What follows belongs to an exercise in optimizing a design on an open flow for small area, a short achievable clock period and few clock cycles; a production flow would make more cautious choices.
The RTL was checked by simulation tests, not by an equivalence proof against the original design.
The series may have gaps, and a smaller design here may also do less where the tests do not look.
Power and IR drop assume default switching activity.

**design.v**
```verilog
`timescale 1ns / 1ps
module Fetch_Unit (
    input clk,
    input rstn,
    output reg [32-1:0] o_mem_pc,
    input [32-1:0] i_mem_inst,
    input [32-1:0] i_mem_addr,
    output reg [32-1:0] o_du_inst,
    output reg [32-1:0] o_du_addr,
    output reg o_du_branch_taken,
    input i_du_stall,
    input i_exec_flush,
    input [32-1:0] i_exec_pc,
    output reg o_exec_sig_align_error
);
  reg flush_flag;
  reg [32-1:0] pc;
  reg [32-1:0] pc_add_4;
  reg [32-1:0] branch_pc;
  reg [32-1:0] inst_buf[1:0];
  reg [32-1:0] addr_buf[1:0];
  reg branch_taken_buf;
  always @(*) begin
    o_mem_pc = i_du_stall ? pc - 4 : pc;
    o_du_inst = inst_buf[1];
    o_du_addr = addr_buf[1];
    pc_add_4 = pc + 32'd4;
    o_du_branch_taken = branch_taken_buf;
  end
  reg [32-1:0] imm_JAL;
  reg is_JAL;
  reg [32-1:0] imm_B;
  reg is_Branch;
  reg [6:0] opcode;
  reg branch_taken;
  always @(*) begin
    opcode = inst_buf[0][6:0];
    imm_JAL = {
      {(32 - 20) {inst_buf[0][31]}},
      inst_buf[0][19:12],
      inst_buf[0][20],
      inst_buf[0][30:21],
      1'b0
    };
    is_JAL = opcode == 7'b1101111;
    imm_B = {
      {(32 - 12) {inst_buf[0][31]}}, inst_buf[0][7], inst_buf[0][30:25], inst_buf[0][11:8], 1'b0
    };
    is_Branch = opcode == 7'b1100011;
    branch_taken = is_JAL | (is_Branch & imm_B[31]);
    branch_pc = is_JAL ? addr_buf[0] + imm_JAL : is_Branch ? addr_buf[0] + imm_B : 0;
  end
  always @(posedge clk or negedge rstn) begin
    if (!rstn) begin
      pc <= 32'b0;
      addr_buf[0] <= -32'd1;
      addr_buf[1] <= -32'd1;
      o_exec_sig_align_error <= 0;
      flush_flag <= 1;
    end else begin
      if (i_exec_flush) begin
        addr_buf[0] <= -32'd1;
        addr_buf[1] <= -32'd1;
        flush_flag  <= 1;
        if (i_exec_pc[1:0] != 2'b0) begin
          pc <= 32'h0;
          o_exec_sig_align_error <= 1;
        end else begin
          pc <= i_exec_pc;
          o_exec_sig_align_error <= 0;
        end
      end else if (i_du_stall) begin
        pc <= pc;
        addr_buf[0] <= addr_buf[0];
        addr_buf[1] <= addr_buf[1];
      end else if (branch_taken) begin
        pc <= branch_pc;
        addr_buf[1] <= addr_buf[0];
        addr_buf[0] <= -32'd1;
        flush_flag <= 1;
      end else if (flush_flag) begin
        pc <= pc_add_4;
        addr_buf[1] <= addr_buf[0];
        addr_buf[0] <= -32'd1;
        flush_flag <= 0;
      end else begin
        pc <= pc_add_4;
        addr_buf[1] <= addr_buf[0];
        addr_buf[0] <= i_mem_addr;
      end
    end
  end
  always @(posedge clk or negedge rstn) begin
    if (!rstn) begin
      inst_buf[0] <= 32'h00000013;
      inst_buf[1] <= 32'h00000013;
    end else begin
      if (i_exec_flush) begin
        inst_buf[0] <= 32'h00000013;
        inst_buf[1] <= 32'h00000013;
      end else if (i_du_stall) begin
        inst_buf[0] <= inst_buf[0];
        inst_buf[1] <= inst_buf[1];
      end else if (branch_taken) begin
        inst_buf[1] <= inst_buf[0];
        inst_buf[0] <= 32'h00000013;
      end else if (flush_flag) begin
        inst_buf[1] <= inst_buf[0];
        inst_buf[0] <= 32'h00000013;
      end else begin
        inst_buf[1] <= inst_buf[0];
        inst_buf[0] <= i_mem_inst;
      end
    end
  end
  always @(posedge clk or negedge rstn) begin
    if (!rstn) begin
      branch_taken_buf <= 0;
    end else begin
      if (i_exec_flush) begin
        branch_taken_buf <= 0;
      end else if (i_du_stall) begin
        branch_taken_buf <= branch_taken_buf;
      end else begin
        branch_taken_buf <= branch_taken;
      end
    end
  end
endmodule
`timescale 1ns / 1ps
module Decode_Unit (
    input clk,
    input rstn,
    input [32-1:0] i_fu_inst,
    input [32-1:0] i_fu_addr,
    input i_fu_branch_taken,
    output reg o_fu_stall,
    output reg [4:0] o_reg_rs1,
    output reg [4:0] o_reg_rs2,
    input i_exec_stall,
    input i_exec_flush,
    output reg o_exec_branch_taken,
    output reg [4:0] o_exec_rs1,
    output reg [4:0] o_exec_rs2,
    output reg [4:0] o_exec_rd,
    output reg [1:0] o_exec_src2_type,
    output reg [4:0] o_exec_opcode,
    output reg [32-1:0] o_exec_pc,
    output reg [32-1:0] o_exec_imm,
    output reg o_exec_is_load
);
  parameter src_imm = 0, src_reg = 1, src_pc = 2, src_zero = 3;
  parameter op_add = 0, op_sub = 1,   
  op_and = 2, op_or = 3, op_xor = 4,   
  op_slt = 5, op_sltu = 6,   
  op_sll = 7, op_srl = 8, op_sra = 9,   
  op_jal = 10, op_jalr = 11,   
  op_beq = 12, op_bne = 13, op_blt = 14, op_bge = 15, op_bltu = 16, op_bgeu = 17,   
  op_lui = 18, op_auipc = 19,   
  op_lb = 20, op_lh = 21, op_lw = 22, op_lbu = 23, op_lhu = 24,   
  op_sb = 25, op_sh = 26, op_sw = 27,   
  op_nop = 31;
  reg [32-1:0] inst_buf;
  reg [32-1:0] addr_buf;
  reg branch_taken_buf;
  always @(posedge clk or negedge rstn) begin
    if (!rstn) begin
      inst_buf <= 32'h00000013;
      addr_buf <= -32'd1;
      branch_taken_buf <= 0;
    end else begin
      if (i_exec_flush) begin
        inst_buf <= 32'h00000013;
        addr_buf <= -32'd1;
        branch_taken_buf <= 0;
      end else if (i_exec_stall) begin
        inst_buf <= inst_buf;
        addr_buf <= addr_buf;
        branch_taken_buf <= branch_taken_buf;
      end else begin
        inst_buf <= i_fu_inst;
        addr_buf <= i_fu_addr;
        branch_taken_buf <= i_fu_branch_taken;
      end
    end
  end
  wire [6:0] funct7;
  wire [4:0] rs2;
  wire [4:0] rs1;
  wire [2:0] funct3;
  wire [4:0] rd;
  wire [6:0] opcode;
  assign funct7 = inst_buf[31:25];
  assign rs2 = inst_buf[24:20];
  assign rs1 = inst_buf[19:15];
  assign funct3 = inst_buf[14:12];
  assign rd = inst_buf[11:7];
  assign opcode = inst_buf[6:0];
  reg [31:0] imm_I, imm_S, imm_B, imm_U, imm_J;
  always @(*) begin
    imm_I = {{21{inst_buf[31]}}, inst_buf[30:20]};
    imm_S = {{21{inst_buf[31]}}, inst_buf[30:25], inst_buf[11:7]};
    imm_B = {{20{inst_buf[31]}}, inst_buf[7], inst_buf[30:25], inst_buf[11:8], 1'b0};
    imm_U = {inst_buf[31:12], 12'b0};
    imm_J = {{12{inst_buf[31]}}, inst_buf[19:12], inst_buf[20], inst_buf[30:21], 1'b0};
  end
  reg is_R_type, is_I_type, is_S_type, is_B_type, is_U_type, is_J_type;
  always @(*) begin
    is_R_type = opcode == 7'b0110011;
    is_I_type = opcode == 7'b0010011 | opcode == 7'b1100111 | opcode == 7'b0000011;
    is_S_type = opcode == 7'b0100011;
    is_B_type = opcode == 7'b1100011;
    is_U_type = opcode == 7'b0110111 | opcode == 7'b0010111;
    is_J_type = opcode == 7'b1101111;
  end
  always @(*) begin
    o_fu_stall = i_exec_stall;
    o_reg_rs1 = rs1;
    o_reg_rs2 = rs2;
    o_exec_branch_taken = branch_taken_buf;
    o_exec_rs1 = rs1;
    o_exec_rs2 = rs2;
    o_exec_rd = (is_B_type | is_S_type) ? 0 : rd;
    o_exec_pc = addr_buf;
    o_exec_imm = is_I_type ? imm_I : is_S_type ? imm_S : is_B_type ? imm_B : is_U_type ? imm_U : is_J_type ? imm_J : 32'b0;
    o_exec_is_load = opcode == 7'b0000011;
  end
  always @(*) begin
    if (is_R_type) begin
      o_exec_src2_type = src_reg;
    end else if (is_I_type) begin
      o_exec_src2_type = src_imm;
    end else if (is_S_type) begin
      o_exec_src2_type = src_reg;
    end else if (is_B_type) begin
      o_exec_src2_type = src_reg;
    end else if (is_U_type) begin
      o_exec_src2_type = src_imm;
    end else if (is_J_type) begin
      o_exec_src2_type = src_imm;
    end else begin   
      o_exec_src2_type = src_imm;
    end
  end
  always @(*) begin
    if (opcode == 7'b0110111) begin   
      o_exec_opcode = op_lui;
    end else if (opcode == 7'b0010111) begin   
      o_exec_opcode = op_auipc;
    end else if (opcode == 7'b1101111) begin   
      o_exec_opcode = op_jal;
    end else if (opcode == 7'b1100111) begin   
      o_exec_opcode = op_jalr;
    end else if (opcode == 7'b1100011) begin   
      case (funct3)
        3'b000:  o_exec_opcode = op_beq;
        3'b001:  o_exec_opcode = op_bne;
        3'b100:  o_exec_opcode = op_blt;
        3'b101:  o_exec_opcode = op_bge;
        3'b110:  o_exec_opcode = op_bltu;
        3'b111:  o_exec_opcode = op_bgeu;
        default: o_exec_opcode = op_nop;
      endcase
    end else if (opcode == 7'b0000011) begin   
      case (funct3)
        3'b000:  o_exec_opcode = op_lb;
        3'b001:  o_exec_opcode = op_lh;
        3'b010:  o_exec_opcode = op_lw;
        3'b100:  o_exec_opcode = op_lbu;
        3'b101:  o_exec_opcode = op_lhu;
        default: o_exec_opcode = op_nop;
      endcase
    end else if (opcode == 7'b0100011) begin   
      case (funct3)
        3'b000:  o_exec_opcode = op_sb;
        3'b001:  o_exec_opcode = op_sh;
        3'b010:  o_exec_opcode = op_sw;
        default: o_exec_opcode = op_nop;
      endcase
    end else if (opcode == 7'b0010011 | opcode == 7'b0110011) begin   
      case (funct3)
        3'b000:
        if (opcode == 7'b0110011 & funct7[5] == 1) o_exec_opcode = op_sub;
        else o_exec_opcode = op_add;
        3'b010: o_exec_opcode = op_slt;
        3'b011: o_exec_opcode = op_sltu;
        3'b100: o_exec_opcode = op_xor;
        3'b110: o_exec_opcode = op_or;
        3'b111: o_exec_opcode = op_and;
        3'b001: o_exec_opcode = op_sll;
        3'b101:
        case (funct7[5])
          0: o_exec_opcode = op_srl;
          1: o_exec_opcode = op_sra;
        endcase
      endcase
    end else begin
      o_exec_opcode = op_nop;
    end
  end
endmodule
`timescale 1ns / 1ps
module Execute_Unit (
    input clk,
    input rstn,
    input [4:0] i_du_rs1,   
    input [4:0] i_du_rs2,   
    input [4:0] i_du_rd,   
    input [1:0] i_du_src2_type,
    input [4:0] i_du_opcode,
    input [32-1:0] i_du_pc,
    input [32-1:0] i_du_imm,
    input i_du_branch_taken,
    output o_du_stall,
    output o_du_flush,
    input i_du_is_load,
    input [32-1:0] i_reg_data1,
    input [32-1:0] i_reg_data2,
    output o_fu_flush,
    output reg [32-1:0] o_fu_pc,
    input i_fu_sig_align_error,
    output reg [32-1:0] o_mau_addr_r,
    output reg [1:0] o_mau_len_r,
    output reg o_mau_is_signed,
    output o_mau_read_en,
    output reg [32-1:0] o_mau_addr_w,
    output reg [32-1:0] o_mau_data_w,
    output reg [1:0] o_mau_len_w,
    output o_mau_write_en,
    output [4:0] o_mau_rd,
    output [32-1:0] o_mau_res,
    input [4:0] i_mau_bypass_reg,
    input [32-1:0] i_mau_bypass_data,
    input [4:0] i_wb_bypass_reg,
    input [32-1:0] i_wb_bypass_data
);
  parameter src_imm = 0, src_reg = 1, src_pc = 2, src_zero = 3;
  parameter op_add = 0, op_sub = 1,   
  op_and = 2, op_or = 3, op_xor = 4,   
  op_slt = 5, op_sltu = 6,   
  op_sll = 7, op_srl = 8, op_sra = 9,   
  op_jal = 10, op_jalr = 11,   
  op_beq = 12, op_bne = 13, op_blt = 14, op_bge = 15, op_bltu = 16, op_bgeu = 17,   
  op_lui = 18, op_auipc = 19,   
  op_lb = 20, op_lh = 21, op_lw = 22, op_lbu = 23, op_lhu = 24,   
  op_sb = 25, op_sh = 26, op_sw = 27,   
  op_nop = 31;
  reg [32-1:0] rs1_data_buffer, rs2_data_buffer, pc_buffer, imm_buffer;   
  reg [4:0] rd_buffer, rs1_buffer, rs2_buffer, opcode_buffer;
  reg [1:0] src2_type;
  reg branch_taken, should_branch, flush_flag, load_flag;
  reg [32-1:0] res;
  always @(posedge clk or negedge rstn) begin
    if (!rstn) begin
      rs1_buffer <= 0;
      rs1_data_buffer <= 0;
      rs2_buffer <= 0;
      rs2_data_buffer <= 0;
      pc_buffer <= 0;
      imm_buffer <= 0;
      rd_buffer <= 0;
      branch_taken <= 0;
      load_flag <= 0;
      src2_type <= src_zero;
      opcode_buffer <= op_nop;
    end else begin
      if (flush_flag) begin   
        rs1_buffer <= 0;
        rs1_data_buffer <= 0;
        rs2_buffer <= 0;
        rs2_data_buffer <= 0;
        pc_buffer <= 0;
        imm_buffer <= 0;
        rd_buffer <= 0;
        branch_taken <= 0;
        load_flag <= 0;
        src2_type <= src_zero;
        opcode_buffer <= op_nop;
      end else begin
        rs1_data_buffer <= (i_du_rs1 == 0 | o_du_stall) ? 0 : (i_du_rs1 == rd_buffer) ? res : (i_du_rs1 == i_mau_bypass_reg) ? i_mau_bypass_data : (i_du_rs1 == i_wb_bypass_reg) ? i_wb_bypass_data : i_reg_data1;
        rs2_data_buffer <= (i_du_rs2 == 0 | o_du_stall) ? 0 : (i_du_rs2 == rd_buffer) ? res : (i_du_rs2 == i_mau_bypass_reg) ? i_mau_bypass_data : (i_du_rs2 == i_wb_bypass_reg) ? i_wb_bypass_data : i_reg_data2;
        rs1_buffer <= o_du_stall ? 0 : i_du_rs1;
        rs2_buffer <= o_du_stall ? 0 : i_du_rs2;
        pc_buffer <= o_du_stall ? 0 : i_du_pc;
        imm_buffer <= o_du_stall ? 0 : i_du_imm;
        rd_buffer <= o_du_stall ? 0 : i_du_rd;
        opcode_buffer <= o_du_stall ? op_nop : i_du_opcode;
        src2_type <= o_du_stall ? src_zero : i_du_src2_type;
        branch_taken <= o_du_stall ? 0 : i_du_branch_taken;
        load_flag <= o_du_stall ? 0 : i_du_is_load;
      end
    end
  end
  always @(*) begin
    res = 0;
    flush_flag = 0;
    should_branch = 0;
    o_fu_pc = 0;
    o_mau_addr_r = 0;
    o_mau_len_r = 0;
    o_mau_is_signed = 0;
    o_mau_addr_w = 0;
    o_mau_data_w = 0;
    o_mau_len_w = 0;
    case (opcode_buffer)
      op_add:
      if (src2_type == src_reg) res = rs1_data_buffer + rs2_data_buffer;
      else res = rs1_data_buffer + imm_buffer;
      op_sub: res = rs1_data_buffer - rs2_data_buffer;
      op_and:
      if (src2_type == src_reg) res = rs1_data_buffer & rs2_data_buffer;
      else res = rs1_data_buffer & imm_buffer;
      op_or:
      if (src2_type == src_reg) res = rs1_data_buffer | rs2_data_buffer;
      else res = rs1_data_buffer | imm_buffer;
      op_xor:
      if (src2_type == src_reg) res = rs1_data_buffer ^ rs2_data_buffer;
      else res = rs1_data_buffer ^ imm_buffer;
      op_slt:
      if (src2_type == src_reg)
        res = $signed(rs1_data_buffer) < $signed(rs2_data_buffer) ? 32'b1 : 32'b0;
      else res = $signed(rs1_data_buffer) < $signed(imm_buffer) ? 32'b1 : 32'b0;
      op_sltu:
      if (src2_type == src_reg) res = rs1_data_buffer < rs2_data_buffer ? 32'b1 : 32'b0;
      else res = rs1_data_buffer < imm_buffer ? 32'b1 : 32'b0;
      op_sll:
      if (src2_type == src_reg) res = rs1_data_buffer << (rs2_data_buffer & 32'b11111);
      else res = rs1_data_buffer << (imm_buffer & 32'b11111);
      op_srl:
      if (src2_type == src_reg) res = rs1_data_buffer >> (rs2_data_buffer & 32'b11111);
      else res = rs1_data_buffer >> (imm_buffer & 32'b11111);
      op_sra:
      if (src2_type == src_reg) res = $signed(rs1_data_buffer) >>> (rs2_data_buffer & 32'b11111);
      else res = $signed(rs1_data_buffer) >>> (imm_buffer & 32'b11111);
      op_jal: res = pc_buffer + 4;   
      op_jalr: begin
        o_fu_pc = (rs1_data_buffer + imm_buffer) & (~32'b1);
        flush_flag = 1;
        res = pc_buffer + 4;
      end
      op_beq, op_bne, op_blt, op_bge, op_bltu, op_bgeu: begin
        case (opcode_buffer)
          op_beq:  should_branch = rs1_data_buffer == rs2_data_buffer;
          op_bne:  should_branch = rs1_data_buffer != rs2_data_buffer;
          op_blt:  should_branch = $signed(rs1_data_buffer) < $signed(rs2_data_buffer);
          op_bge:  should_branch = $signed(rs1_data_buffer) >= $signed(rs2_data_buffer);
          op_bltu: should_branch = rs1_data_buffer < rs2_data_buffer;
          op_bgeu: should_branch = rs1_data_buffer >= rs2_data_buffer;
        endcase
        if (should_branch & !branch_taken) begin
          o_fu_pc = pc_buffer + imm_buffer;
          flush_flag = 1;
        end else if (!should_branch & branch_taken) begin
          o_fu_pc = pc_buffer + 4;
          flush_flag = 1;
        end
      end
      op_lui: res = imm_buffer;
      op_auipc: res = pc_buffer + imm_buffer;
      op_lb, op_lh, op_lw, op_lbu, op_lhu: begin
        o_mau_addr_r = rs1_data_buffer + imm_buffer;
        o_mau_len_r = (opcode_buffer == op_lb | opcode_buffer == op_lbu) ? 0 : (opcode_buffer == op_lh | opcode_buffer == op_lhu)? 1 : 2;
        o_mau_is_signed = (opcode_buffer == op_lb | opcode_buffer == op_lh | opcode_buffer == op_lw) ? 1 : 0;
      end
      op_sb, op_sh, op_sw: begin
        o_mau_addr_w = rs1_data_buffer + imm_buffer;
        o_mau_data_w = rs2_data_buffer;
        o_mau_len_w  = opcode_buffer == op_sb ? 0 : opcode_buffer == op_sh ? 1 : 2;
      end
      default: begin
        res = 0;
        flush_flag = 0;
      end
    endcase
  end
  assign o_fu_flush = flush_flag;
  assign o_du_flush = flush_flag;
  assign o_mau_read_en = opcode_buffer == op_lb | opcode_buffer == op_lh | opcode_buffer == op_lw | opcode_buffer == op_lbu | opcode_buffer == op_lhu;
  assign o_mau_write_en = opcode_buffer == op_sb | opcode_buffer == op_sh | opcode_buffer == op_sw;
  assign o_mau_rd = rd_buffer;
  assign o_mau_res = res;
  assign o_du_stall = i_fu_sig_align_error | (load_flag & rd_buffer != 0 & (rd_buffer == i_du_rs1 | rd_buffer == i_du_rs2));
endmodule
`timescale 1ns / 1ps
module Mem_Access_Unit (
    input clk,
    input rstn,
    input [32-1:0] i_exec_addr_r,
    input [1:0] i_exec_len_r,
    input i_exec_is_signed,
    input i_exec_read_en,
    input [32-1:0] i_exec_addr_w,
    input [32-1:0] i_exec_data_w,
    input [1:0] i_exec_len_w,
    input i_exec_write_en,
    input [4:0] i_exec_rd,
    input [32-1:0] i_exec_res,
    output [4:0] o_exec_bypass_reg,
    output [32-1:0] o_exec_bypass_data,
    output o_mem_read_en,
    output [32-1:0] o_mem_addr_r,
    input  [32-1:0] i_mem_data_r,
    output [32-1:0] o_mem_addr_w,
    output [32-1:0] o_mem_data_w,
    output [1:0] o_mem_len_w,
    output o_mem_write_en,
    output reg [4:0] o_wb_rd,
    output reg [32-1:0] o_wb_res
);
  reg [4:0] rd_buffer;
  reg [32-1:0] res_buffer;
  reg [1:0] len_r_buffer;
  reg is_signed_buffer;
  reg read_en_buffer;
  reg write_en_buffer;
  always @(posedge clk or negedge rstn) begin
    if (!rstn) begin
      rd_buffer <= 0;
      res_buffer <= 0;
      len_r_buffer <= 0;
      is_signed_buffer <= 0;
      read_en_buffer <= 0;
      write_en_buffer <= 0;
    end else begin
      rd_buffer <= i_exec_rd;
      res_buffer <= i_exec_res;
      len_r_buffer <= i_exec_len_r;
      is_signed_buffer <= i_exec_is_signed;
      read_en_buffer <= i_exec_read_en;
      write_en_buffer <= i_exec_write_en;
    end
  end
  assign o_mem_read_en = i_exec_read_en;
  assign o_mem_addr_r = i_exec_addr_r;
  assign o_mem_addr_w = i_exec_addr_w;
  assign o_mem_data_w = i_exec_data_w;
  assign o_mem_len_w = i_exec_len_w;
  assign o_mem_write_en = i_exec_write_en;
  assign o_exec_bypass_reg = o_wb_rd;
  assign o_exec_bypass_data = o_wb_res;
  always @(*) begin
    if (read_en_buffer) begin
      o_wb_rd = rd_buffer;
      case (len_r_buffer)
        0:   
        case (is_signed_buffer)
          1: o_wb_res = {{24{i_mem_data_r[7]}}, i_mem_data_r[7:0]};
          0: o_wb_res = {24'b0, i_mem_data_r[7:0]};
        endcase
        1:   
        case (is_signed_buffer)
          1: o_wb_res = {{16{i_mem_data_r[15]}}, i_mem_data_r[15:0]};
          0: o_wb_res = {16'b0, i_mem_data_r[15:0]};
        endcase
        default:   
        o_wb_res = i_mem_data_r;
      endcase
    end else if (write_en_buffer) begin
      o_wb_rd  = 0;
      o_wb_res = 0;
    end else begin
      o_wb_rd  = rd_buffer;
      o_wb_res = res_buffer;
    end
  end
endmodule
`timescale 1ns / 1ps
module Write_Back_Unit (
    input clk,
    input rstn,
    input [4:0] i_mau_rd,
    input [32-1:0] i_mau_res,
    output o_reg_write_en,
    output [4:0] o_reg_addr,
    output [32-1:0] o_reg_data,
    output [32-1:0] o_exec_bypass_data,
    output [4:0] o_exec_bypass_reg
);
  reg [4:0] addr_buffer;
  reg [32-1:0] data_buffer;
  always @(posedge clk) begin
    if (!rstn) begin
      addr_buffer <= 0;
      data_buffer <= 0;
    end else begin
      addr_buffer <= i_mau_rd;
      data_buffer <= i_mau_res;
    end
  end
  assign o_reg_write_en = addr_buffer != 0;
  assign o_reg_addr = addr_buffer;
  assign o_reg_data = data_buffer;
  assign o_exec_bypass_reg = addr_buffer;
  assign o_exec_bypass_data = data_buffer;
endmodule
`timescale 1ns / 1ps
module Register_File (
    input clk,
    input rstn,
    input [4:0] i_du_rs1,
    input [4:0] i_du_rs2,
    output [32-1:0] o_exec_data1,
    output [32-1:0] o_exec_data2,
    input i_wb_write_en,
    input [4:0] i_wb_rd,
    input [32-1:0] i_wb_data
);
  integer i;
  reg [32-1:0] GPRs[31:1];   
  assign o_exec_data1 = (i_du_rs1 == 0) ? 0 : GPRs[i_du_rs1];
  assign o_exec_data2 = (i_du_rs2 == 0) ? 0 : GPRs[i_du_rs2];
  always @(posedge clk or negedge rstn) begin
    if (!rstn) begin
      for (i = 1; i < 32; i = i + 1) begin
        GPRs[i] <= 32'b0;
      end
    end else begin
      if (i_wb_write_en) begin
        GPRs[i_wb_rd] <= i_wb_data;
      end
    end
  end
endmodule
`timescale 1ps / 1ps
module Cpu (
    input clk,
    input rstn,
    output [32-1:0] pc,
    input [32-1:0] inst,
    input [32-1:0] pc_copy,
    output read_en,
    output [32-1:0] read_addr,
    input [32-1:0] read_data,
    output write_en,
    output [32-1:0] write_addr,
    output [32-1:0] write_data,
    output [1:0] write_len
);
  wire [31:0] fu_du_inst, fu_du_addr, exec_fu_pc, du_exec_pc, du_exec_imm, reg_exec_data1, reg_exec_data2, exec_mau_addr_r, exec_mau_addr_w, exec_mau_data_w, exec_mau_res, mau_exec_bypass_data, wb_exec_res, mau_wb_res, wb_reg_data;
  wire [4:0] du_reg_rs1, du_reg_rs2, du_exec_rs1, du_exec_rs2, du_exec_rd, du_exec_opcode, exec_mau_rd, mau_exec_bypass_reg, wb_exec_bypass_reg, mau_wb_rd, wb_reg_rd;
  wire [1:0] du_exec_src2_type, exec_mau_len_r, exec_mau_len_w;
  wire fu_du_branch_taken,du_fu_stall,exec_fu_flush,fu_exec_align_error,exec_du_stall,exec_du_flush,du_exec_branch_taken,du_exec_is_load,exec_mau_is_signed,exec_mau_read_en,exec_mau_write_en,wb_reg_write_en;
  Fetch_Unit fetch_unit_inst (
      .clk(clk),
      .rstn(rstn),
      .o_mem_pc(pc),
      .i_mem_inst(inst),
      .i_mem_addr(pc_copy),
      .o_du_inst(fu_du_inst),
      .o_du_addr(fu_du_addr),
      .o_du_branch_taken(fu_du_branch_taken),
      .i_du_stall(du_fu_stall),
      .i_exec_flush(exec_fu_flush),
      .i_exec_pc(exec_fu_pc),
      .o_exec_sig_align_error(fu_exec_align_error)
  );
  Decode_Unit decode_unit_inst (
      .clk(clk),
      .rstn(rstn),
      .i_fu_inst(fu_du_inst),
      .i_fu_addr(fu_du_addr),
      .i_fu_branch_taken(fu_du_branch_taken),
      .o_fu_stall(du_fu_stall),
      .o_reg_rs1(du_reg_rs1),
      .o_reg_rs2(du_reg_rs2),
      .i_exec_stall(exec_du_stall),
      .i_exec_flush(exec_du_flush),
      .o_exec_branch_taken(du_exec_branch_taken),
      .o_exec_rs1(du_exec_rs1),
      .o_exec_rs2(du_exec_rs2),
      .o_exec_rd(du_exec_rd),
      .o_exec_src2_type(du_exec_src2_type),
      .o_exec_opcode(du_exec_opcode),
      .o_exec_pc(du_exec_pc),
      .o_exec_imm(du_exec_imm),
      .o_exec_is_load(du_exec_is_load)
  );
  Execute_Unit execute_unit_inst (
      .clk(clk),
      .rstn(rstn),
      .i_du_rs1(du_exec_rs1),
      .i_du_rs2(du_exec_rs2),
      .i_du_rd(du_exec_rd),
      .i_du_src2_type(du_exec_src2_type),
      .i_du_opcode(du_exec_opcode),
      .i_du_pc(du_exec_pc),
      .i_du_imm(du_exec_imm),
      .i_du_branch_taken(du_exec_branch_taken),
      .o_du_stall(exec_du_stall),
      .o_du_flush(exec_du_flush),
      .i_reg_data1(reg_exec_data1),
      .i_reg_data2(reg_exec_data2),
      .o_fu_flush(exec_fu_flush),
      .o_fu_pc(exec_fu_pc),
      .i_fu_sig_align_error(fu_exec_align_error),
      .o_mau_addr_r(exec_mau_addr_r),
      .o_mau_len_r(exec_mau_len_r),
      .o_mau_is_signed(exec_mau_is_signed),
      .o_mau_read_en(exec_mau_read_en),
      .o_mau_addr_w(exec_mau_addr_w),
      .o_mau_data_w(exec_mau_data_w),
      .o_mau_len_w(exec_mau_len_w),
      .o_mau_write_en(exec_mau_write_en),
      .o_mau_rd(exec_mau_rd),
      .o_mau_res(exec_mau_res),
      .i_mau_bypass_reg(mau_exec_bypass_reg),
      .i_mau_bypass_data(mau_exec_bypass_data),
      .i_wb_bypass_reg(wb_exec_bypass_reg),
      .i_wb_bypass_data(wb_exec_res),
      .i_du_is_load(du_exec_is_load)
  );
  Mem_Access_Unit mem_access_unit_inst (
      .clk(clk),
      .rstn(rstn),
      .i_exec_addr_r(exec_mau_addr_r),
      .i_exec_len_r(exec_mau_len_r),
      .i_exec_is_signed(exec_mau_is_signed),
      .i_exec_read_en(exec_mau_read_en),
      .i_exec_addr_w(exec_mau_addr_w),
      .i_exec_data_w(exec_mau_data_w),
      .i_exec_len_w(exec_mau_len_w),
      .i_exec_write_en(exec_mau_write_en),
      .i_exec_rd(exec_mau_rd),
      .i_exec_res(exec_mau_res),
      .o_exec_bypass_reg(mau_exec_bypass_reg),
      .o_exec_bypass_data(mau_exec_bypass_data),
      .o_mem_addr_r(read_addr),
      .i_mem_data_r(read_data),
      .o_mem_addr_w(write_addr),
      .o_mem_data_w(write_data),
      .o_mem_len_w(write_len),
      .o_mem_write_en(write_en),
      .o_wb_rd(mau_wb_rd),
      .o_wb_res(mau_wb_res),
      .o_mem_read_en(read_en)
  );
  Write_Back_Unit write_back_unit_inst (
      .clk(clk),
      .rstn(rstn),
      .i_mau_rd(mau_wb_rd),
      .i_mau_res(mau_wb_res),
      .o_reg_write_en(wb_reg_write_en),
      .o_reg_addr(wb_reg_rd),
      .o_reg_data(wb_reg_data),
      .o_exec_bypass_data(wb_exec_res),
      .o_exec_bypass_reg(wb_exec_bypass_reg)
  );
  Register_File register_file_inst (
      .clk(clk),
      .rstn(rstn),
      .i_du_rs1(du_reg_rs1),
      .i_du_rs2(du_reg_rs2),
      .o_exec_data1(reg_exec_data1),
      .o_exec_data2(reg_exec_data2),
      .i_wb_write_en(wb_reg_write_en),
      .i_wb_rd(wb_reg_rd),
      .i_wb_data(wb_reg_data)
  );
endmodule
```
**run.sh**
```bash
#!/bin/bash
# synth_recipe.tcl (not shown) runs the flow's synth.tcl, then flattens the netlist and writes it again
# the make line also repeats each setting of config.mk as NAME=value (left out here)
make -C /OpenROAD-flow-scripts/flow DESIGN_CONFIG=/design/flow/config.mk WORK_HOME=/design/flow/orfs CLKGATE_MAP_FILE= SYNTH_SCRIPT=/design/flow/synth_recipe.tcl finish
```
**config.mk**
```make
export PLATFORM = sky130hd
export DESIGN_NAME = Cpu
export DESIGN_NICKNAME = Cpu
export VERILOG_FILES = /design/flow/design.v
export SDC_FILE = /design/flow/constraint.sdc
export NUM_CORES = 4
export LEC_CHECK = 0
export CAP_MARGIN = 20
export CORE_MARGIN = 2
export CORE_UTILIZATION = 40
export SLEW_MARGIN = 20
```
**constraint.sdc**
```tcl
create_clock -name core_clock -period 8.0 [get_ports {clk}]
set_input_delay 1.6000 -clock core_clock [delete_from_list [all_inputs] [get_ports {clk}]]
set_output_delay 1.6000 -clock core_clock [all_outputs]
set_load 0.01 [all_outputs]
```
Figure 1. Clock wires, drivers and flops (run 1).
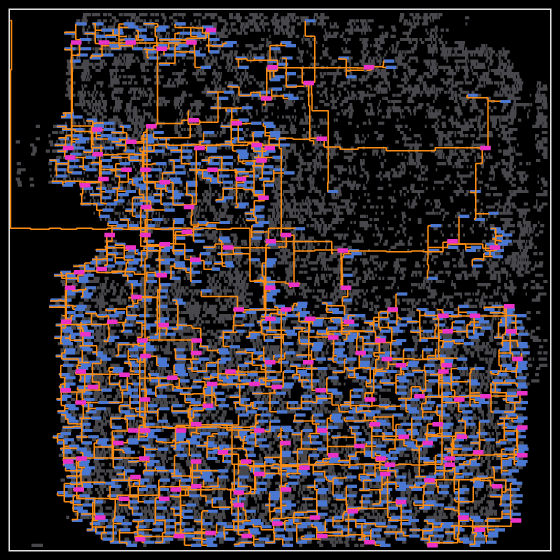
- clock wires: orange (length 19900 um)
- clock drivers: magenta (count 158)
- flip-flops: blue (count 1441)
- routed clock nets: 159
- flops lie: spread over the die
Clk. pwr: 7930 uW
Worst Skew: 88.4 ps
Clock power frac: 0.223
clock latency (worst-skew pair): 890 ps

Figure 2. Cells colored by class (run 1).
The bar under the picture is 100 um long.
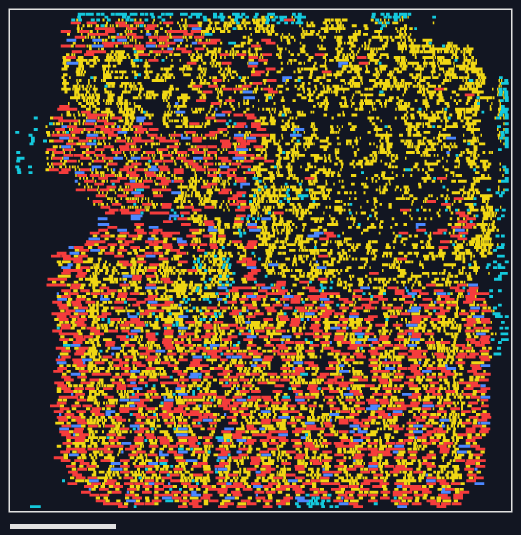
- remaining buffers and delay cells: cyan (cells 501)
- sequential cells: red (cells 1441)
- combinational and other logic: yellow (cells 7053)
- clock drivers and dummy loads: blue (cells 294)

Figure 3. PDN straps and rails (run 1).
Pins as bars on the die edge.
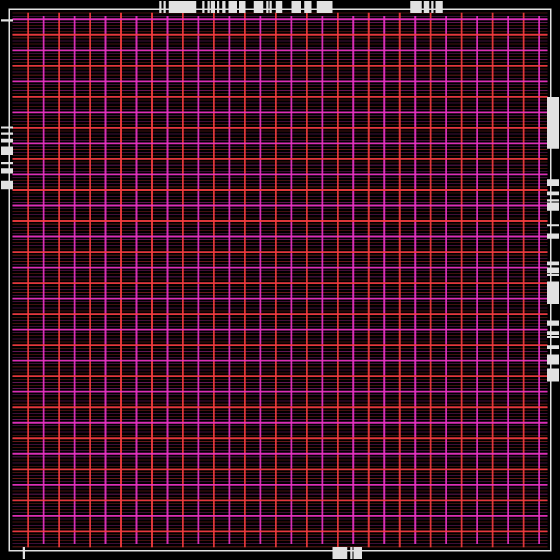
- VDD: magenta
- VSS: red
- rows: 172
- signal pins: 230
- met5 straps: 34
- met4 straps: 34

==> results by group, run 1 <==
Finish
  – Most frequent cells in the layout: 1291 x dfrtp_1, 1010 x mux2_2, 886 x a22oi_1
  – Filler cells: 20900
  – Seq. cell area: around 36000 um^2
  – Commonest non-fill, non-tap cell in the layout: dfrtp_1
  – Final net count: approximately 9500
  – Fraction of layout cells with a size suffix above 1: 0.204
  – Finished Cell Area: roughly 100000 um^2
  – Final core occ: 0.455
  – Area Growth Syn to Fin: 13.2%
  – Multi-input logic area: 49000 um^2
  – Final Non-Filler Cells: 12200

Synth
  – Mapped Avg Cell Area: approximately 9.5 um^2
  – Synth area leader: dfrtp_1
  – Post-synth EDFFs: 0
  – Most common cell in the netlist: dfrtp_1
  – Mux contribution to synthesized area: 0.148
  – Mapped Area: 88100 um^2
  – Yosys Warn Count: 9
  – Compound-Gate Fraction of Synth Area: 0.203
  – Ranking of synthesized cells by area: dfrtp_1 37%, mux2_2 13%, a22oi_1 7.6%
  – Post-synthesis adder-cell area fraction: 0.0403
  – FFs w/ async S/R, synth: 0.974
  – Share of the synthesized area in the top cell type: 0.367
  – Synth cell types: around 100
  – XOR/XNOR share of the synthesized area: 0.0213
  – Synth Instances: ~9300
  – Combinational family with the most area after synthesis: compound AO/OA/AOI/OAI gates
  – Register area share after synthesis: 0.409

Outcome
  – Status: finished clean

Pwr
  – Cell Pwr Density: approximately 360 nW/um^2
  – Leakage: 0.0449 uW
  – Final Power: approximately 36000 uW
  – Combinational share of power: 0.471
  – Internal Power: approximately 18000 uW
  – Reg power frac: 0.306
  – Sw frac: 0.491
  – Psw: around 17000 uW

Timing
  – Max-slew headroom: 0.138
  – Setup TNS: 0 ps
  – Slew of the pin with the lowest slew margin: 1280 ps
  – # setup viols final: 0
  – Period utilization: 0.939
  – Final Worst Setup Slack: roughly 490 ps
  – Period minus WS final: 7510 ps
  – Number of max-slew violations in the final report: 0
  – RSZ-0062 raised after global routing: no

Floorplan
  – Standard-cell rows: about 170
  – Die Width: roughly 470 um
  – Core area: roughly 220000 um^2
  – Ports: between 200 and 250

Detailed routing
  – Via/cell ratio: about 7
  – Router iterations before antenna repair: 14
  – Drt wl/cell: 39.7 um
  – # DRC: 0
  – Drt initial violations: ~17000

CTS
  – Clock sink count: between 1000 and 1500
  – Clk root buf: clkbuf_16
  – Clock buffer depth: 3
  – Buffer count from post-CTS setup fixing: 0
  – CTS Hold Bufs: 0

Worst setup path
  – CP max-delay cell: clkdlybuf4s50_1
  – Critical Path End Type: primary output
  – Most common cell on crit path: o311a_1
  – Worst endpoint required time: about 6400 ps
  – Crit-path cells: ha_1 > fa_1 > nor2b_1 > o311a_1 > o311a_1 > a2111oi_4 > o21ai_1 > nand4_1 > and4bb_2 > mux2i_1 > and2_1 > nor2_1 > clkdlybuf4s50_1
  – Worst-path maximum fanout: 8
  – Delay-heaviest family, CP: simple AND/OR/NAND/NOR gates
  – Crit path DAT: 5910 ps

Placed design
  – Final HPWL DP: roughly 310000 um
  – Routability cong.: between 1 and 1.5
  – Placed cell count: 11900
  – # port buffers: 229
  – Pre-CTS setup slack: approximately 1300 ps

Global route
  – Initial antenna violation count: 38
  – Vias in the first global route: roughly 80000
  – First-pass GRT wire length: between 600000 and 700000 um
  – GRT Total Usage: 0.418
  – Overflow after GRT: 0

Job
  – Max-Cap Viols: 0
Testbench counts for the RTL of run 1, summed over its fixed seeds: cycles 44,112.
-- run 1: path summary, 6_finish.rpt --
path,endpoint,cells past startpoint,slack (ps),from
setup / recovery,write_addr[28],13,490,execute_unit_inst.imm_buffer[0]$_DFF_PN0_
hold / removal,decode_unit_inst.addr_buf[10]$_DFFE_PN1P_,2,470,fetch_unit_inst.addr_buf[1][10]$_DFFE_PN1P_
setup reg to reg,fetch_unit_inst.pc[28]$_DFFE_PN0P_,25,1010,execute_unit_inst.rs1_data_buffer[0]$_DFF_PN0_
hold reg to reg,decode_unit_inst.addr_buf[10]$_DFFE_PN1P_,2,470,fetch_unit_inst.addr_buf[1][10]$_DFFE_PN1P_
max in group asynchronous,fetch_unit_inst.inst_buf[0][18]$_DFFE_PN0P_,3,5270,rstn
min in group asynchronous,register_file_inst.GPRs[20][27]$_DFFE_PN0P_,1,750,rstn
-- run 1: state kept, by name, summed over array words and instances, names as in the netlist, 2 cells and up --
signal,cells
mem_access_unit_inst.rd_buffer,5
execute_unit_inst.opcode_buffer,5
execute_unit_inst.rd_buffer,5
execute_unit_inst.imm_buffer,32
fetch_unit_inst.inst_buf,64
decode_unit_inst.inst_buf,32
execute_unit_inst.pc_buffer,32
execute_unit_inst.src2_type,2
write_back_unit_inst.data_buffer,32
fetch_unit_inst.pc,32
decode_unit_inst.addr_buf,32
execute_unit_inst.rs1_data_buffer,32
mem_access_unit_inst.len_r_buffer,2
execute_unit_inst.rs2_data_buffer,32
register_file_inst.GPRs,992
write_back_unit_inst.addr_buffer,5
fetch_unit_inst.addr_buf,64
mem_access_unit_inst.res_buffer,32
-- run 1: layout make-up --
type / count / area share
Antenna cell: 19 / 0.000477
Clock buffer: 211 / 0.0452
Clock inverter: 83 / 0.0110
Inverter: 250 / 0.00943
Multi-Input combinational cell: 6803 / 0.492
Sequential cell: 1441 / 0.361
Tap cell: 2871 / 0.0360
Timing Repair Buffer: 501 / 0.0452
-- run 1: layer usage --
metal	up-vias	wire, um	global-route usage	part of all wire
met2	7945	185000	0.555	0.38
met3	2247	71600	0.175	0.15
met5	-	325	0.00735	0.00067
li1	34200	-	-	-
met4	33	42100	0.284	0.087
met1	43400	184000	0.544	0.38
-- run 1: power by group through the flow --
stage	clock network (uW)	logic [uW]	registers, uW
floorplan	0	9160	9640
global placement	0	15700	10900
detailed placement	0	15700	10900
CTS	7950	15800	10800
global route	8270	17100	10900
finish	7930	16800	10900
==> run 2: a larger rewrite; changed files in full <==
==> design.v <==
`timescale 1ns / 1ps
module Register_File (
    input clk,
    input [4:0] i_rs1,
    input [4:0] i_rs2,
    output [32-1:0] o_data1,
    output [32-1:0] o_data2,
    input i_we,
    input [4:0] i_rd,
    input [32-1:0] i_wd
);
  reg [32-1:0] GPRs[31:1];
  assign o_data1 = (i_rs1 == 5'd0) ? 32'd0 : GPRs[i_rs1];
  assign o_data2 = (i_rs2 == 5'd0) ? 32'd0 : GPRs[i_rs2];
  always @(posedge clk) begin
    if (i_we) GPRs[i_rd] <= i_wd;
  end
endmodule
`timescale 1ns / 1ps
module Cpu (
    input clk,
    input rstn,
    output [32-1:0] pc,
    input [32-1:0] inst,
    input [32-1:0] pc_copy,
    output read_en,
    output [32-1:0] read_addr,
    input [32-1:0] read_data,
    output write_en,
    output [32-1:0] write_addr,
    output [32-1:0] write_data,
    output [1:0] write_len
);
  reg [31:2] pc_q;   
  reg dv;   
  reg e_valid, e_wait;
  reg [31:0] e_a, e_b, e_x;   
  reg [4:0] e_rd;
  reg e_wen, e_ld, e_st, e_br, e_jal, e_jalr, e_alt;
  reg [2:0] e_f3;
  reg e_fa, e_fb, e_fx;   
  reg m_wen, m_ld;
  reg [4:0] m_rd;
  reg [2:0] m_f3;
  reg [31:0] m_res;
  wire [31:0] sum = e_a + e_b;
  wire [32:0] dif = {1'b0, e_a} + {1'b0, ~e_b} + 33'd1;
  wire ltu = ~dif[32];
  wire lt = (e_a[31] ^ e_b[31]) ? e_a[31] : dif[31];
  wire eq = e_a == e_b;
  wire [4:0] sh = e_b[4:0];
  wire [31:0] sll = e_a << sh;
  wire [31:0] srx = $signed({e_alt & e_a[31], e_a}) >>> sh;
  reg [31:0] alu;
  always @(*) begin
    case (e_f3)
      3'b000: alu = e_alt ? dif[31:0] : sum;
      3'b001: alu = sll;
      3'b010: alu = {31'd0, lt};
      3'b011: alu = {31'd0, ltu};
      3'b100: alu = e_a ^ e_b;
      3'b101: alu = srx;
      3'b110: alu = e_a | e_b;
      default: alu = e_a & e_b;
    endcase
  end
  wire [31:0] e_res = e_jalr ? e_x : alu;
  wire e_go = e_valid & ~e_wait;
  wire cond = (e_f3[2] ? (e_f3[1] ? ltu : lt) : eq) ^ e_f3[0];
  wire taken = e_go & (e_jal | e_jalr | (e_br & cond));
  wire [31:2] target = e_jalr ? sum[31:2] : e_x[31:2];
  wire [31:2] pc_out = taken ? target : pc_q;
  assign pc = {pc_out, 2'b00};
  assign read_en = e_go & e_ld;
  assign read_addr = sum;
  assign write_en = e_go & e_st;
  assign write_addr = sum;
  assign write_data = e_x;
  assign write_len = e_f3[1:0];
  wire [31:0] ld_data = m_f3[1] ? read_data :
                        m_f3[0] ? {{16{~m_f3[2] & read_data[15]}}, read_data[15:0]} :
                                  {{24{~m_f3[2] & read_data[7]}}, read_data[7:0]};
  wire [31:0] wb_data = m_ld ? ld_data : m_res;
  wire [4:0] op = inst[6:2];
  wire d_lui = op == 5'b01101;
  wire d_auipc = op == 5'b00101;
  wire d_jal = op == 5'b11011;
  wire d_jalr = op == 5'b11001;
  wire d_br = op == 5'b11000;
  wire d_ld = op == 5'b00000;
  wire d_st = op == 5'b01000;
  wire d_opi = op == 5'b00100;
  wire d_op = op == 5'b01100;
  wire [4:0] rs1 = inst[19:15];
  wire [4:0] rs2 = inst[24:20];
  wire [4:0] rd = inst[11:7];
  wire [2:0] f3 = inst[14:12];
  wire [31:0] imm_i = {{20{inst[31]}}, inst[31:20]};
  wire [31:0] imm_s = {{20{inst[31]}}, inst[31:25], inst[11:7]};
  wire [31:0] imm_b = {{20{inst[31]}}, inst[7], inst[30:25], inst[11:8], 1'b0};
  wire [31:0] imm_u = {inst[31:12], 12'd0};
  wire [31:0] imm_j = {{12{inst[31]}}, inst[19:12], inst[20], inst[30:21], 1'b0};
  wire [31:0] pc_imm = pc_copy + (d_br ? imm_b : d_jal ? imm_j : imm_u);
  wire [31:0] pc_4 = pc_copy + 32'd4;
  wire use_rs1 = ~(d_lui | d_auipc | d_jal);
  wire use_rs2 = d_op | d_br | d_st;
  wire d_wen = (rd != 5'd0) & ~(d_br | d_st);
  wire [31:0] rf1, rf2;
  wire e_fwd = e_go & e_wen & ~e_ld;
  wire [31:0] v1 = (e_fwd && e_rd == rs1) ? e_res : (m_wen && m_rd == rs1) ? wb_data : rf1;
  wire [31:0] v2 = (e_fwd && e_rd == rs2) ? e_res : (m_wen && m_rd == rs2) ? wb_data : rf2;
  wire lu1 = use_rs1 & (rs1 == e_rd);
  wire lu2 = use_rs2 & (rs2 == e_rd);
  wire lu = e_go & e_ld & e_wen & (lu1 | lu2);
  wire [31:0] a_n = d_auipc ? pc_imm : d_jal ? pc_4 : d_lui ? 32'd0 : v1;
  wire [31:0] b_n = (d_op | d_br) ? v2 : d_st ? imm_s : d_lui ? imm_u : (d_jal | d_auipc) ? 32'd0 : imm_i;
  wire [31:0] x_n = d_st ? v2 : d_jalr ? pc_4 : pc_imm;
  wire d_take = dv & ~taken;   
  Register_File register_file_inst (
      .clk(clk),
      .i_rs1(rs1),
      .i_rs2(rs2),
      .o_data1(rf1),
      .o_data2(rf2),
      .i_we(m_wen),
      .i_rd(m_rd),
      .i_wd(wb_data)
  );
  always @(posedge clk or negedge rstn) begin
    if (!rstn) begin
      pc_q <= 30'd0;
      dv <= 1'b0;
      e_valid <= 1'b0;
      e_wait <= 1'b0;
      m_wen <= 1'b0;
    end else begin
      dv <= 1'b1;
      pc_q <= (lu & dv) ? pc_q : pc_out + 30'd1;
      if (!e_wait) begin
        e_valid <= d_take;
        e_wait <= d_take & lu;
      end else begin
        e_wait <= 1'b0;
      end
      m_wen <= e_go & e_wen;
    end
  end
  always @(posedge clk) begin
    if (e_wait) begin
      if (e_fa) e_a <= ld_data;
      if (e_fb) e_b <= ld_data;
      if (e_fx) e_x <= ld_data;
    end else begin
      e_a <= a_n;
      e_b <= b_n;
      e_x <= x_n;
      e_rd <= rd;
      e_wen <= d_wen & (d_lui | d_auipc | d_jal | d_jalr | d_ld | d_opi | d_op);
      e_ld <= d_ld;
      e_st <= d_st;
      e_br <= d_br;
      e_jal <= d_jal;
      e_jalr <= d_jalr;
      e_f3 <= (d_op | d_opi | d_br | d_ld | d_st) ? f3 : 3'b000;
      e_alt <= inst[30] & (d_op | (d_opi & f3 == 3'b101));
      e_fa <= lu1;
      e_fb <= lu2 & ~d_st;
      e_fx <= lu2 & d_st;
    end
    m_rd <= e_rd;
    m_ld <= e_ld;
    m_f3 <= e_f3;
    m_res <= e_res;
  end
endmodule
Figure 4. Clock wires, drivers and flops (run 2).
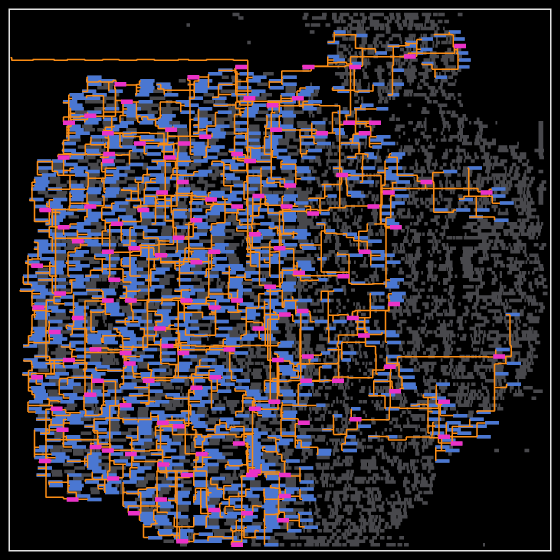
- clock drivers: magenta (count 133)
- clock wires: orange (length 15500 um)
- flip-flops: blue (count 1181)
- routed clock nets: 134
Worst Skew: 35.4 ps
clock latency (worst-skew pair): 800 ps

Figure 5. PDN straps and rails (run 2).
Pins as bars on the die edge.
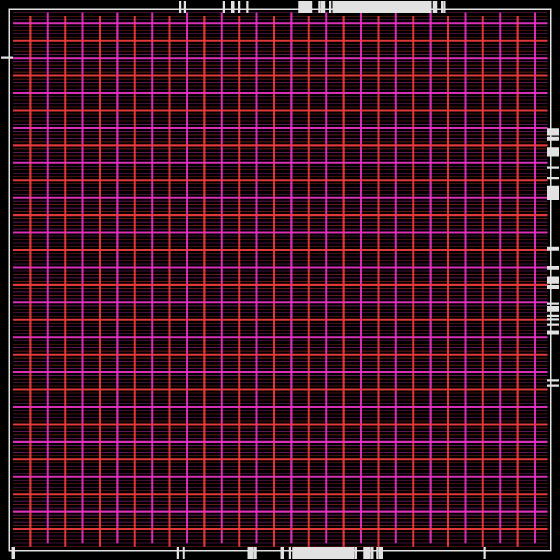
core area: 173000 um^2
Die Width: 421 um
VDD IR max: 241 uV

==> run 2 against run 1 <==
Effect of this change:
- routed wire length decreased by 43%
- via count fell by 42%
- first-iteration DRC count is 60% lower
- still clean
- clock-buffer cell count decreased by 37
- largest cell class is now sequential cells
- die area decreased by 21%
==> results by group, run 2 <==
Synth
  – Register area share after synthesis: 0.501 (+0.0924)
  – Mapped Avg Cell Area: 13.4 um^2 (+41%)
  – Mapped Area: 69600 um^2 (-21%)
  – FFs w/ async S/R, synth: 0.0288 (-0.946)
  – Ranking of synthesized cells by area: edfxtp_1 48%, mux4_2 20%, mux2i_1 3.2%
  – Synth Instances: 5193 (-44%)
  – Synth cell types: 106 (+7.1%)
  – Synth top cells by count: 1106 x edfxtp_1, 625 x mux4_2, 392 x nor2_1, 345 x a21oi_1, 328 x nand2_1
  – Most common cell in the netlist: edfxtp_1
  – Post-synthesis register bit count: between 1000 and 1500
  – Yosys Warn Count: 2 (-7)
  – Post-synth EDFFs: 1106 (+1106)
  – Synth area leader: edfxtp_1
  – Top_reg_cell synth: edfxtp_1
  – Share of the synthesized area in the top cell type: 0.477 (+0.111)

Worst setup path
  – Worst-path maximum fanout: 10 (+2)
  – Crit path DAT: 6350 ps (+440 ps)
  – Setup CP Type: register to primary output
  – Most common cell on crit path: nor2_1
  – Critical Path End Type: primary output
  – Crit-path cells: inv_2 > ha_1 > o21ba_2 > or4_4 > a21oi_2 > o311a_1 > or3_1 > nand4_1 > a31oi_2 > a21oi_1 > nor2_1 > nor2_1 > fa_2 > nand3b_1 > o21ai_4 > a211oi_4 > buf_4 > a21o_2 > mux2_2 > clkdlybuf4s50_1
  – Max stage delay on crit path: roughly 530 ps
  – Startpoint Class: register
  – Crit path buffers/inverters: 3
  – Worst endpoint required time: 6400 ps (about the same)
  – CP max-delay cell: clkdlybuf4s50_1
  – Delay-heaviest family, CP: compound AO/OA/AOI/OAI gates

Finish
  – Final net count: 5562 (-42%)
  – Commonest non-fill, non-tap cell in the layout: edfxtp_1
  – Final core occ: 0.458 (+0.00329)
  – Max reg flops: 992 (unchanged)
  – Largest Register: register_file_inst.GPRs
  – Finished Cell Area: 79400 um^2 (-20%)
  – Most frequent cells in the layout: 1106 x edfxtp_1, 625 x mux4_2, 360 x nor2_1
  – Area Growth Syn to Fin: 14.2%
  – Filler cells: 15300 (-27%)
  – Fraction of layout cells with a size suffix above 1: 0.219 (+0.0150)

Global route
  – Initial antenna violation count: 10 (-74%)
  – Vias in the first global route: 49200 (-40%)
  – GRT Total Usage: 0.305 (-0.113)
  – Overflow after GRT: 0 (unchanged)
  – Largest net degree at the start of global routing: about 110
  – First-pass GRT wire length: 383000 um (-42%)

Pwr
  – Cell Pwr Density: 247 nW/um^2 (-31%)
  – Leakage: 0.0272 uW (-39%)
  – Final Power: 19600 uW (-45%)

Timing
  – Slew of the pin with the lowest slew margin: 1230 ps (-54.2 ps)
  – Period minus WS final: 7950 ps (+432 ps)
  – Fin. Hold Viols: 0
  – Period utilization: 0.993 (+0.0540)
  – RSZ-0062 raised after global routing: yes
  – Max-slew headroom: 0.177 (+0.0393)
  – Max Clk Rate: 126 MHz
  – Worst hold slack: around 420 ps
  – Setup TNS: 0 ps (unchanged)
  – Number of max-slew violations in the final report: 0 (unchanged)
  – # setup viols final: 0 (unchanged)

Floorplan
  – Die area: roughly 180000 um^2
  – Ports: 230 (unchanged)
  – Standard-cell rows: 153 (-11%)
  – Initial Util: 0.401

CTS
  – H-Tree Depth: 4
  – Clock sink count: 1181 (-18%)
  – CTS tree: built
  – Clk slew on worst S/H paths: ~60 ps
  – CTS Hold Bufs: 0 (unchanged)
  – Clk root buf: clkbuf_16
  – Clock buffer depth: 3 (unchanged)

Placed design
  – Final HPWL DP: 185000 um (-41%)
  – Area after DPL: around 75000 um^2
  – # port buffers: 225 (-1.7%)
  – Routability cong.: 1.08 (-1.5%)

Detailed routing
  – Via/cell ratio: 6.54 (-9.3%)
  – Router iterations before antenna repair: 8 (-6)
  – # DRC: 0 (unchanged)
  – DRT antenna net count: 0
  – Drt initial violations: 6880 (-60%)
  – Final wirelength: 275000 um

Job
  – Max-Cap Viols: 0 (unchanged)

Outcome
  – Status: finished clean

Hold path
  – Worst min-delay path category: register to register
Testbench counts for the RTL of run 2, summed over its fixed seeds: cycles 32,254.
Figure 6. Signal wires by layer (run 2).
Two of the layers only.
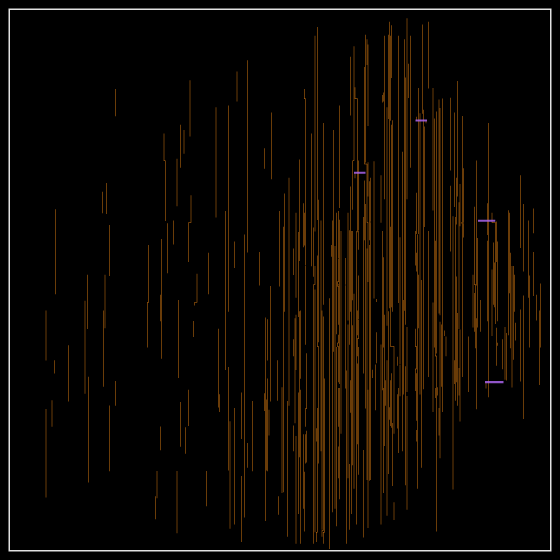
- metal 5: purple (wire length 39.6 um)
- metal 4: orange (wire length 23.2 mm)
drt wl/cell: 35.4 um
via count: 50800

Figure 7. The clock network (run 2).
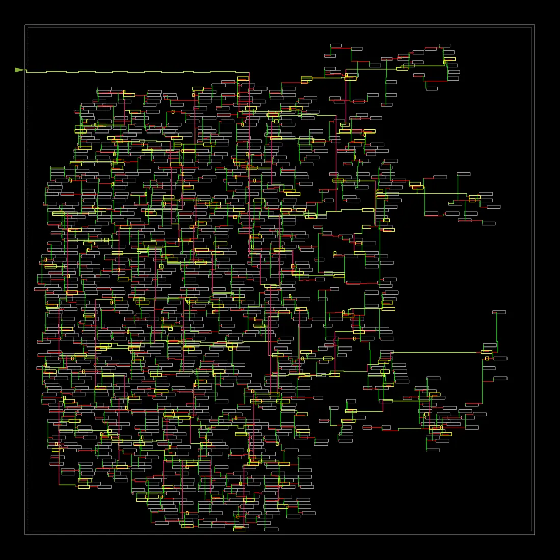
number of clock buffers in the layout: 174
Clk. pwr: 6230 uW
total CTS buffers: 133

## run 2: changes by cell type in the layout (fill, tap and decap cells not counted), sizes merged, moves of 133 or more
cell    previous run  this run
dfrtp           1291        34
mux2            1010        27
nor2             629       392
edfxtp             0      1106
mux4              23       625
a21oi            600       348
ha               274       129
nand4            175        29
nand3            257        88
nor3             192        59
a22oi            886        15
nand2            827       328
## run 2: layer usage
layer  global-route usage  share of wire  vias to the layer above
li1                     -              -                    21000
met1                0.372           0.35                    26000
met2                0.481           0.47                     3110
met3               0.0677          0.095                      683
met4                0.215          0.084                        8
met5                    0        0.00014                        -
## run 2: per-stage QoR
stage,setup slack [ps],std cells
2_1_floorplan,750,5194
3_3_place_gp,402,7512
3_5_place_dp,468,7512
4_1_cts,21.7,7756
5_1_grt,-18.7,7762
6_report,53.9,7765
## run 2: cell type report
type                    count  area, um^2  share of cell area
flip-flops and latches   1181       34900               0.439
multi-input cells        3426       32800               0.412
repair buffers            424        3900              0.0491
clock buffers             174        3600              0.0453
well taps                2325        2910              0.0366
clock inverters            66         772             0.00972
inverters                 165         619             0.00780
diodes                      4        10.0            0.000126
## run 2: final timing paths
check / to / cells past startpoint / slack, ps / from
worst max register to register: pc_q[24]$_DFFE_PN0N_ / 28 / 1110 / e_b[1]$_DFFE_PP_
worst min register to register: m_rd[4]$_DFF_P_ / 0 / 420 / e_rd[4]$_DFFE_PN_
worst max-delay path: pc[11] / 20 / 50 / e_b[1]$_DFFE_PP_
min in group asynchronous: pc_q[4]$_DFFE_PN0N_ / 1 / 940 / rstn
max in group asynchronous: e_wait$_DFF_PN0_ / 1 / 6450 / rstn
worst min-delay path: m_rd[4]$_DFF_P_ / 0 / 420 / e_rd[4]$_DFFE_PN_
## run 2: cell families after synthesis
kind of cell,synth area share
adders and majority gates,0.0243
buffers and inverters,0.0355
AOI/OAI and AO/OA,0.109
and+or+nand+nor,0.0731
muxes,0.239
DFF,0.501
other,0.000108
xor gates and xnor gates,0.0171
## run 2: timing repair
| item | CTS | global route |
|---|---|---|
| setup endpoints to repair | 29 | 19 |
| pin swaps | 1 | 4 |
| resized for setup | 5 | 10 |
| gates cloned | 2 | 1 |
| buffers inserted | 2 | 3 |
## run 2: power breakdown
group | total [uW] | internal, uW | switching (uW)
clock | 6230 | 3590 | 2640
sequential | 7920 | 7650 | 277
combinational | 5500 | 1960 | 3540
## Run 3: files that changed since run 2, shown whole
==> design.v <==
`timescale 1ns / 1ps
module Register_File (
    input clk,
    input [4:0] i_rs1,
    input [4:0] i_rs2,
    output [32-1:0] o_data1,
    output [32-1:0] o_data2,
    input i_we,
    input [4:0] i_rd,
    input [32-1:0] i_wd
);
  reg [32-1:0] GPRs[31:1];
  assign o_data1 = (i_rs1 == 5'd0) ? 32'd0 : GPRs[i_rs1];
  assign o_data2 = (i_rs2 == 5'd0) ? 32'd0 : GPRs[i_rs2];
  always @(posedge clk) begin
    if (i_we) GPRs[i_rd] <= i_wd;
  end
endmodule
`timescale 1ns / 1ps
module Cpu (
    input clk,
    input rstn,
    output [32-1:0] pc,
    input [32-1:0] inst,
    input [32-1:0] pc_copy,
    output read_en,
    output [32-1:0] read_addr,
    input [32-1:0] read_data,
    output write_en,
    output [32-1:0] write_addr,
    output [32-1:0] write_data,
    output [1:0] write_len
);
  reg [31:2] pc_q;   
  reg dv;   
  reg e_valid;
  reg [31:0] e_a, e_b, e_x;   
  reg [4:0] e_rd;
  reg e_wen, e_ld, e_st, e_br, e_jalr, e_fx;
  reg e_isa;   
  reg e_bf;   
  reg e_jr;   
  reg ft;   
  reg [2:0] e_f3;
  reg [4:0] e_sh;   
  reg e_sgn;   
  reg e_beq;   
  reg e_binv;   
  reg e_sra;
  reg r_add, r_sub, r_sll, r_srl, r_slt, r_xor, r_or, r_and, r_link;
  reg ren_q, wen_q;
  reg [31:0] addr_q, wdata_q;
  reg [1:0] wlen_q;
  reg m_wen, m_ld;
  reg [4:0] m_rd;
  reg [2:0] m_f3;
  reg [31:0] m_res;
  reg w_wen, w_ld;
  reg [4:0] w_rd;
  reg [2:0] w_f3;
  reg [31:0] w_res;
  assign pc = {pc_q, 2'b00};
  assign read_en = ren_q;
  assign read_addr = addr_q;
  assign write_en = wen_q;
  assign write_addr = addr_q;
  assign write_data = wdata_q;
  assign write_len = wlen_q;
  wire [31:0] ld_data = w_f3[1] ? read_data :
                        w_f3[0] ? {{16{~w_f3[2] & read_data[15]}}, read_data[15:0]} :
                                  {{24{~w_f3[2] & read_data[7]}}, read_data[7:0]};
  wire [31:0] wb_data = w_ld ? ld_data : w_res;
  wire [31:0] sum = e_a + e_b;
  wire [31:0] dif = e_a - e_b;
  wire [31:0] ca = {e_a[31] ^ e_sgn, e_a[30:0]};
  wire [31:0] cb = {e_b[31] ^ e_sgn, e_b[30:0]};
  wire [31:0] g0 = ~ca & cb;
  wire [31:0] e0 = ~(ca ^ cb);
  wire [15:0] g1, e1;
  wire [7:0] g2, e2;
  wire [3:0] g3, e3;
  wire [1:0] g4, e4;
  genvar gi;
  generate
    for (gi = 0; gi < 16; gi = gi + 1) begin : cmp1
      assign g1[gi] = g0[2*gi+1] | (e0[2*gi+1] & g0[2*gi]);
      assign e1[gi] = e0[2*gi+1] & e0[2*gi];
    end
    for (gi = 0; gi < 8; gi = gi + 1) begin : cmp2
      assign g2[gi] = g1[2*gi+1] | (e1[2*gi+1] & g1[2*gi]);
      assign e2[gi] = e1[2*gi+1] & e1[2*gi];
    end
    for (gi = 0; gi < 4; gi = gi + 1) begin : cmp3
      assign g3[gi] = g2[2*gi+1] | (e2[2*gi+1] & g2[2*gi]);
      assign e3[gi] = e2[2*gi+1] & e2[2*gi];
    end
    for (gi = 0; gi < 2; gi = gi + 1) begin : cmp4
      assign g4[gi] = g3[2*gi+1] | (e3[2*gi+1] & g3[2*gi]);
      assign e4[gi] = e3[2*gi+1] & e3[2*gi];
    end
  endgenerate
  wire lt = g4[1] | (e4[1] & g4[0]);
  wire eq = e4[1] & e4[0];
  wire [31:0] sll = e_a << e_sh;
  wire [31:0] srx = $signed({e_sra & e_a[31], e_a}) >>> e_sh;
  wire [31:0] e_res = ({32{r_add}} & sum) | ({32{r_sub}} & dif) | ({32{r_sll}} & sll) |
                      ({32{r_srl}} & srx) | {31'd0, r_slt & lt} | ({32{r_xor}} & (e_a ^ e_b)) |
                      ({32{r_or}} & (e_a | e_b)) | ({32{r_and}} & (e_a & e_b)) | ({32{r_link}} & e_x);
  wire cond = e_beq ? eq : lt;
  wire taken = cond ^ e_binv;   
  wire redir = e_valid & (e_jr | (e_bf & taken));
  wire bt = ft & taken;   
  wire bn = ft & ~taken;   
  wire [31:2] redir_pc = e_jr ? sum[31:2] : e_x[31:2];
  wire [4:0] op = inst[6:2];
  wire d_lui = op == 5'b01101;
  wire d_auipc = op == 5'b00101;
  wire d_jal = op == 5'b11011;
  wire d_jalr = op == 5'b11001;
  wire d_br = op == 5'b11000;
  wire d_ld = op == 5'b00000;
  wire d_st = op == 5'b01000;
  wire d_opi = op == 5'b00100;
  wire d_op = op == 5'b01100;
  wire [4:0] rs1 = inst[19:15];
  wire [4:0] rs2 = inst[24:20];
  wire [4:0] rd = inst[11:7];
  wire [2:0] f3 = inst[14:12];
  wire [31:0] imm_i = {{20{inst[31]}}, inst[31:20]};
  wire [31:0] imm_s = {{20{inst[31]}}, inst[31:25], inst[11:7]};
  wire [31:0] imm_b = {{20{inst[31]}}, inst[7], inst[30:25], inst[11:8], 1'b0};
  wire [31:0] imm_u = {inst[31:12], 12'd0};
  wire [31:0] imm_j = {{12{inst[31]}}, inst[19:12], inst[20], inst[30:21], 1'b0};
  wire [31:0] pc_b = pc_copy + imm_b;
  wire [31:0] pc_j = pc_copy + imm_j;
  wire [31:0] pc_u = {pc_copy[31:12] + inst[31:12], pc_copy[11:0]};
  wire [31:0] pc_4 = pc_copy + 32'd4;
  wire use_rs1 = ~(d_lui | d_auipc | d_jal);
  wire use_rs2 = d_op | d_br;   
  wire d_wen = (rd != 5'd0) & ~(d_br | d_st);
  wire d_pred = d_jal | (d_br & inst[31]);   
  wire [31:0] rf1, rf2;
  wire e_fwd = e_valid & e_wen & ~e_ld;
  wire m_fwd = m_wen & ~m_ld;
  wire [31:0] v1 = (e_fwd && e_rd == rs1) ? e_res : (m_fwd && m_rd == rs1) ? m_res :
                   (w_wen && w_rd == rs1) ? wb_data : rf1;
  wire [31:0] v2 = (e_fwd && e_rd == rs2) ? e_res : (m_fwd && m_rd == rs2) ? m_res :
                   (w_wen && w_rd == rs2) ? wb_data : rf2;
  wire e_ldw = e_valid & e_ld & e_wen;
  wire m_ldw = m_wen & m_ld;
  wire hz_e = e_ldw & ((use_rs1 & rs1 == e_rd) | ((use_rs2 | d_st) & rs2 == e_rd));
  wire hz_m = m_ldw & ((use_rs1 & rs1 == m_rd & ~(e_fwd & rs1 == e_rd)) | (use_rs2 & rs2 == m_rd & ~(e_fwd & rs2 == e_rd)));
  wire fx_m = m_ldw & d_st & (rs2 == m_rd) & ~(e_fwd & rs2 == e_rd);   
  wire d_jf = d_jalr & e_valid & e_isa & e_wen & (rs1 == e_rd);
  wire [31:0] jf_t = e_a + imm_i;
  wire d_ok = dv & ~redir & ~bt;
  wire hz = hz_e | hz_m | (bn & (d_pred | d_jalr));
  wire replay = d_ok & hz;
  wire d_go = d_ok & ~hz;
  wire predict = d_go & (d_pred | d_jf);
  wire pbb = d_go & d_br & inst[31];   
  wire [31:0] a_n = d_auipc ? pc_u : d_jal ? pc_4 : d_lui ? imm_u : v1;
  wire [31:0] b_n = (d_op | d_br) ? v2 : d_st ? imm_s : (d_jal | d_auipc | d_lui) ? 32'd0 : imm_i;
  wire [31:0] x_n = d_st ? v2 : (d_jalr | (d_br & inst[31])) ? pc_4 : pc_b;
  Register_File register_file_inst (
      .clk(clk),
      .i_rs1(rs1),
      .i_rs2(rs2),
      .o_data1(rf1),
      .o_data2(rf2),
      .i_we(w_wen),
      .i_rd(w_rd),
      .i_wd(wb_data)
  );
  always @(posedge clk or negedge rstn) begin
    if (!rstn) begin
      pc_q <= 30'd0;
      dv <= 1'b0;
      ft <= 1'b0;
      e_valid <= 1'b0;
      ren_q <= 1'b0;
      wen_q <= 1'b0;
      m_wen <= 1'b0;
      w_wen <= 1'b0;
    end else begin
      pc_q <= redir ? redir_pc : replay ? pc_copy[31:2] :
              predict ? (d_jal ? pc_j[31:2] : d_jalr ? jf_t[31:2] : pc_b[31:2]) :
              bn ? pc_4[31:2] : pc_q + 30'd1;
      dv <= ~(redir | replay | (predict & ~pbb) | bn);
      ft <= pbb;
      e_valid <= d_go;
      ren_q <= e_valid & e_ld;
      wen_q <= e_valid & e_st;
      m_wen <= e_valid & e_wen;
      w_wen <= m_wen;
    end
  end
  always @(posedge clk) begin
    e_a <= a_n;
    e_b <= b_n;
    e_x <= x_n;
    e_rd <= rd;
    e_wen <= d_wen & (d_lui | d_auipc | d_jal | d_jalr | d_ld | d_opi | d_op);
    e_ld <= d_ld;
    e_st <= d_st;
    e_br <= d_br;
    e_jalr <= d_jalr;
    e_jr <= d_jalr & ~d_jf;
    e_isa <= d_lui | d_auipc | d_jal;
    e_bf <= d_br & ~inst[31];
    e_fx <= fx_m;
    e_f3 <= f3;
    e_sh <= (d_op | d_opi) & f3[1:0] == 2'b01 ? b_n[4:0] : 5'd0;
    e_sgn <= d_br ? ~f3[1] : ~f3[0];
    e_beq <= ~f3[2];
    e_binv <= f3[0];
    e_sra <= inst[30];
    r_add <= ~(d_op | d_opi | d_jalr) | ((d_op | d_opi) & f3 == 3'b000 & ~(d_op & inst[30]));
    r_sub <= d_op & f3 == 3'b000 & inst[30];
    r_sll <= (d_op | d_opi) & f3 == 3'b001;
    r_srl <= (d_op | d_opi) & f3 == 3'b101;
    r_slt <= (d_op | d_opi) & f3[2:1] == 2'b01;
    r_xor <= (d_op | d_opi) & f3 == 3'b100;
    r_or <= (d_op | d_opi) & f3 == 3'b110;
    r_and <= (d_op | d_opi) & f3 == 3'b111;
    r_link <= d_jalr;
    addr_q <= sum;
    wdata_q <= e_fx ? ld_data : e_x;
    wlen_q <= e_f3[1:0];
    m_rd <= e_rd;
    m_ld <= e_ld;
    m_f3 <= e_f3;
    m_res <= e_res;
    w_rd <= m_rd;
    w_ld <= m_ld;
    w_f3 <= m_f3;
    w_res <= m_res;
  end
endmodule
==> config.mk <==
export PLATFORM = sky130hd
export DESIGN_NAME = Cpu
export DESIGN_NICKNAME = Cpu
export VERILOG_FILES = /design/flow/design.v
export SDC_FILE = /design/flow/constraint.sdc
export NUM_CORES = 4
export LEC_CHECK = 0
export ABC_AREA = 1
export CAP_MARGIN = 20
export CORE_MARGIN = 2
export CORE_UTILIZATION = 40
export SETUP_SLACK_MARGIN = 4.5
export SLEW_MARGIN = 20
Figure 8. Cells colored by class (run 3).
The bar under the picture is 100 um long.
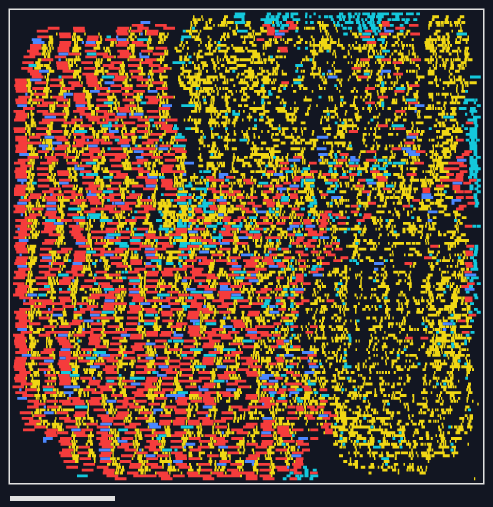
final core occ: 0.493
standard-cell rows: 163
core area: 197000 um^2

Figure 9. PDN straps and rails (run 3).
Pins as bars on the die edge.
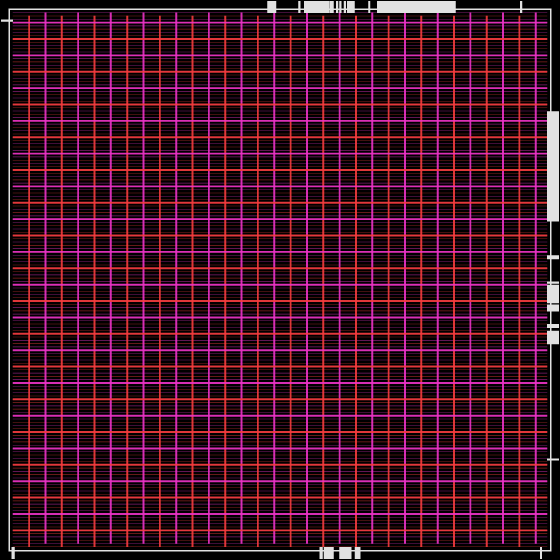
- VSS: red
- VDD: magenta
- met5 straps: 32
- signal pins: 230

==> run 3 against run 2 <==
Effect of this change:
- critical path depth fell by 7
- sequential cell count rose by 122
- global-route usage rose by 11 points
- non-clock buffer count rose by 277
- combinational power rose by 41%
- clock power rose by 11%
- critical path type is now input port to register
- first-iteration DRC count rose by 82%
- cell count rose by 65%
- cell area rose by 22%
- critical endpoint is now e_b[6]$_DFF_P_
- clock skew rose by 17 ps
- register-to-register slack improved by 3300 ps
- sequential power rose by 13%
==> results by group, run 3 <==
Synth
  – Synth Instances: 9889 (+90%)
  – Synth top cells by count: 1771 x nand2_1, 1484 x o21ai_0, 1029 x a21oi_1, 992 x edfxtp_1, 870 x inv_1
  – Yosys Warn Count: 2 (unchanged)
  – XOR/XNOR share of the synthesized area: 0.0135 (-0.00359)
  – Most common cell in the netlist: nand2_1
  – Synth Area in Simple Gates: 0.182 (+0.109)
  – Compound-Gate Fraction of Synth Area: 0.224 (+0.115)
  – Top_reg_cell synth: edfxtp_1
  – Combinational family with the most area after synthesis: compound AO/OA/AOI/OAI gates
  – FFs w/ async S/R, synth: 0.0284 (-0.000393)
  – Synth cell types: 65 (-39%)
  – Mux contribution to synthesized area: 0.00253 (-0.237)
  – Synth area leader: edfxtp_1
  – Share of the synthesized area in the top cell type: 0.377 (-0.100)
  – Register area share after synthesis: 0.458 (-0.0431)
  – Post-synthesis register bit count: 1303 (+10%)
  – Mapped Avg Cell Area: 7.99 um^2 (-40%)
  – Ranking of synthesized cells by area: edfxtp_1 38%, o21ai_0 9.4%, nand2_1 8.4%
  – Mapped Area: 79000 um^2 (+14%)
  – Post-synth EDFFs: 992 (-10%)
  – Post-synthesis adder-cell area fraction: 0.0361 (+0.0118)

Global route
  – First-pass GRT wire length: 581000 um (+52%)
  – Vias in the first global route: 73900 (+50%)
  – Overflow after GRT: 0 (unchanged)
  – GR Util met3: 0.0904 (+0.0227)
  – Largest net degree at the start of global routing: 119 (+5.3%)
  – Initial antenna violation count: 28 (+18)
  – Grt peak-use layer: met2
  – Grt met1 use: 0.521 (+0.149)
  – Routing usage on met2: 0.622 (+0.141)

Detailed routing
  – DRT antenna net count: 0 (unchanged)
  – Via/cell ratio: 6.34 (-3.2%)
  – Router iterations before antenna repair: 9 (+1)
  – Drt initial violations: 12500 (+82%)
  – # DRC: 0 (unchanged)

Pwr
  – VDD IR max: 205 uV (-15%)
  – Cell Pwr Density: 244 nW/um^2 (-1.3%)
  – Leakage: 0.0372 uW (+37%)

CTS
  – Clock sink count: 1303 (+10%)
  – CTS tree: built
  – Clk root buf: clkbuf_16
  – Total CTS buffers: 149 (+12%)
  – H-Tree Depth: 4 (unchanged)
  – Clk slew on worst S/H paths: 60 ps (about the same)
  – Clock latency (worst-skew pair): 850 ps (+50 ps)
  – Clock buffer depth: 3 (unchanged)
  – CTS Hold Bufs: 0 (unchanged)

Hold path
  – Worst min-delay path category: register to register

Timing
  – Slew of the pin with the lowest slew margin: 1130 ps (-94.4 ps)
  – # setup viols final: 0 (unchanged)
  – Final Worst Setup Slack: 4390 ps (+4330 ps)
  – Worst Skew: 52.2 ps (+16.8 ps)
  – Setup TNS: 0 ps (unchanged)
  – Max Clk Rate: 277 MHz (+120%)
  – Number of max-slew violations in the final report: 0 (unchanged)
  – Period minus WS final: 3610 ps (-4330 ps)
  – RSZ-0062 raised after global routing: yes
  – Period utilization: 0.452 (-0.542)
  – Max-slew headroom: 0.244 (+0.0670)
  – Fin. Hold Viols: 0 (unchanged)

Worst setup path
  – Setup CP Type: input port to register
  – Crit path buffers/inverters: 5 (+2)
  – Max stage delay on crit path: 320 ps (-210 ps)
  – Crit-path cells: buf_16 > inv_1 > buf_8 > a221oi_2 > nand3_2 > o21ai_4 > clkinv_2 > buf_4 > o211ai_1 > nand2_1 > o21ai_0 > o21ai_1 > a22o_1
  – Crit path DAT: 4320 ps (-2030 ps)
  – Startpoint Class: input port
  – CP max-delay cell: a221oi_2
  – Critical Path End Type: register
  – Delay-heaviest family, CP: compound AO/OA/AOI/OAI gates
  – Worst endpoint required time: 8710 ps (+2310 ps)
  – Worst-path maximum fanout: 20 (+10)

Finish
  – Area Growth Syn to Fin: 22.7%
  – Multi-input logic area: 40300 um^2 (+23%)
  – Largest Register: register_file_inst.GPRs
  – Commonest non-fill, non-tap cell in the layout: nand2_1
  – Final Non-Filler Cells: 12800 (+65%)
  – Finished Cell Area: 96900 um^2 (+22%)
  – Most frequent cells in the layout: 1663 x nand2_1, 1355 x o21ai_0, 992 x edfxtp_1
  – Seq. cell area: 36300 um^2 (+4.1%)
  – Max reg flops: 992 (unchanged)
  – Filler cells: 18900 (+23%)
  – Final net count: 10400 (+87%)
  – Fraction of layout cells with a size suffix above 1: 0.153 (-0.0657)

Floorplan
  – Initial Util: 0.401 (about the same)
  – Die Width: 448 um (+6.5%)
  – Ports: 230 (unchanged)
  – Die area: 201000 um^2 (+13%)
  – Die Ht: between 400 and 500 um

Placed design
  – Area after DPL: 83600 um^2 (+12%)
  – Placed cell count: 12300 (+63%)
  – Routability cong.: 1.04 (-4.0%)
  – # port buffers: 225 (unchanged)
  – Pre-CTS setup slack: 2150 ps (+1690 ps)
  – Final HPWL DP: 281000 um (+52%)

Outcome
  – Status: finished clean

Job
  – Max-Cap Viols: 0 (unchanged)
Testbench counts for the RTL of run 3, summed over its fixed seeds: cycles 34,491.
Figure 10. Signal wires by layer (run 3).
Two of the layers only.
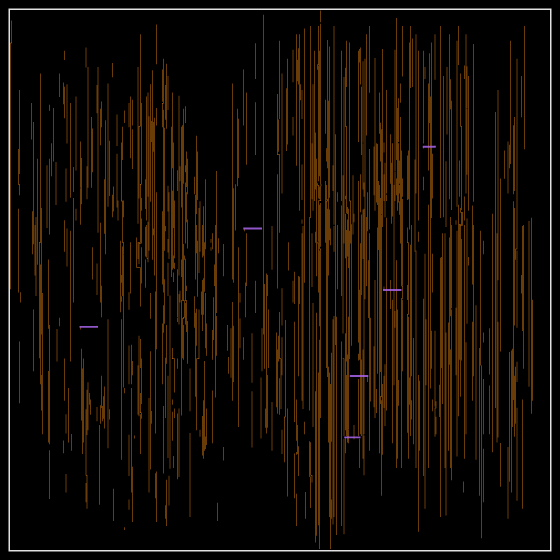
- metal 4: orange (wire length 40.2 mm)
- metal 5: purple (wire length 76.4 um)
GRT Total Usage: 0.413
via count: 81400
final wirelength: 439000 um
drt wl/cell: 34.1 um

Figure 11. Clock wires, drivers and flops (run 3).
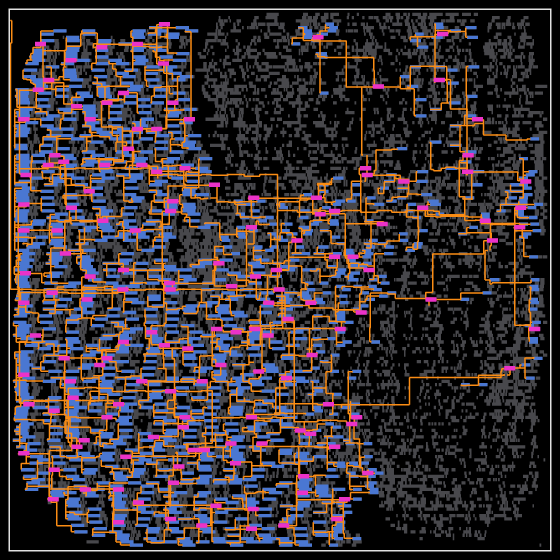
- clock wires: orange (length 18300 um)
- flip-flops: blue (count 1303)
- clock drivers: magenta (count 149)
- routed clock nets: 150

run 3: changes by cell type after synthesis, sizes merged, moves of 114 or more:
cell	change
buf	+154
a21oi	+686
nand3	+574
dfxtp	+233
nand2	+1451
mux2i	-203
o211ai	+286
o21ai	+1274
inv	+741
nor2	+308
mux4	-625
edfxtp	-114
run 3: what timing repair did:
item                                    in CTS  in global routing
gates cloned                                39                 33
pin swaps                                   56                 98
endpoints found under the setup margin     815                226
buffers inserted                            89                120
resized for setup                         1012                484
run 3: final cells by class:
cell class                      instances  share of cell area
Clock inverter                         82             0.00829
Timing Repair Buffer                  701              0.0865
Sequential cell                      1303               0.375
Antenna cell                           19            0.000490
Timing Repair inverter                 11            0.000929
Clock buffer                          190              0.0415
Inverter                              911              0.0385
Tap cell                             2640              0.0341
Multi-Input combinational cell       6991               0.415
run 3: path summary, 6_finish.rpt:
kind | from | to | slack (ps) | depth (start not counted)
worst max-delay path | inst[24] | e_b[6]$_DFF_P_ | 4390 | 13
worst min-delay path | e_f3[2]$_DFF_P_ | m_f3[2]$_DFF_P_ | 330 | 0
worst max register to register | e_a[8]$_DFF_P_ | pc_q[28]$_DFF_PN0_ | 4420 | 15
worst min register to register | e_f3[2]$_DFF_P_ | m_f3[2]$_DFF_P_ | 330 | 0
max in group asynchronous | rstn | pc_q[25]$_DFF_PN0_ | 6510 | 2
min in group asynchronous | rstn | ren_q$_DFF_PN0_ | 920 | 2
run 3: through the flow:
stage               hold slack, ps  power [uW]
floorplan                      310       12100
CTS                            329       23000
global placement               312       15400
finish                         331       23700
detailed placement             315       15400
global route                   338       24200
run 3: cells by family after synthesis:
kind of cell,Yosys count
and+or+nand+nor,3407
DFF,1303
muxes,20
other,1
buffers and inverters,1598
adders and majority gates,225
AOI/OAI and AO/OA,3213
xor gates and xnor gates,122
run 3: per-layer routing:
layer	vias up	wire, um
li1	34900	-
met5	-	76
met2	5775	188000
met3	1421	50000
met1	39300	161000
met4	12	40200
run 3: report_power, final:
group	leakage (uW)	switching, uW	internal, uW
clock	0.00236	3100	3830
sequential	0.0116	512	8450
combinational	0.0232	5390	2370
==> run 3 -> run 4 <==
--- a/design.v
+++ b/design.v
@@ -39,6 +39,2 @@
   reg e_wen, e_ld, e_st, e_br, e_jalr, e_fx;
-  reg e_isa;   
-  reg e_bf;   
-  reg e_jr;   
-  reg ft;   
   reg [2:0] e_f3;
@@ -109,7 +105,4 @@
   wire cond = e_beq ? eq : lt;
-  wire taken = cond ^ e_binv;   
-  wire redir = e_valid & (e_jr | (e_bf & taken));
-  wire bt = ft & taken;   
-  wire bn = ft & ~taken;   
-  wire [31:2] redir_pc = e_jr ? sum[31:2] : e_x[31:2];
+  wire redir = e_valid & (e_jalr | (e_br & (cond ^ e_binv)));
+  wire [31:2] redir_pc = e_jalr ? sum[31:2] : e_x[31:2];
   wire [4:0] op = inst[6:2];
@@ -153,12 +146,8 @@
   wire fx_m = m_ldw & d_st & (rs2 == m_rd) & ~(e_fwd & rs2 == e_rd);   
-  wire d_jf = d_jalr & e_valid & e_isa & e_wen & (rs1 == e_rd);
-  wire [31:0] jf_t = e_a + imm_i;
-  wire d_ok = dv & ~redir & ~bt;
-  wire hz = hz_e | hz_m | (bn & (d_pred | d_jalr));
-  wire replay = d_ok & hz;
-  wire d_go = d_ok & ~hz;
-  wire predict = d_go & (d_pred | d_jf);
-  wire pbb = d_go & d_br & inst[31];   
-  wire [31:0] a_n = d_auipc ? pc_u : d_jal ? pc_4 : d_lui ? imm_u : v1;
-  wire [31:0] b_n = (d_op | d_br) ? v2 : d_st ? imm_s : (d_jal | d_auipc | d_lui) ? 32'd0 : imm_i;
+  wire d_ok = dv & ~redir;
+  wire replay = d_ok & (hz_e | hz_m);
+  wire d_go = d_ok & ~(hz_e | hz_m);
+  wire predict = d_go & d_pred;
+  wire [31:0] a_n = d_auipc ? pc_u : d_jal ? pc_4 : d_lui ? 32'd0 : v1;
+  wire [31:0] b_n = (d_op | d_br) ? v2 : d_st ? imm_s : d_lui ? imm_u : (d_jal | d_auipc) ? 32'd0 : imm_i;
   wire [31:0] x_n = d_st ? v2 : (d_jalr | (d_br & inst[31])) ? pc_4 : pc_b;
@@ -178,3 +167,2 @@
       dv <= 1'b0;
-      ft <= 1'b0;
       e_valid <= 1'b0;
@@ -185,7 +173,4 @@
     end else begin
-      pc_q <= redir ? redir_pc : replay ? pc_copy[31:2] :
-              predict ? (d_jal ? pc_j[31:2] : d_jalr ? jf_t[31:2] : pc_b[31:2]) :
-              bn ? pc_4[31:2] : pc_q + 30'd1;
-      dv <= ~(redir | replay | (predict & ~pbb) | bn);
-      ft <= pbb;
+      pc_q <= redir ? redir_pc : replay ? pc_copy[31:2] : predict ? (d_jal ? pc_j[31:2] : pc_b[31:2]) : pc_q + 30'd1;
+      dv <= ~(redir | replay | predict);
       e_valid <= d_go;
@@ -207,5 +192,2 @@
     e_jalr <= d_jalr;
-    e_jr <= d_jalr & ~d_jf;
-    e_isa <= d_lui | d_auipc | d_jal;
-    e_bf <= d_br & ~inst[31];
     e_fx <= fx_m;
@@ -215,3 +197,3 @@
     e_beq <= ~f3[2];
-    e_binv <= f3[0];
+    e_binv <= f3[0] ^ inst[31];
     e_sra <= inst[30];
Figure 12. PDN straps and rails (run 4).
Pins as bars on the die edge.
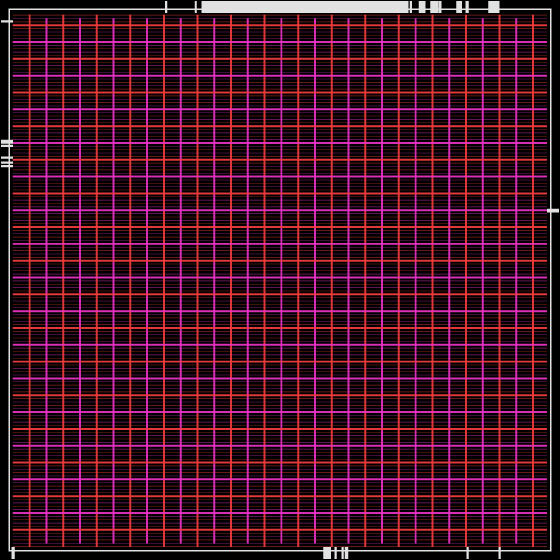
- VSS: red
- VDD: magenta
- signal pins: 230
- met1 rails: 159
- met4 straps: 31
- met5 straps: 31
- rows: 158
VDD IR max: 286 uV
Die Ht: 437 um
core area: 186000 um^2
Die Width: 437 um

Figure 13. Signal wires by layer (run 4).
Two of the layers only.
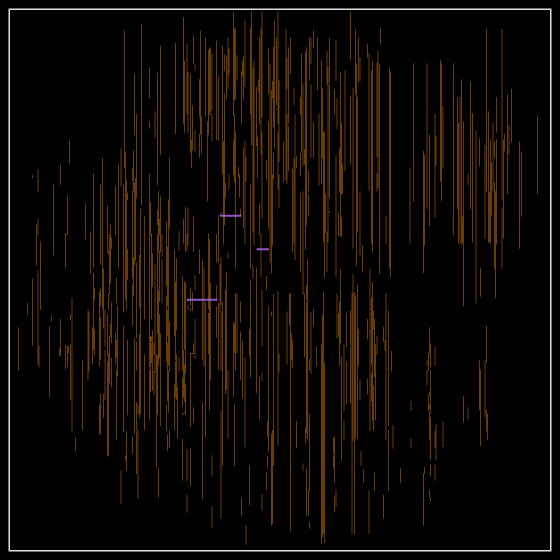
drt wl/cell: 32.7 um
GRT Total Usage: 0.375
via count: 75100
final wirelength: 380000 um

==> run 4 against run 3 <==
Effect of this change:
- routed wire length decreased by 13%
- setup slack got worse by 24 ps
- clock skew decreased by 12 ps
- global-route usage decreased by 3.8 points
==> results by group, run 4 <==
Outcome
  – Status: finished clean

Pwr
  – Leakage: 0.0339 uW (-9.0%)
  – Cell Pwr Density: 251 nW/um^2 (+2.7%)

Timing
  – Slew of the pin with the lowest slew margin: 1130 ps (-5.67 ps)
  – Worst hold slack: 326 ps (-5.20 ps)
  – Setup TNS: 0 ps (unchanged)
  – Max-slew headroom: 0.246 (+0.00207)
  – Fin. Hold Viols: 0 (unchanged)
  – Period minus WS final: 3640 ps (+23.8 ps)
  – # setup viols final: 0 (unchanged)
  – RSZ-0062 raised after global routing: yes
  – Number of max-slew violations in the final report: 0 (unchanged)
  – Max Clk Rate: 275 MHz (-0.65%)
  – Period utilization: 0.455 (+0.00298)

Job
  – Max-Cap Viols: 0 (unchanged)

Synth
  – FFs w/ async S/R, synth: 0.0277 (-0.000725)
  – Synth Area in Simple Gates: 0.167 (-0.0157)
  – XOR/XNOR share of the synthesized area: 0.0147 (+0.00121)
  – Combinational family with the most area after synthesis: compound AO/OA/AOI/OAI gates
  – Post-synthesis adder-cell area fraction: 0.0326 (-0.00352)
  – Mapped Area: 74900 um^2 (-5.2%)
  – Most common cell in the netlist: nand2_1
  – Share of the synthesized area in the top cell type: 0.398 (+0.0208)
  – Compound-Gate Fraction of Synth Area: 0.222 (-0.00196)
  – Synth area leader: edfxtp_1
  – Mapped Avg Cell Area: 8.38 um^2 (+4.9%)
  – Mux contribution to synthesized area: 0.00180 (-0.000729)
  – Yosys Warn Count: 2 (unchanged)
  – Ranking of synthesized cells by area: edfxtp_1 40%, o21ai_0 7.5%, dfxtp_1 7.3%
  – Post-synth EDFFs: 992 (unchanged)
  – Post-synthesis register bit count: 1301 (-0.15%)
  – Synth Instances: 8938 (-9.6%)
  – Register area share after synthesis: 0.483 (+0.0247)
  – Synth top cells by count: 1326 x nand2_1, 1122 x o21ai_0, 992 x edfxtp_1, 962 x a21oi_1, 751 x nand3_1
  – Synth cell types: 72 (+11%)
  – Top_reg_cell synth: edfxtp_1

Finish
  – Area Growth Syn to Fin: 20.1%
  – Max reg flops: 992 (unchanged)
  – Largest Register: register_file_inst.GPRs
  – Commonest non-fill, non-tap cell in the layout: nand2_1
  – Filler cells: 17400 (-7.8%)
  – Finished Cell Area: 89900 um^2 (-7.3%)
  – Most frequent cells in the layout: 1277 x nand2_1, 1072 x o21ai_0, 992 x edfxtp_1
  – Final core occ: 0.484 (-0.00835)
  – Fraction of layout cells with a size suffix above 1: 0.133 (-0.0196)
  – Final net count: 9292 (-11%)
  – Seq. cell area: 36300 um^2 (about the same)
  – Multi-input logic area: 35900 um^2 (-11%)

Worst setup path
  – Worst R2R End: e_a[30]$_DFF_P_
  – Critical Path End Type: register
  – Crit path DAT: 4330 ps (about the same)
  – FF-to-FF Start: r_or$_DFF_P_
  – Most common cell on crit path: nand2_1
  – Startpoint Class: register
  – Cell depth of the worst flop-to-flop path: 11 (-4)
  – Worst-path maximum fanout: 19 (-5.0%)
  – Max stage delay on crit path: 580 ps (+260 ps)
  – CP max-delay cell: a221oi_1
  – R2R setup slack: 4360 ps (-60 ps)
  – Worst endpoint required time: 8700 ps (about the same)
  – Crit-path cells: inv_1 > buf_4 > o22ai_1 > a221oi_1 > nand2_1 > a211oi_1 > nand4_1 > nand2_1 > nand2_1 > nand2_1 > nand2_1
  – Setup CP Type: register to register

CTS
  – Clk slew on worst S/H paths: 60 ps (about the same)
  – Clk root buf: clkbuf_16
  – Clock buffer depth: 3 (unchanged)
  – H-Tree Depth: 4 (unchanged)
  – CTS tree: built

Floorplan
  – Initial Util: 0.403 (+0.00194)
  – Standard-cell rows: 158 (-3.1%)
  – Die area: 191000 um^2 (-5.2%)
  – Ports: 230 (unchanged)

Detailed routing
  – Router iterations before antenna repair: 9 (unchanged)
  – Via/cell ratio: 6.47 (+2.1%)
  – # DRC: 0 (unchanged)
  – Drt initial violations: 12600 (+1.2%)
  – DRT antenna net count: 0 (unchanged)

Placed design
  – Final HPWL DP: 239000 um (-15%)
  – # port buffers: 225 (unchanged)
  – Area after DPL: 79000 um^2 (-5.5%)
  – Routability cong.: 1.06 (+2.2%)

Hold path
  – Hold endpoint: m_f3[0]$_DFF_P_
  – Cell count of the worst hold path: 0 (unchanged)
  – Hold Startpoint: e_f3[0]$_DFF_P_
  – Worst min-delay path category: register to register

Global route
  – First-pass GRT wire length: 515000 um (-11%)
  – Initial antenna violation count: 27 (-3.6%)
  – Largest net degree at the start of global routing: 170 (+43%)
  – Overflow after GRT: 0 (unchanged)
  – Vias in the first global route: 68400 (-7.5%)
Testbench counts for the RTL of run 4, summed over its fixed seeds: cycles 35,437.
Figure 14. Clock wires, drivers and flops (run 4).
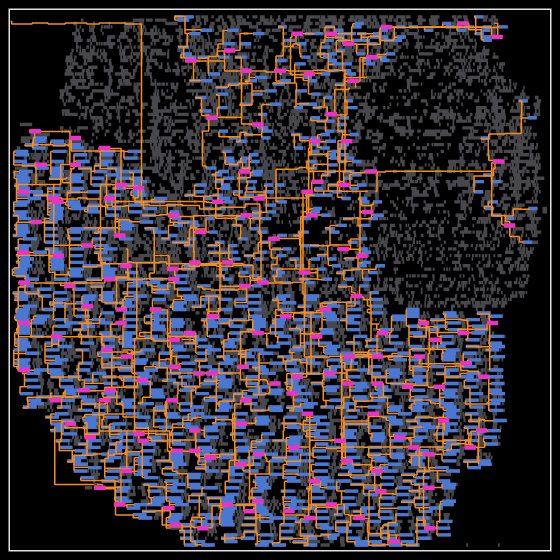
Clock power frac: 0.307
Worst Skew: 39.8 ps
Clk. pwr: 6910 uW
clock latency (worst-skew pair): 840 ps

Figure 15. The clock network (run 4).
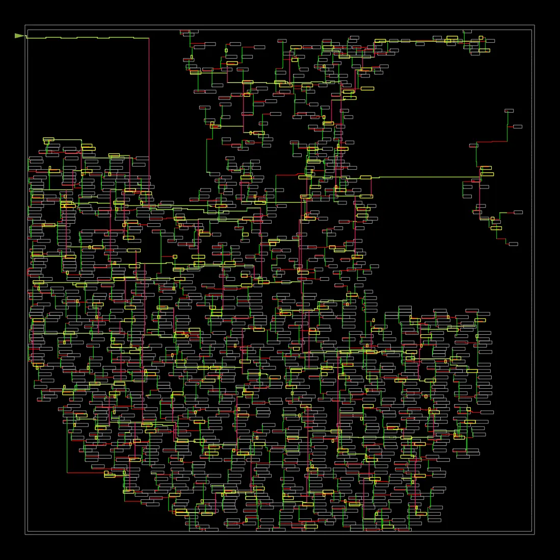
clock sink count: 1301
total CTS buffers: 149

## run 4: kinds of logic (layout without fill, tap and decap cells)
group / Yosys count / count (layout)
AO/OA/AOI/OAI: 2943 / 2943
AND/OR/NAND/NOR: 2911 / 2929
buffers and inverters: 1451 / 1618
flip-flops: 1301 / 1301
adder cells (fa/ha/maj): 192 / 192
XOR/XNOR: 126 / 126
multiplexers: 13 / 13
other: 1 / 16
## run 4: worst max path at each step
stage	slack [ps]	to	from
6_report	4360	e_a[30]$_DFF_P_	r_or$_DFF_P_
5_1_grt	4360	pc_q[28]$_DFF_PN0_	inst[6]
4_1_cts	4400	e_b[24]$_DFF_P_	read_data[7]
3_5_place_dp	2080	register_file_inst.GPRs[25][16]$_DFFE_PP_	read_data[7]
3_3_place_gp	2160	register_file_inst.GPRs[25][16]$_DFFE_PP_	read_data[7]
2_1_floorplan	4160	e_b[19]$_DFF_P_	read_data[7]
## run 4: cell type report
type | count | area share
well taps | 2480 | 0.0345
clock inverters | 77 | 0.00954
diodes | 14 | 0.000390
inverters | 789 | 0.0362
repair buffers | 539 | 0.0694
repair inverters | 17 | 0.00167
multi-input cells | 6205 | 0.400
flip-flops and latches | 1301 | 0.404
clock buffers | 196 | 0.0449
## run 4: repair_timing
action	CTS	global route
buffers inserted	46	82
resized for setup	667	338
setup endpoints to repair	731	270
pin swaps	39	40
hold buffers	0	0
cloned	48	18
## run 4: power by group
part           internal [uW]  total [uW]  switching [uW]
registers               8470        9020             548
logic                   2000        6610            4600
clock network           3900        6910            3020
## run 4: critical path: cells and delay by family (launching register included)
family	cells	cell delay, ps
flops	1	300
simple gates	6	1020
compound gates	3	1250
buf+inv	2	940
## run 4: per-layer routing
layer,GRT usage,up-vias,share of wire,routed length (um)
met2,0.547,5930,0.42,160000
met1,0.505,36200,0.38,144000
met3,0.0861,1164,0.13,49000
li1,-,31900,-,-
met4,0.226,6,0.072,27200
met5,0,-,0.00012,46
## run 4: stage by stage
stage | power, uW | worst slack [ps] | std cells
detailed placement | 14700 | 2080 | 11100
floorplan | 11800 | 4160 | 8939
CTS | 22000 | 4400 | 11500
finish | 22500 | 4360 | 11600
global route | 23100 | 4360 | 11600
global placement | 14700 | 2160 | 11100
==> run 4 -> run 5 <==
--- a/design.v
+++ b/design.v
@@ -99,4 +99,9 @@
   wire eq = e4[1] & e4[0];
-  wire [31:0] sll = e_a << e_sh;
-  wire [31:0] srx = $signed({e_sra & e_a[31], e_a}) >>> e_sh;
+  function [31:0] rev32(input [31:0] v);
+    integer k;
+    for (k = 0; k < 32; k = k + 1) rev32[k] = v[31-k];
+  endfunction
+  wire [31:0] sh_in = r_sll ? rev32(e_a) : e_a;
+  wire [31:0] srx = $signed({e_sra & sh_in[31], sh_in}) >>> e_sh;
+  wire [31:0] sll = rev32(srx);
   wire [31:0] e_res = ({32{r_add}} & sum) | ({32{r_sub}} & dif) | ({32{r_sll}} & sll) |
@@ -198,3 +203,3 @@
     e_binv <= f3[0] ^ inst[31];
-    e_sra <= inst[30];
+    e_sra <= inst[30] & f3[2];
     r_add <= ~(d_op | d_opi | d_jalr) | ((d_op | d_opi) & f3 == 3'b000 & ~(d_op & inst[30]));
--- a/config.mk
+++ b/config.mk
@@ -10,3 +10,3 @@
 export CORE_MARGIN = 2
-export CORE_UTILIZATION = 40
+export CORE_UTILIZATION = 55
 export SETUP_SLACK_MARGIN = 4.5
Figure 16. PDN straps and rails (run 5).
Pins as bars on the die edge.
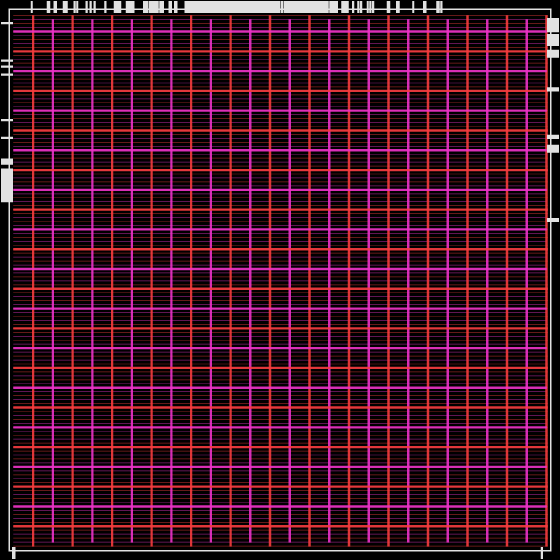
Die Width: 371 um
core area: 134000 um^2
VDD IR max: 283 uV

Figure 17. Clock wires, drivers and flops (run 5).
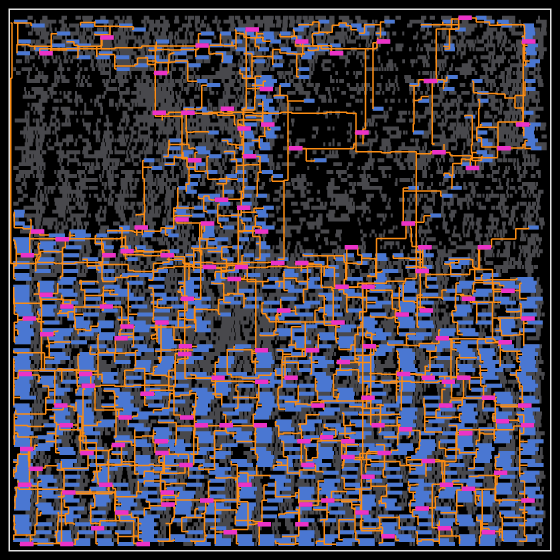
- flip-flops: blue (count 1301)
- clock drivers: magenta (count 142)
- clock wires: orange (length 16100 um)
- routed clock nets: 143
- flops lie: spread over the die

==> run 5 against run 4 <==
Effect of this change:
- sequential cell count unchanged
- global-route usage up 11 points
- critical path type is now input port to register
- critical path depth up 4
==> results by group, run 5 <==
Outcome
  – Status: finished clean

CTS
  – CTS tree: built
  – H-Tree Depth: 4 (unchanged)
  – Clk root buf: clkbuf_16
  – Total CTS buffers: 142 (-4.7%)
  – Clock buffer depth: 3 (unchanged)
  – Clock latency (worst-skew pair): 840 ps (about the same)

Finish
  – Area Growth Syn to Fin: 18.2%
  – Max reg flops: 992 (unchanged)
  – Multi-input logic area: 35000 um^2 (-2.5%)
  – Seq. cell area: 36300 um^2 (about the same)
  – Filler cells: 10700 (-39%)
  – Fraction of layout cells with a size suffix above 1: 0.129 (-0.00391)

Synth
  – Synth Area in Simple Gates: 0.178 (+0.0112)
  – Most common cell in the netlist: nand2_1
  – Ranking of synthesized cells by area: edfxtp_1 40%, nand2_1 7.5%, o21ai_0 7.4%
  – XOR/XNOR share of the synthesized area: 0.0156 (+0.000855)
  – Synth area leader: edfxtp_1
  – Synth Instances: 8825 (-1.3%)
  – Top_reg_cell synth: edfxtp_1
  – FFs w/ async S/R, synth: 0.0277 (unchanged)
  – Compound-Gate Fraction of Synth Area: 0.209 (-0.0131)
  – Register area share after synthesis: 0.488 (+0.00480)
  – Mux contribution to synthesized area: 0.000270 (-0.00153)
  – Post-synthesis register bit count: 1301 (unchanged)
  – Mapped Area: 74100 um^2 (-0.98%)
  – Synth cell types: 71 (-1.4%)

Detailed routing
  – Via/cell ratio: 7.00 (+8.3%)
  – Router iterations before antenna repair: 13 (+4)
  – # DRC: 0 (unchanged)
  – Final wirelength: 354000 um (-6.8%)
  – Drt initial violations: 15500 (+23%)
  – Met2 WL post-DR: 140000 um (-13%)
  – Metal-1 WL: 125000 um (-14%)

Timing
  – Fin. Hold Viols: 0 (unchanged)
  – Period utilization: 0.456 (+0.00155)
  – Slew of the pin with the lowest slew margin: 1210 ps (+83.1 ps)
  – Max Clk Rate: 274 MHz (-0.34%)
  – Worst Skew: 58.6 ps (+18.8 ps)

Placed design
  – Final HPWL DP: 223000 um (-6.9%)
  – # port buffers: 225 (unchanged)

Global route
  – Largest net degree at the start of global routing: 131 (-23%)
  – Initial antenna violation count: 17 (-37%)
  – First-pass GRT wire length: 479000 um (-7.0%)
  – Grt met1 use: 0.654 (+0.149)
  – GR Util met3: 0.177 (+0.0908)
  – Overflow after GRT: 0 (unchanged)

Pwr
  – Psw: 7780 uW (-4.8%)
  – Comb group: 6300 uW (-4.7%)
  – Sw frac: 0.357 (-0.00540)
  – Combinational share of power: 0.289 (-0.004)
  – Leakage: 0.0333 uW (-1.7%)
  – Clock power frac: 0.303 (-0.004)
  – Top Consumer: registers
  – Reg power frac: 0.408 (+0.008)

Worst setup path
  – Worst-path maximum fanout: 27 (+8)
  – Startpoint Class: input port
  – Setup CP Type: input port to register
  – Critical Path End Type: register
  – Crit path DAT: 4320 ps (about the same)

Job
  – Max-Cap Viols: 0 (unchanged)

Floorplan
  – Initial Util: 0.555 (+0.151)
Testbench counts for the RTL of run 5, summed over its fixed seeds: cycles 35,437.
Figure 18. Cells colored by class (run 5).
The bar under the picture is 100 um long.
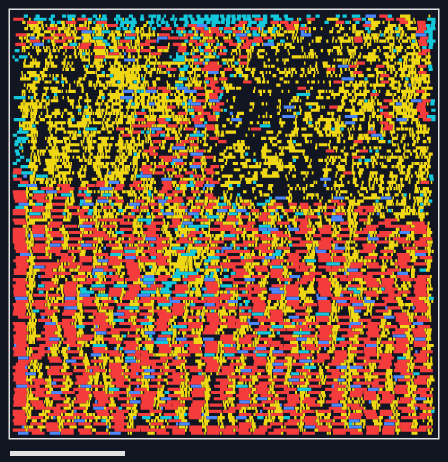
- clock drivers and dummy loads: blue (cells 259)
- remaining buffers and delay cells: cyan (cells 530)
- combinational and other logic: yellow (cells 6908)
- sequential cells: red (cells 1301)
final core occ: 0.655
standard-cell rows: 134
Finished Cell Area: 87600 um^2

Figure 19. Signal wires by layer (run 5).
Two of the layers only.
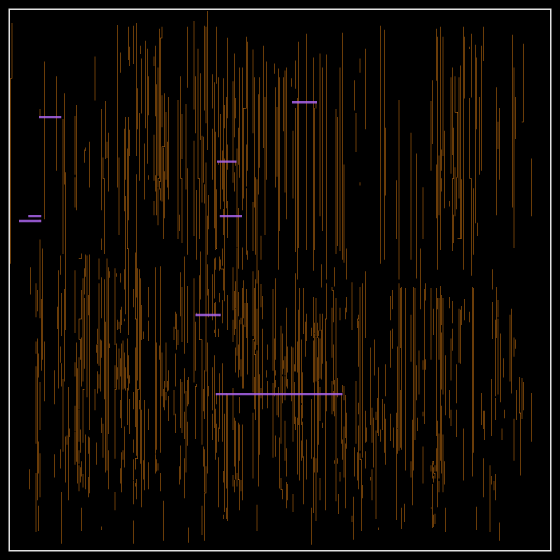
- metal 5: purple (wire length 177 um)
- metal 4: orange (wire length 28.0 mm)
via count: 75400
GRT Total Usage: 0.487
drt wl/cell: 32.9 um

==> run 5: cell types whose count changed after synthesis, moves of 16 or more <==
cell       delta
inv_2        -33
or2_2        +23
o221ai_1     +47
o211ai_1     +19
buf_2        -58
o21ai_0      -28
nand3_1      -16
o2111ai_1    -27
nand2_1     +146
o21ai_1     -105
a21oi_1     -122
nor2_1       +48
clkbuf_1     +42
==> run 5: worst paths after layout <==
check	start	end	slack (ps)	cells past startpoint
worst max-delay path	inst[18]	e_a[8]$_DFF_P_	4350	15
worst min-delay path	e_f3[1]$_DFF_P_	m_f3[1]$_DFF_P_	320	0
worst max register to register	e_a[1]$_DFF_P_	e_a[3]$_DFF_P_	4380	10
worst min register to register	e_f3[1]$_DFF_P_	m_f3[1]$_DFF_P_	320	0
max in group asynchronous	rstn	pc_q[23]$_DFF_PN0_	6330	1
min in group asynchronous	rstn	pc_q[7]$_DFF_PN0_	970	1
==> run 5: cell type report <==
type                       count  area share
sequential                  1301       0.414
tap                         1768      0.0253
timing repair buffer         530      0.0709
timing repair inverter        14     0.00144
multi-input combinational   6143       0.400
clock inverter                78     0.00929
antenna                        5    0.000143
inverter                     751      0.0360
clock buffer                 181      0.0434
==> run 5: cells by family (layout without fill, tap and decap cells) <==
kind of cell	after synthesis	after routing
buffers and inverters	1391	1554
xor gates and xnor gates	132	132
muxes	2	2
adders and majority gates	192	192
AOI/OAI and AO/OA	2702	2702
DFF	1301	1301
and+or+nand+nor	3104	3113
other	1	7
==> run 5: per-stage QoR <==
step | worst slack (ps) | cells | total power [uW] | utilization
global placement | 1440 | 10300 | 14200 | 0.580
CTS | 4370 | 10700 | 21100 | 0.639
detailed placement | 1440 | 10300 | 14200 | 0.580
floorplan | 4180 | 8826 | 11700 | -
finish | 4350 | 10800 | 21800 | 0.655
global route | 4420 | 10800 | 22200 | 0.655
==> run 5: critical path: stages <==
cell	delay (ps)
buf_12	210
clkinvlp_4	250
buf_4	180
nand2_1	50
a221oi_1	70
nand3_1	130
nand2_2	190
inv_1	210
buf_12	220
nand3_1	170
nand2_1	90
nand2_1	50
nand3_1	80
o211ai_1	320
a21oi_2	450
==> run 5: repair_timing <==
item | 4_1_cts | 5_1_grt
gates resized for setup | 628 | 402
gates cloned | 37 | 21
endpoints found under the setup margin | 491 | 226
pin swaps | 30 | 39
setup buffers | 46 | 55
==> run 5 -> run 6 <==
--- a/design.v
+++ b/design.v
@@ -68,4 +68,3 @@
   wire [31:0] wb_data = w_ld ? ld_data : w_res;
-  wire [31:0] sum = e_a + e_b;
-  wire [31:0] dif = e_a - e_b;
+  wire [31:0] sum = e_a + e_b + {31'd0, r_sub};
   wire [31:0] ca = {e_a[31] ^ e_sgn, e_a[30:0]};
@@ -106,3 +105,3 @@
   wire [31:0] sll = rev32(srx);
-  wire [31:0] e_res = ({32{r_add}} & sum) | ({32{r_sub}} & dif) | ({32{r_sll}} & sll) |
+  wire [31:0] e_res = ({32{r_add | r_sub}} & sum) | ({32{r_sll}} & sll) |
                       ({32{r_srl}} & srx) | {31'd0, r_slt & lt} | ({32{r_xor}} & (e_a ^ e_b)) |
@@ -156,3 +155,4 @@
   wire [31:0] a_n = d_auipc ? pc_u : d_jal ? pc_4 : d_lui ? 32'd0 : v1;
-  wire [31:0] b_n = (d_op | d_br) ? v2 : d_st ? imm_s : d_lui ? imm_u : (d_jal | d_auipc) ? 32'd0 : imm_i;
+  wire d_sub = d_op & f3 == 3'b000 & inst[30];
+  wire [31:0] b_n = d_sub ? ~v2 : (d_op | d_br) ? v2 : d_st ? imm_s : d_lui ? imm_u : (d_jal | d_auipc) ? 32'd0 : imm_i;
   wire [31:0] x_n = d_st ? v2 : (d_jalr | (d_br & inst[31])) ? pc_4 : pc_b;
@@ -205,3 +205,3 @@
     r_add <= ~(d_op | d_opi | d_jalr) | ((d_op | d_opi) & f3 == 3'b000 & ~(d_op & inst[30]));
-    r_sub <= d_op & f3 == 3'b000 & inst[30];
+    r_sub <= d_sub;
     r_sll <= (d_op | d_opi) & f3 == 3'b001;
Figure 20. PDN straps and rails (run 6).
Pins as bars on the die edge.
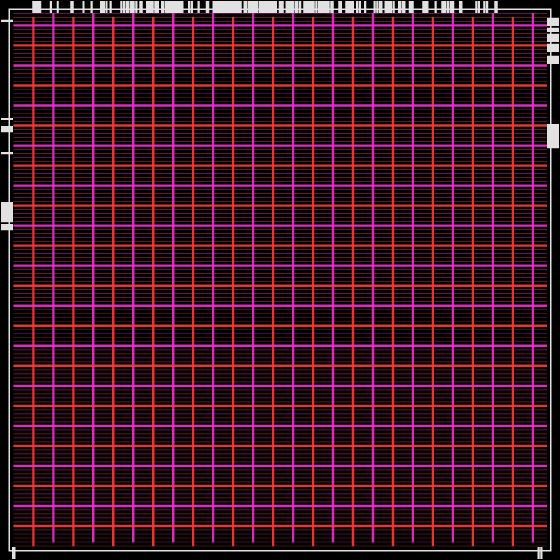
- VDD: magenta
- VSS: red
- signal pins: 230
- met1 rails: 134

Figure 21. Signal wires by layer (run 6).
Two of the layers only.
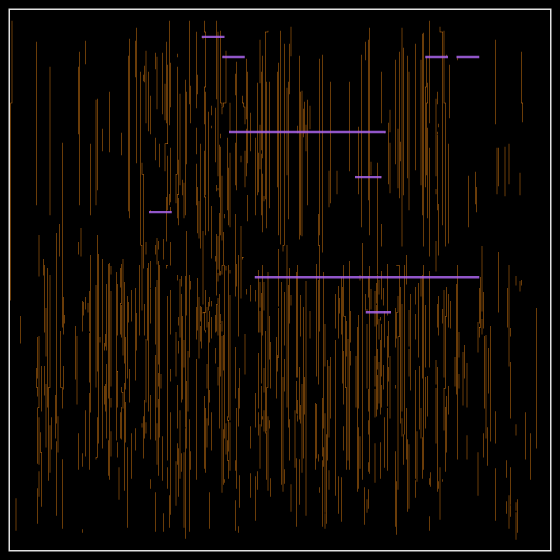
drt wl/cell: 33.1 um
via count: 73700
final wirelength: 346000 um

==> run 6 against run 5 <==
Effect of this change:
- cell area down 1.5%
- first-iteration DRC count fell by 4.5%
- still clean
- clock skew decreased by 7.4 ps
- die area down 2.3%
- largest power group unchanged
==> results by group, run 6 <==
Worst setup path
  – Crit-path cells: buf_4 > inv_2 > buf_16 > o22ai_1 > nor2_1 > o2111ai_1 > buf_6 > nand2_1 > bufinv_16 > nand3_1 > nand2_1 > o21ai_0 > o21ai_1 > o21ai_0 > o21ai_0
  – Setup CP Type: input port to register
  – Cell depth of the worst flop-to-flop path: 17 (+7)
  – Max stage delay on crit path: 400 ps (-50 ps)
  – FF-to-FF Start: e_a[31]$_DFF_P_
  – Most common cell on crit path: o21ai_0
  – Worst R2R End: pc_q[27]$_DFF_PN0_
  – Startpoint Class: input port
  – R2R setup slack: 4360 ps (-20 ps)
  – CP max-delay cell: nand3_1
  – Worst endpoint required time: 8730 ps
  – Critical Path Source: inst[24]
  – Crit path DAT: 4380 ps (+60 ps)
  – Worst-path maximum fanout: 21 (-22%)
  – Delay-heaviest family, CP: compound AO/OA/AOI/OAI gates
  – Crit path buffers/inverters: 5 (unchanged)
  – Critical Path End Type: register

Finish
  – Filler cells: 10600 (-0.35%)
  – Largest Register: register_file_inst.GPRs
  – Final net count: slightly below 9000
  – Max reg flops: 992 (unchanged)
  – Most frequent cells in the layout: 1232 x nand2_1, 999 x o21ai_0, 992 x edfxtp_1
  – Finished Cell Area: 86300 um^2 (-1.5%)
  – Area Growth Syn to Fin: 19.2%
  – Commonest non-fill, non-tap cell in the layout: nand2_1
  – Fraction of layout cells with a size suffix above 1: 0.129 (-0.000281)

Pwr
  – Cell Pwr Density: 248 nW/um^2
  – Psw: 7420 uW (-4.7%)
  – Top Consumer: registers
  – Reg power frac: 0.414 (+0.006)
  – Sw frac: 0.347 (-0.0102)
  – Internal Power: 14000 uW
  – VDD IR max: 245 uV (-13%)
  – Comb group: 5860 uW (-7.0%)
  – Leakage: 0.0326 uW (-2.1%)
  – Combinational share of power: 0.274 (-0.015)
  – Flop+latch power: slightly below 9000 uW
  – Clock power frac: 0.312 (+0.009)

Outcome
  – Status: finished clean

Global route
  – Largest net degree at the start of global routing: 145 (+11%)
  – Initial antenna violation count: 23 (+6)
  – Overflow after GRT: 0 (unchanged)
  – First-pass GRT wire length: 469000 um (-2.1%)
  – GRT Total Usage: 0.483 (-0.00439)
  – Vias in the first global route: roughly 66000

Timing
  – Fin. Hold Viols: 0 (unchanged)
  – Setup TNS: 0 ps
  – Max Clk Rate: 274 MHz (+0.14%)
  – RSZ-0062 raised after global routing: yes
  – Period utilization: 0.456 (-0.000654)
  – # setup viols final: 0
  – Number of max-slew violations in the final report: 0
  – Slew of the pin with the lowest slew margin: 1090 ps (-114 ps)
  – Max-slew headroom: 0.262
  – Period minus WS final: 3640 ps
  – Worst Skew: 51.1 ps (-7.44 ps)

Detailed routing
  – Drt initial violations: 14800 (-4.5%)
  – Via/cell ratio: 7.06 (+0.78%)
  – Router iterations before antenna repair: 9 (-4)
  – DRT antenna net count: 0
  – # DRC: 0 (unchanged)

CTS
  – Clk root buf: clkbuf_16
  – Clock sink count: around 1300
  – CTS Hold Bufs: 0
  – Clock buffer depth: 3 (unchanged)
  – CTS tree: built
  – Clk slew on worst S/H paths: about 60 ps
  – Clock latency (worst-skew pair): 830 ps (about the same)
  – H-Tree Depth: 4 (unchanged)
  – Total CTS buffers: 143 (+0.70%)

Synth
  – Mapped Area: 72400 um^2 (-2.3%)
  – Ranking of synthesized cells by area: edfxtp_1 41%, dfxtp_1 7.5%, o21ai_0 7.4%
  – Synth cell types: 68 (-4.2%)
  – Post-synthesis register bit count: 1301 (unchanged)
  – Post-synth EDFFs: ~990
  – Register area share after synthesis: 0.499 (+0.0117)
  – Top_reg_cell synth: edfxtp_1
  – Mapped Avg Cell Area: 8.58 um^2
  – Synth top cells by count: 1268 x nand2_1, 1067 x o21ai_0, 992 x edfxtp_1, 805 x a21oi_1, 789 x nand3_1
  – Yosys Warn Count: 2
  – Synth area leader: edfxtp_1
  – FFs w/ async S/R, synth: 0.0277 (unchanged)
  – Synth Instances: 8441 (-4.4%)
  – Most common cell in the netlist: nand2_1
  – Share of the synthesized area in the top cell type: 0.411

Floorplan
  – Initial Util: 0.552 (-0.00269)
  – Core area: 131000 um^2 (-1.9%)
  – Die Ht: about 370 um
  – Standard-cell rows: 133 (-0.75%)
  – Die Width: 367 um (-1.2%)
  – Ports: between 200 and 250
  – Die area: 135000 um^2

Hold path
  – Hold endpoint: w_f3[2]$_DFF_P_
  – Cell count of the worst hold path: 0 (unchanged)
  – Worst min-delay path category: register to register
  – Hold Startpoint: m_f3[2]$_DFF_P_

Placed design
  – # port buffers: 225 (unchanged)
  – Routability cong.: between 1 and 1.5
  – Final HPWL DP: 204000 um (-8.2%)
  – Area after DPL: 75800 um^2

Job
  – Max-Cap Viols: 0 (unchanged)
Testbench counts for the RTL of run 6, summed over its fixed seeds: cycles 35,437.
Figure 22. Cells colored by class (run 6).
The bar under the picture is 100 um long.
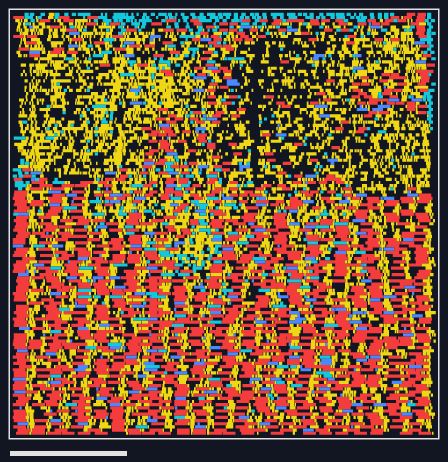
- remaining buffers and delay cells: cyan (cells 590)
- clock drivers and dummy loads: blue (cells 261)
- combinational and other logic: yellow (cells 6525)
- sequential cells: red (cells 1301)

Figure 23. The clock network (run 6).
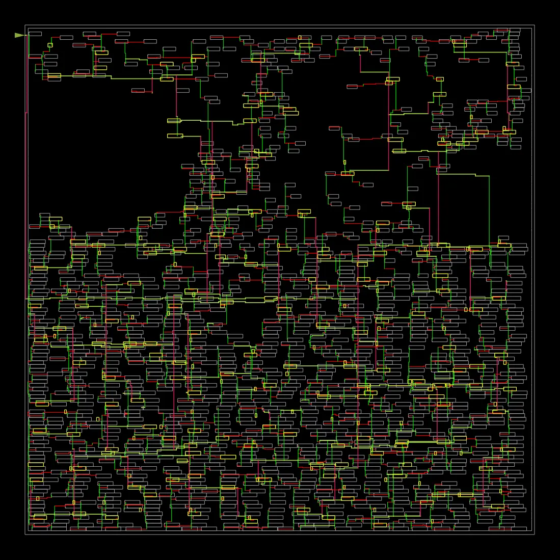
Clk. pwr: 6660 uW
sequential cell count: 1301

[run 6: layout make-up]
cell class / instances / area, um^2 / area share
well taps: 1755 / 2200 / 0.0254
inverters: 682 / 2870 / 0.0333
multi-input cells: 5825 / 33300 / 0.386
repair inverters: 18 / 150 / 0.00174
repair buffers: 590 / 6890 / 0.0798
clock inverters: 76 / 815 / 0.00944
flip-flops and latches: 1301 / 36200 / 0.420
clock buffers: 185 / 3860 / 0.0447
diodes: 8 / 20.0 / 0.000232
[run 6: cell families after synthesis]
| group | synth area share |
|---|---|
| AO/OA/AOI/OAI | 0.213 |
| flip-flops | 0.499 |
| XOR/XNOR | 0.0156 |
| other | 0.0000518 |
| AND/OR/NAND/NOR | 0.170 |
| multiplexers | 0.00140 |
| adder cells (fa/ha/maj) | 0.0273 |
| buffers and inverters | 0.0740 |
[run 6: metal layers]
metal / wire (um) / track usage / vias up / share of wire
li1: - / - / 30400 / -
met1: 122000 / 0.647 / 34900 / 0.35
met2: 138000 / 0.667 / 6959 / 0.40
met3: 59900 / 0.171 / 1438 / 0.17
met4: 25900 / 0.293 / 18 / 0.075
met5: 356 / 0.000712 / - / 0.0010
[run 6: what timing repair did]
| action | CTS | global route |
|---|---|---|
| endpoints found under the hold margin | 0 | 0 |
| buffers inserted | 72 | 92 |
| cloned | 38 | 31 |
| gates resized for setup | 582 | 286 |
| endpoints found under the setup margin | 294 | 149 |
| pin swaps | 44 | 75 |
[run 6: stage by stage]
step	util	power (uW)	cells	hold slack, ps	worst slack [ps]
after floorplan	-	11500	8442	310	4140
after global placement	0.578	13800	9938	311	2150
after detailed placement	0.578	13800	9938	315	2060
after CTS	0.640	20800	10300	327	4450
after global routing	0.658	21800	10400	345	4380
final	0.658	21400	10400	325	4360
[run 6: worst max-delay path by stage]
stage | end | slack, ps | cells past startpoint
2_1_floorplan | e_b[31]$_DFF_P_ | 4140 | 11
3_3_place_gp | pc_q[21]$_DFF_PN0_ | 2150 | 20
3_5_place_dp | e_sh[1]$_SDFF_PN0_ | 2060 | 15
4_1_cts | pc_q[20]$_DFF_PN0_ | 4450 | 17
5_1_grt | e_a[6]$_DFF_P_ | 4380 | 13
6_report | e_b[18]$_DFF_P_ | 4360 | 15
==> run 6 -> run 7 <==
--- a/design.v
+++ b/design.v
@@ -39,2 +39,4 @@
   reg e_wen, e_ld, e_st, e_br, e_jalr, e_fx;
+  reg e_bf;   
+  reg ft;   
   reg [2:0] e_f3;
@@ -109,3 +111,6 @@
   wire cond = e_beq ? eq : lt;
-  wire redir = e_valid & (e_jalr | (e_br & (cond ^ e_binv)));
+  wire taken = cond ^ e_binv;   
+  wire redir = e_valid & (e_jalr | (e_bf & taken));
+  wire bt = ft & taken;   
+  wire bn = ft & ~taken;   
   wire [31:2] redir_pc = e_jalr ? sum[31:2] : e_x[31:2];
@@ -150,6 +155,8 @@
   wire fx_m = m_ldw & d_st & (rs2 == m_rd) & ~(e_fwd & rs2 == e_rd);   
-  wire d_ok = dv & ~redir;
-  wire replay = d_ok & (hz_e | hz_m);
-  wire d_go = d_ok & ~(hz_e | hz_m);
+  wire d_ok = dv & ~redir & ~bt;
+  wire hz = hz_e | hz_m | (bn & d_pred);
+  wire replay = d_ok & hz;
+  wire d_go = d_ok & ~hz;
   wire predict = d_go & d_pred;
+  wire pbb = d_go & d_br & inst[31];   
   wire [31:0] a_n = d_auipc ? pc_u : d_jal ? pc_4 : d_lui ? 32'd0 : v1;
@@ -172,2 +179,3 @@
       dv <= 1'b0;
+      ft <= 1'b0;
       e_valid <= 1'b0;
@@ -178,4 +186,6 @@
     end else begin
-      pc_q <= redir ? redir_pc : replay ? pc_copy[31:2] : predict ? (d_jal ? pc_j[31:2] : pc_b[31:2]) : pc_q + 30'd1;
-      dv <= ~(redir | replay | predict);
+      pc_q <= redir ? redir_pc : replay ? pc_copy[31:2] : predict ? (d_jal ? pc_j[31:2] : pc_b[31:2]) :
+              bn ? pc_4[31:2] : pc_q + 30'd1;
+      dv <= ~(redir | replay | (predict & ~pbb) | bn);
+      ft <= pbb;
       e_valid <= d_go;
@@ -197,2 +207,3 @@
     e_jalr <= d_jalr;
+    e_bf <= d_br & ~inst[31];
     e_fx <= fx_m;
@@ -202,3 +213,3 @@
     e_beq <= ~f3[2];
-    e_binv <= f3[0] ^ inst[31];
+    e_binv <= f3[0];
     e_sra <= inst[30] & f3[2];
Figure 24. Cells colored by class (run 7).
The bar under the picture is 100 um long.
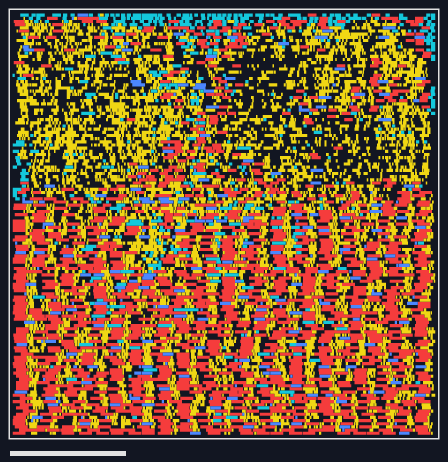
final core occ: 0.656
core area: 131000 um^2
fraction of area in registers: 0.420
Finished Cell Area: 86100 um^2
standard-cell rows: 133

Figure 25. PDN straps and rails (run 7).
Pins as bars on the die edge.
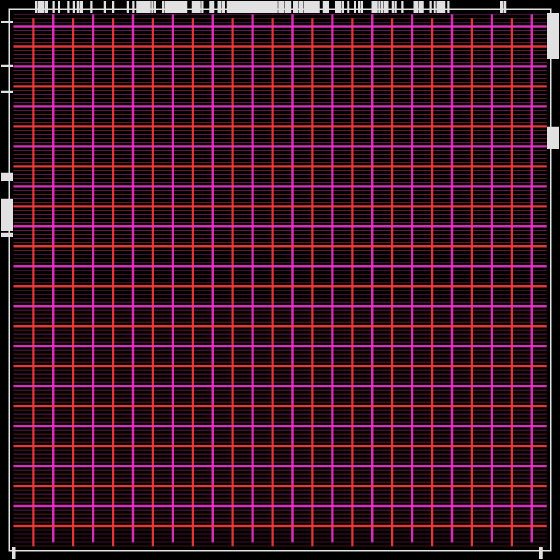
Die Ht: 368 um
VDD IR max: 252 uV
Die Width: 368 um

==> run 7 against run 6 <==
Effect of this change:
- sequential cell count unchanged
- combinational power about the same
- synthesized area up 0.41%
- synthesized cell count up 1.0%
- critical path type unchanged
- die area up 0.40%
- still clean on timing, DRC and antenna
- setup slack worse by 51 ps
- total power down 0.44%
- cell count up 0.21%
- largest cell class unchanged
- cell area down 0.17%
==> results by group, run 7 <==
Synth
  – FFs w/ async S/R, synth: 0.0284 (+0.000769)
  – Ranking of synthesized cells by area: edfxtp_1 41%, dfxtp_1 7.5%, o21ai_0 7.3%
  – Post-synthesis register bit count: 1301 (unchanged)
  – Combinational family with the most area after synthesis: compound AO/OA/AOI/OAI gates
  – Compound-Gate Fraction of Synth Area: 0.214 (+0.00115)
  – XOR/XNOR share of the synthesized area: 0.0161 (+0.000539)
  – Synth Area in Simple Gates: 0.170 (+0.000553)
  – Synth Instances: 8526 (+1.0%)
  – Most common cell in the netlist: nand2_1
  – Share of the synthesized area in the top cell type: 0.410 (-0.00166)
  – Mapped Avg Cell Area: 8.53 um^2 (-0.59%)
  – Mapped Area: 72700 um^2 (+0.41%)
  – Register area share after synthesis: 0.497 (-0.00195)
  – Top_reg_cell synth: edfxtp_1
  – Mux contribution to synthesized area: 0.00138 (-0.0000229)
  – Post-synthesis adder-cell area fraction: 0.0272 (-0.000110)
  – Synth top cells by count: 1274 x nand2_1, 1055 x o21ai_0, 992 x edfxtp_1, 831 x a21oi_1, 792 x nand3_1
  – Yosys Warn Count: 2 (unchanged)
  – Synth cell types: 64 (-5.9%)
  – Post-synth EDFFs: 992 (unchanged)
  – Synth area leader: edfxtp_1

Worst setup path
  – CP max-delay cell: buf_16
  – Worst-path maximum fanout: 58 (+180%)
  – Critical Path End Type: register
  – Crit path DAT: 4450 ps (+70 ps)
  – Delay-heaviest family, CP: simple AND/OR/NAND/NOR gates
  – Crit-path cells: buf_16 > inv_16 > nand2_8 > buf_16 > o2111ai_1 > nand3_1 > o221ai_1 > nand2_1 > nand3_1 > nand2_1 > nand2_1 > nand3_1 > nand2_1 > o21ai_1 > nand2_1 > nand2_1
  – Crit path buffers/inverters: 3 (-2)
  – Setup CP Type: input port to register
  – Max stage delay on crit path: 310 ps (-90 ps)
  – Worst endpoint required time: 8760 ps (+30 ps)
  – Startpoint Class: input port
  – Most common cell on crit path: nand2_1

Timing
  – Fin. Hold Viols: 0 (unchanged)
  – Number of max-slew violations in the final report: 0 (unchanged)
  – Setup TNS: 0 ps (unchanged)
  – Worst Skew: 65.8 ps (+14.7 ps)
  – Max-slew headroom: 0.183 (-0.0794)
  – Slew of the pin with the lowest slew margin: 1210 ps (+118 ps)
  – # setup viols final: 0 (unchanged)
  – Max Clk Rate: 271 MHz (-1.4%)
  – RSZ-0062 raised after global routing: yes
  – Period utilization: 0.462 (+0.00637)
  – Period minus WS final: 3700 ps (+50.9 ps)

Finish
  – Final net count: 8836 (+0.25%)
  – Most frequent cells in the layout: 1241 x nand2_1, 992 x edfxtp_1, 982 x o21ai_0
  – Largest Register: register_file_inst.GPRs
  – Area Growth Syn to Fin: 18.5%
  – Commonest non-fill, non-tap cell in the layout: nand2_1
  – Fraction of layout cells with a size suffix above 1: 0.128 (-0.000931)
  – Max reg flops: 992 (unchanged)

Pwr
  – Clock power frac: 0.307 (-0.005)
  – Cell Pwr Density: 247 nW/um^2 (-0.27%)
  – Reg power frac: 0.416 (+0.002)
  – Sw frac: 0.346 (-0.000803)
  – Combinational share of power: 0.277 (+0.003)
  – Leakage: 0.0322 uW (-1.2%)
  – Internal Power: 13900 uW (-0.32%)
  – Psw: 7370 uW (-0.67%)

Detailed routing
  – Via/cell ratio: 7.00 (-0.78%)
  – Routed wl met3: 57500 um (-4.1%)
  – Router iterations before antenna repair: 9 (unchanged)
  – Drt wl/cell: 32.4 um (-2.2%)
  – Met2 WL post-DR: 137000 um (-0.72%)
  – Final wirelength: 339000 um (-1.9%)
  – Drt initial violations: 15400 (+3.5%)
  – Via count: 73200 (-0.57%)
  – Highest metal used: met5
  – Metal-1 WL: 121000 um (-1.0%)
  – DRT antenna net count: 0 (unchanged)
  – # DRC: 0 (unchanged)

CTS
  – CTS tree: built
  – H-Tree Depth: 4 (unchanged)
  – Clock sink count: 1301 (unchanged)
  – Clk slew on worst S/H paths: 70 ps (about the same)
  – Clock buffer depth: 3 (unchanged)
  – CTS Hold Bufs: 0 (unchanged)
  – Total CTS buffers: 139 (-2.8%)
  – Clk root buf: clkbuf_16

Global route
  – Grt peak-use layer: met2
  – Vias in the first global route: 66000 (-0.17%)
  – GR Util met3: 0.159 (-0.0115)
  – Largest net degree at the start of global routing: 124 (-14%)
  – Routing usage on met2: 0.667 (about the same)
  – Initial antenna violation count: 14 (-39%)
  – First-pass GRT wire length: 464000 um (-0.92%)
  – Grt met1 use: 0.647 (about the same)
  – Overflow after GRT: 0 (unchanged)
  – GRT Total Usage: 0.474 (-0.00820)

Placed design
  – # port buffers: 225 (unchanged)
  – Routability cong.: 1.08 (-5.1%)
  – Area after DPL: 76100 um^2 (+0.31%)
  – Final HPWL DP: 209000 um (+2.0%)

Floorplan
  – Initial Util: 0.554 (+0.00154)
  – Die area: 135000 um^2 (+0.40%)
  – Ports: 230 (unchanged)

Hold path
  – Worst min-delay path category: register to register

Outcome
  – Status: finished clean

Job
  – Max-Cap Viols: 0 (unchanged)
Testbench counts for the RTL of run 7, summed over its fixed seeds: cycles 34,997.
Figure 26. Signal wires by layer (run 7).
Two of the layers only.
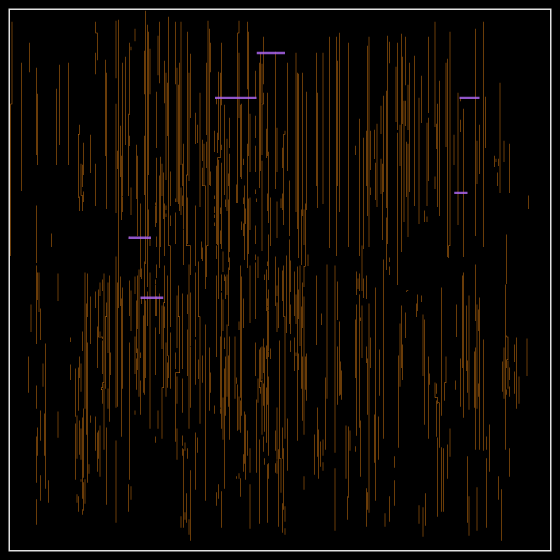
- metal 5: purple (wire length 91.1 um)
- metal 4: orange (wire length 24.1 mm)

Figure 27. Clock wires, drivers and flops (run 7).
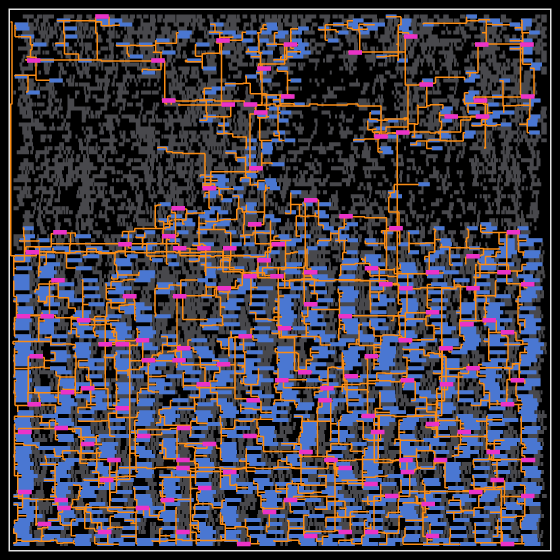
- clock wires: orange (length 15900 um)
- clock drivers: magenta (count 139)
- flip-flops: blue (count 1301)
- flops lie: spread over the die
Clk. pwr: 6530 uW
clock latency (worst-skew pair): 850 ps

==> run 7: kinds of logic after synthesis <==
group,Yosys count
AOI/OAI and AO/OA,2703
xor gates and xnor gates,134
adders and majority gates,155
buffers and inverters,1335
DFF,1301
muxes,10
other,1
and+or+nand+nor,2887
==> run 7: area by class of cell <==
type	instances	area, um^2
timing repair buffer	537	6170
fill	10500	45200
timing repair inverter	20	170
tap	1755	2200
multi-input combinational	5898	33900
sequential	1301	36200
clock inverter	75	851
clock buffer	184	3710
inverter	686	2870
antenna	6	15.0
==> run 7: path summary, 6_finish.rpt <==
path                                 start            endpoint  slack, ps  cells past startpoint
setup / recovery                  inst[15]     e_a[27]$_DFF_P_       4300                     16
hold / removal             e_f3[2]$_DFF_P_     m_f3[2]$_DFF_P_        330                      0
setup reg to reg           e_a[19]$_DFF_P_  pc_q[28]$_DFF_PN0_       4460                     15
hold reg to reg            e_f3[2]$_DFF_P_     m_f3[2]$_DFF_P_        330                      0
max in group asynchronous             rstn  pc_q[16]$_DFF_PN0_       6300                      1
min in group asynchronous             rstn     w_wen$_DFF_PN0_        970                      1
==> run 7: worst register-to-register path: cells and delay by family, from the launching register on <==
| kind | cells | cell delay [ps] |
|---|---|---|
| AOI/OAI and AO/OA | 2 | 650 |
| adders and majority gates | 1 | 330 |
| buffers and inverters | 2 | 420 |
| DFF | 1 | 470 |
| and+or+nand+nor | 10 | 1510 |
==> run 7: per-stage QoR <==
step	hold WS [ps]	cells	util	setup WS, ps	power, uW
2_1_floorplan	310	8527	-	4220	11600
3_3_place_gp	310	10000	0.579	2200	13800
3_5_place_dp	314	10000	0.579	2150	13900
4_1_cts	327	10400	0.639	4420	20600
5_1_grt	339	10500	0.656	4340	21800
6_report	326	10500	0.656	4300	21300
==> run 7: power groups by stage <==
stage / sequential (uW) / combinational [uW] / clock (uW)
2_1_floorplan: 8900 / 2690 / 0
3_3_place_gp: 8950 / 4880 / 0
3_5_place_dp: 8960 / 4930 / 0
4_1_cts: 8830 / 5320 / 6490
5_1_grt: 8890 / 6110 / 6770
6_report: 8860 / 5890 / 6530
==> run 7: what timing repair did <==
| action | CTS | global route |
|---|---|---|
| pin swaps | 45 | 49 |
| cloned | 38 | 21 |
| endpoints found under the setup margin | 449 | 177 |
| setup buffers | 65 | 59 |
| gates resized for setup | 599 | 356 |

## afterwards: timing with drivers on the ports
The flow's constraints put no driver on any port. The routed layouts listed below were extracted and timed again, unchanged, in two steps.
Step 1 sets driving cells, clkbuf_16 on the clock port and buf_2 on the other inputs (assumed; they add their load-dependent delay and slew).
Step 2, shift: input delay + t, output delay - t, t = (earliest + latest rising clock arrival at the registers) / 2. This alone moves slack from input paths to output paths.
Slacks: ideal ports / drivers / drivers and shift; pairs: ideal ports / drivers.
| run | t, ns | setup slack, ns | worst setup path after step 2 | latest minus earliest clock arrival (ns) | worst slew at a driven data input, ns |
|---|---|---|---|---|---|
| run 1 | 0.935 | 0.486 / 0.399 / 1.008 | register to register | 0.091 / 0.091 | 0.14 |
| run 2 | 0.865 | 0.054 / -0.028 / 0.642 | input to register | 0.040 / 0.041 | 0.19 |
| run 3 | 0.916 | 4.386 / 4.174 / 3.257 | input to register | 0.053 / 0.053 | 0.50 |
| run 4 | 0.912 | 4.362 / 4.143 / 3.231 | input to register | 0.046 / 0.046 | 0.55 |
| run 5 | 0.887 | 4.350 / 4.224 / 3.338 | input to register | 0.061 / 0.061 | 0.39 |
| run 6 | 0.887 | 4.355 / 4.049 / 3.162 | input to register | 0.055 / 0.055 | 0.55 |
| run 7 | 0.890 | 4.304 / 4.033 / 3.143 | input to register | 0.066 / 0.066 | 0.44 |
After both steps setup and hold are still met in every run listed. For run 6, which loses most, drivers alone change the setup slack by -0.306 ns; drivers and shift together by -1.193 ns.
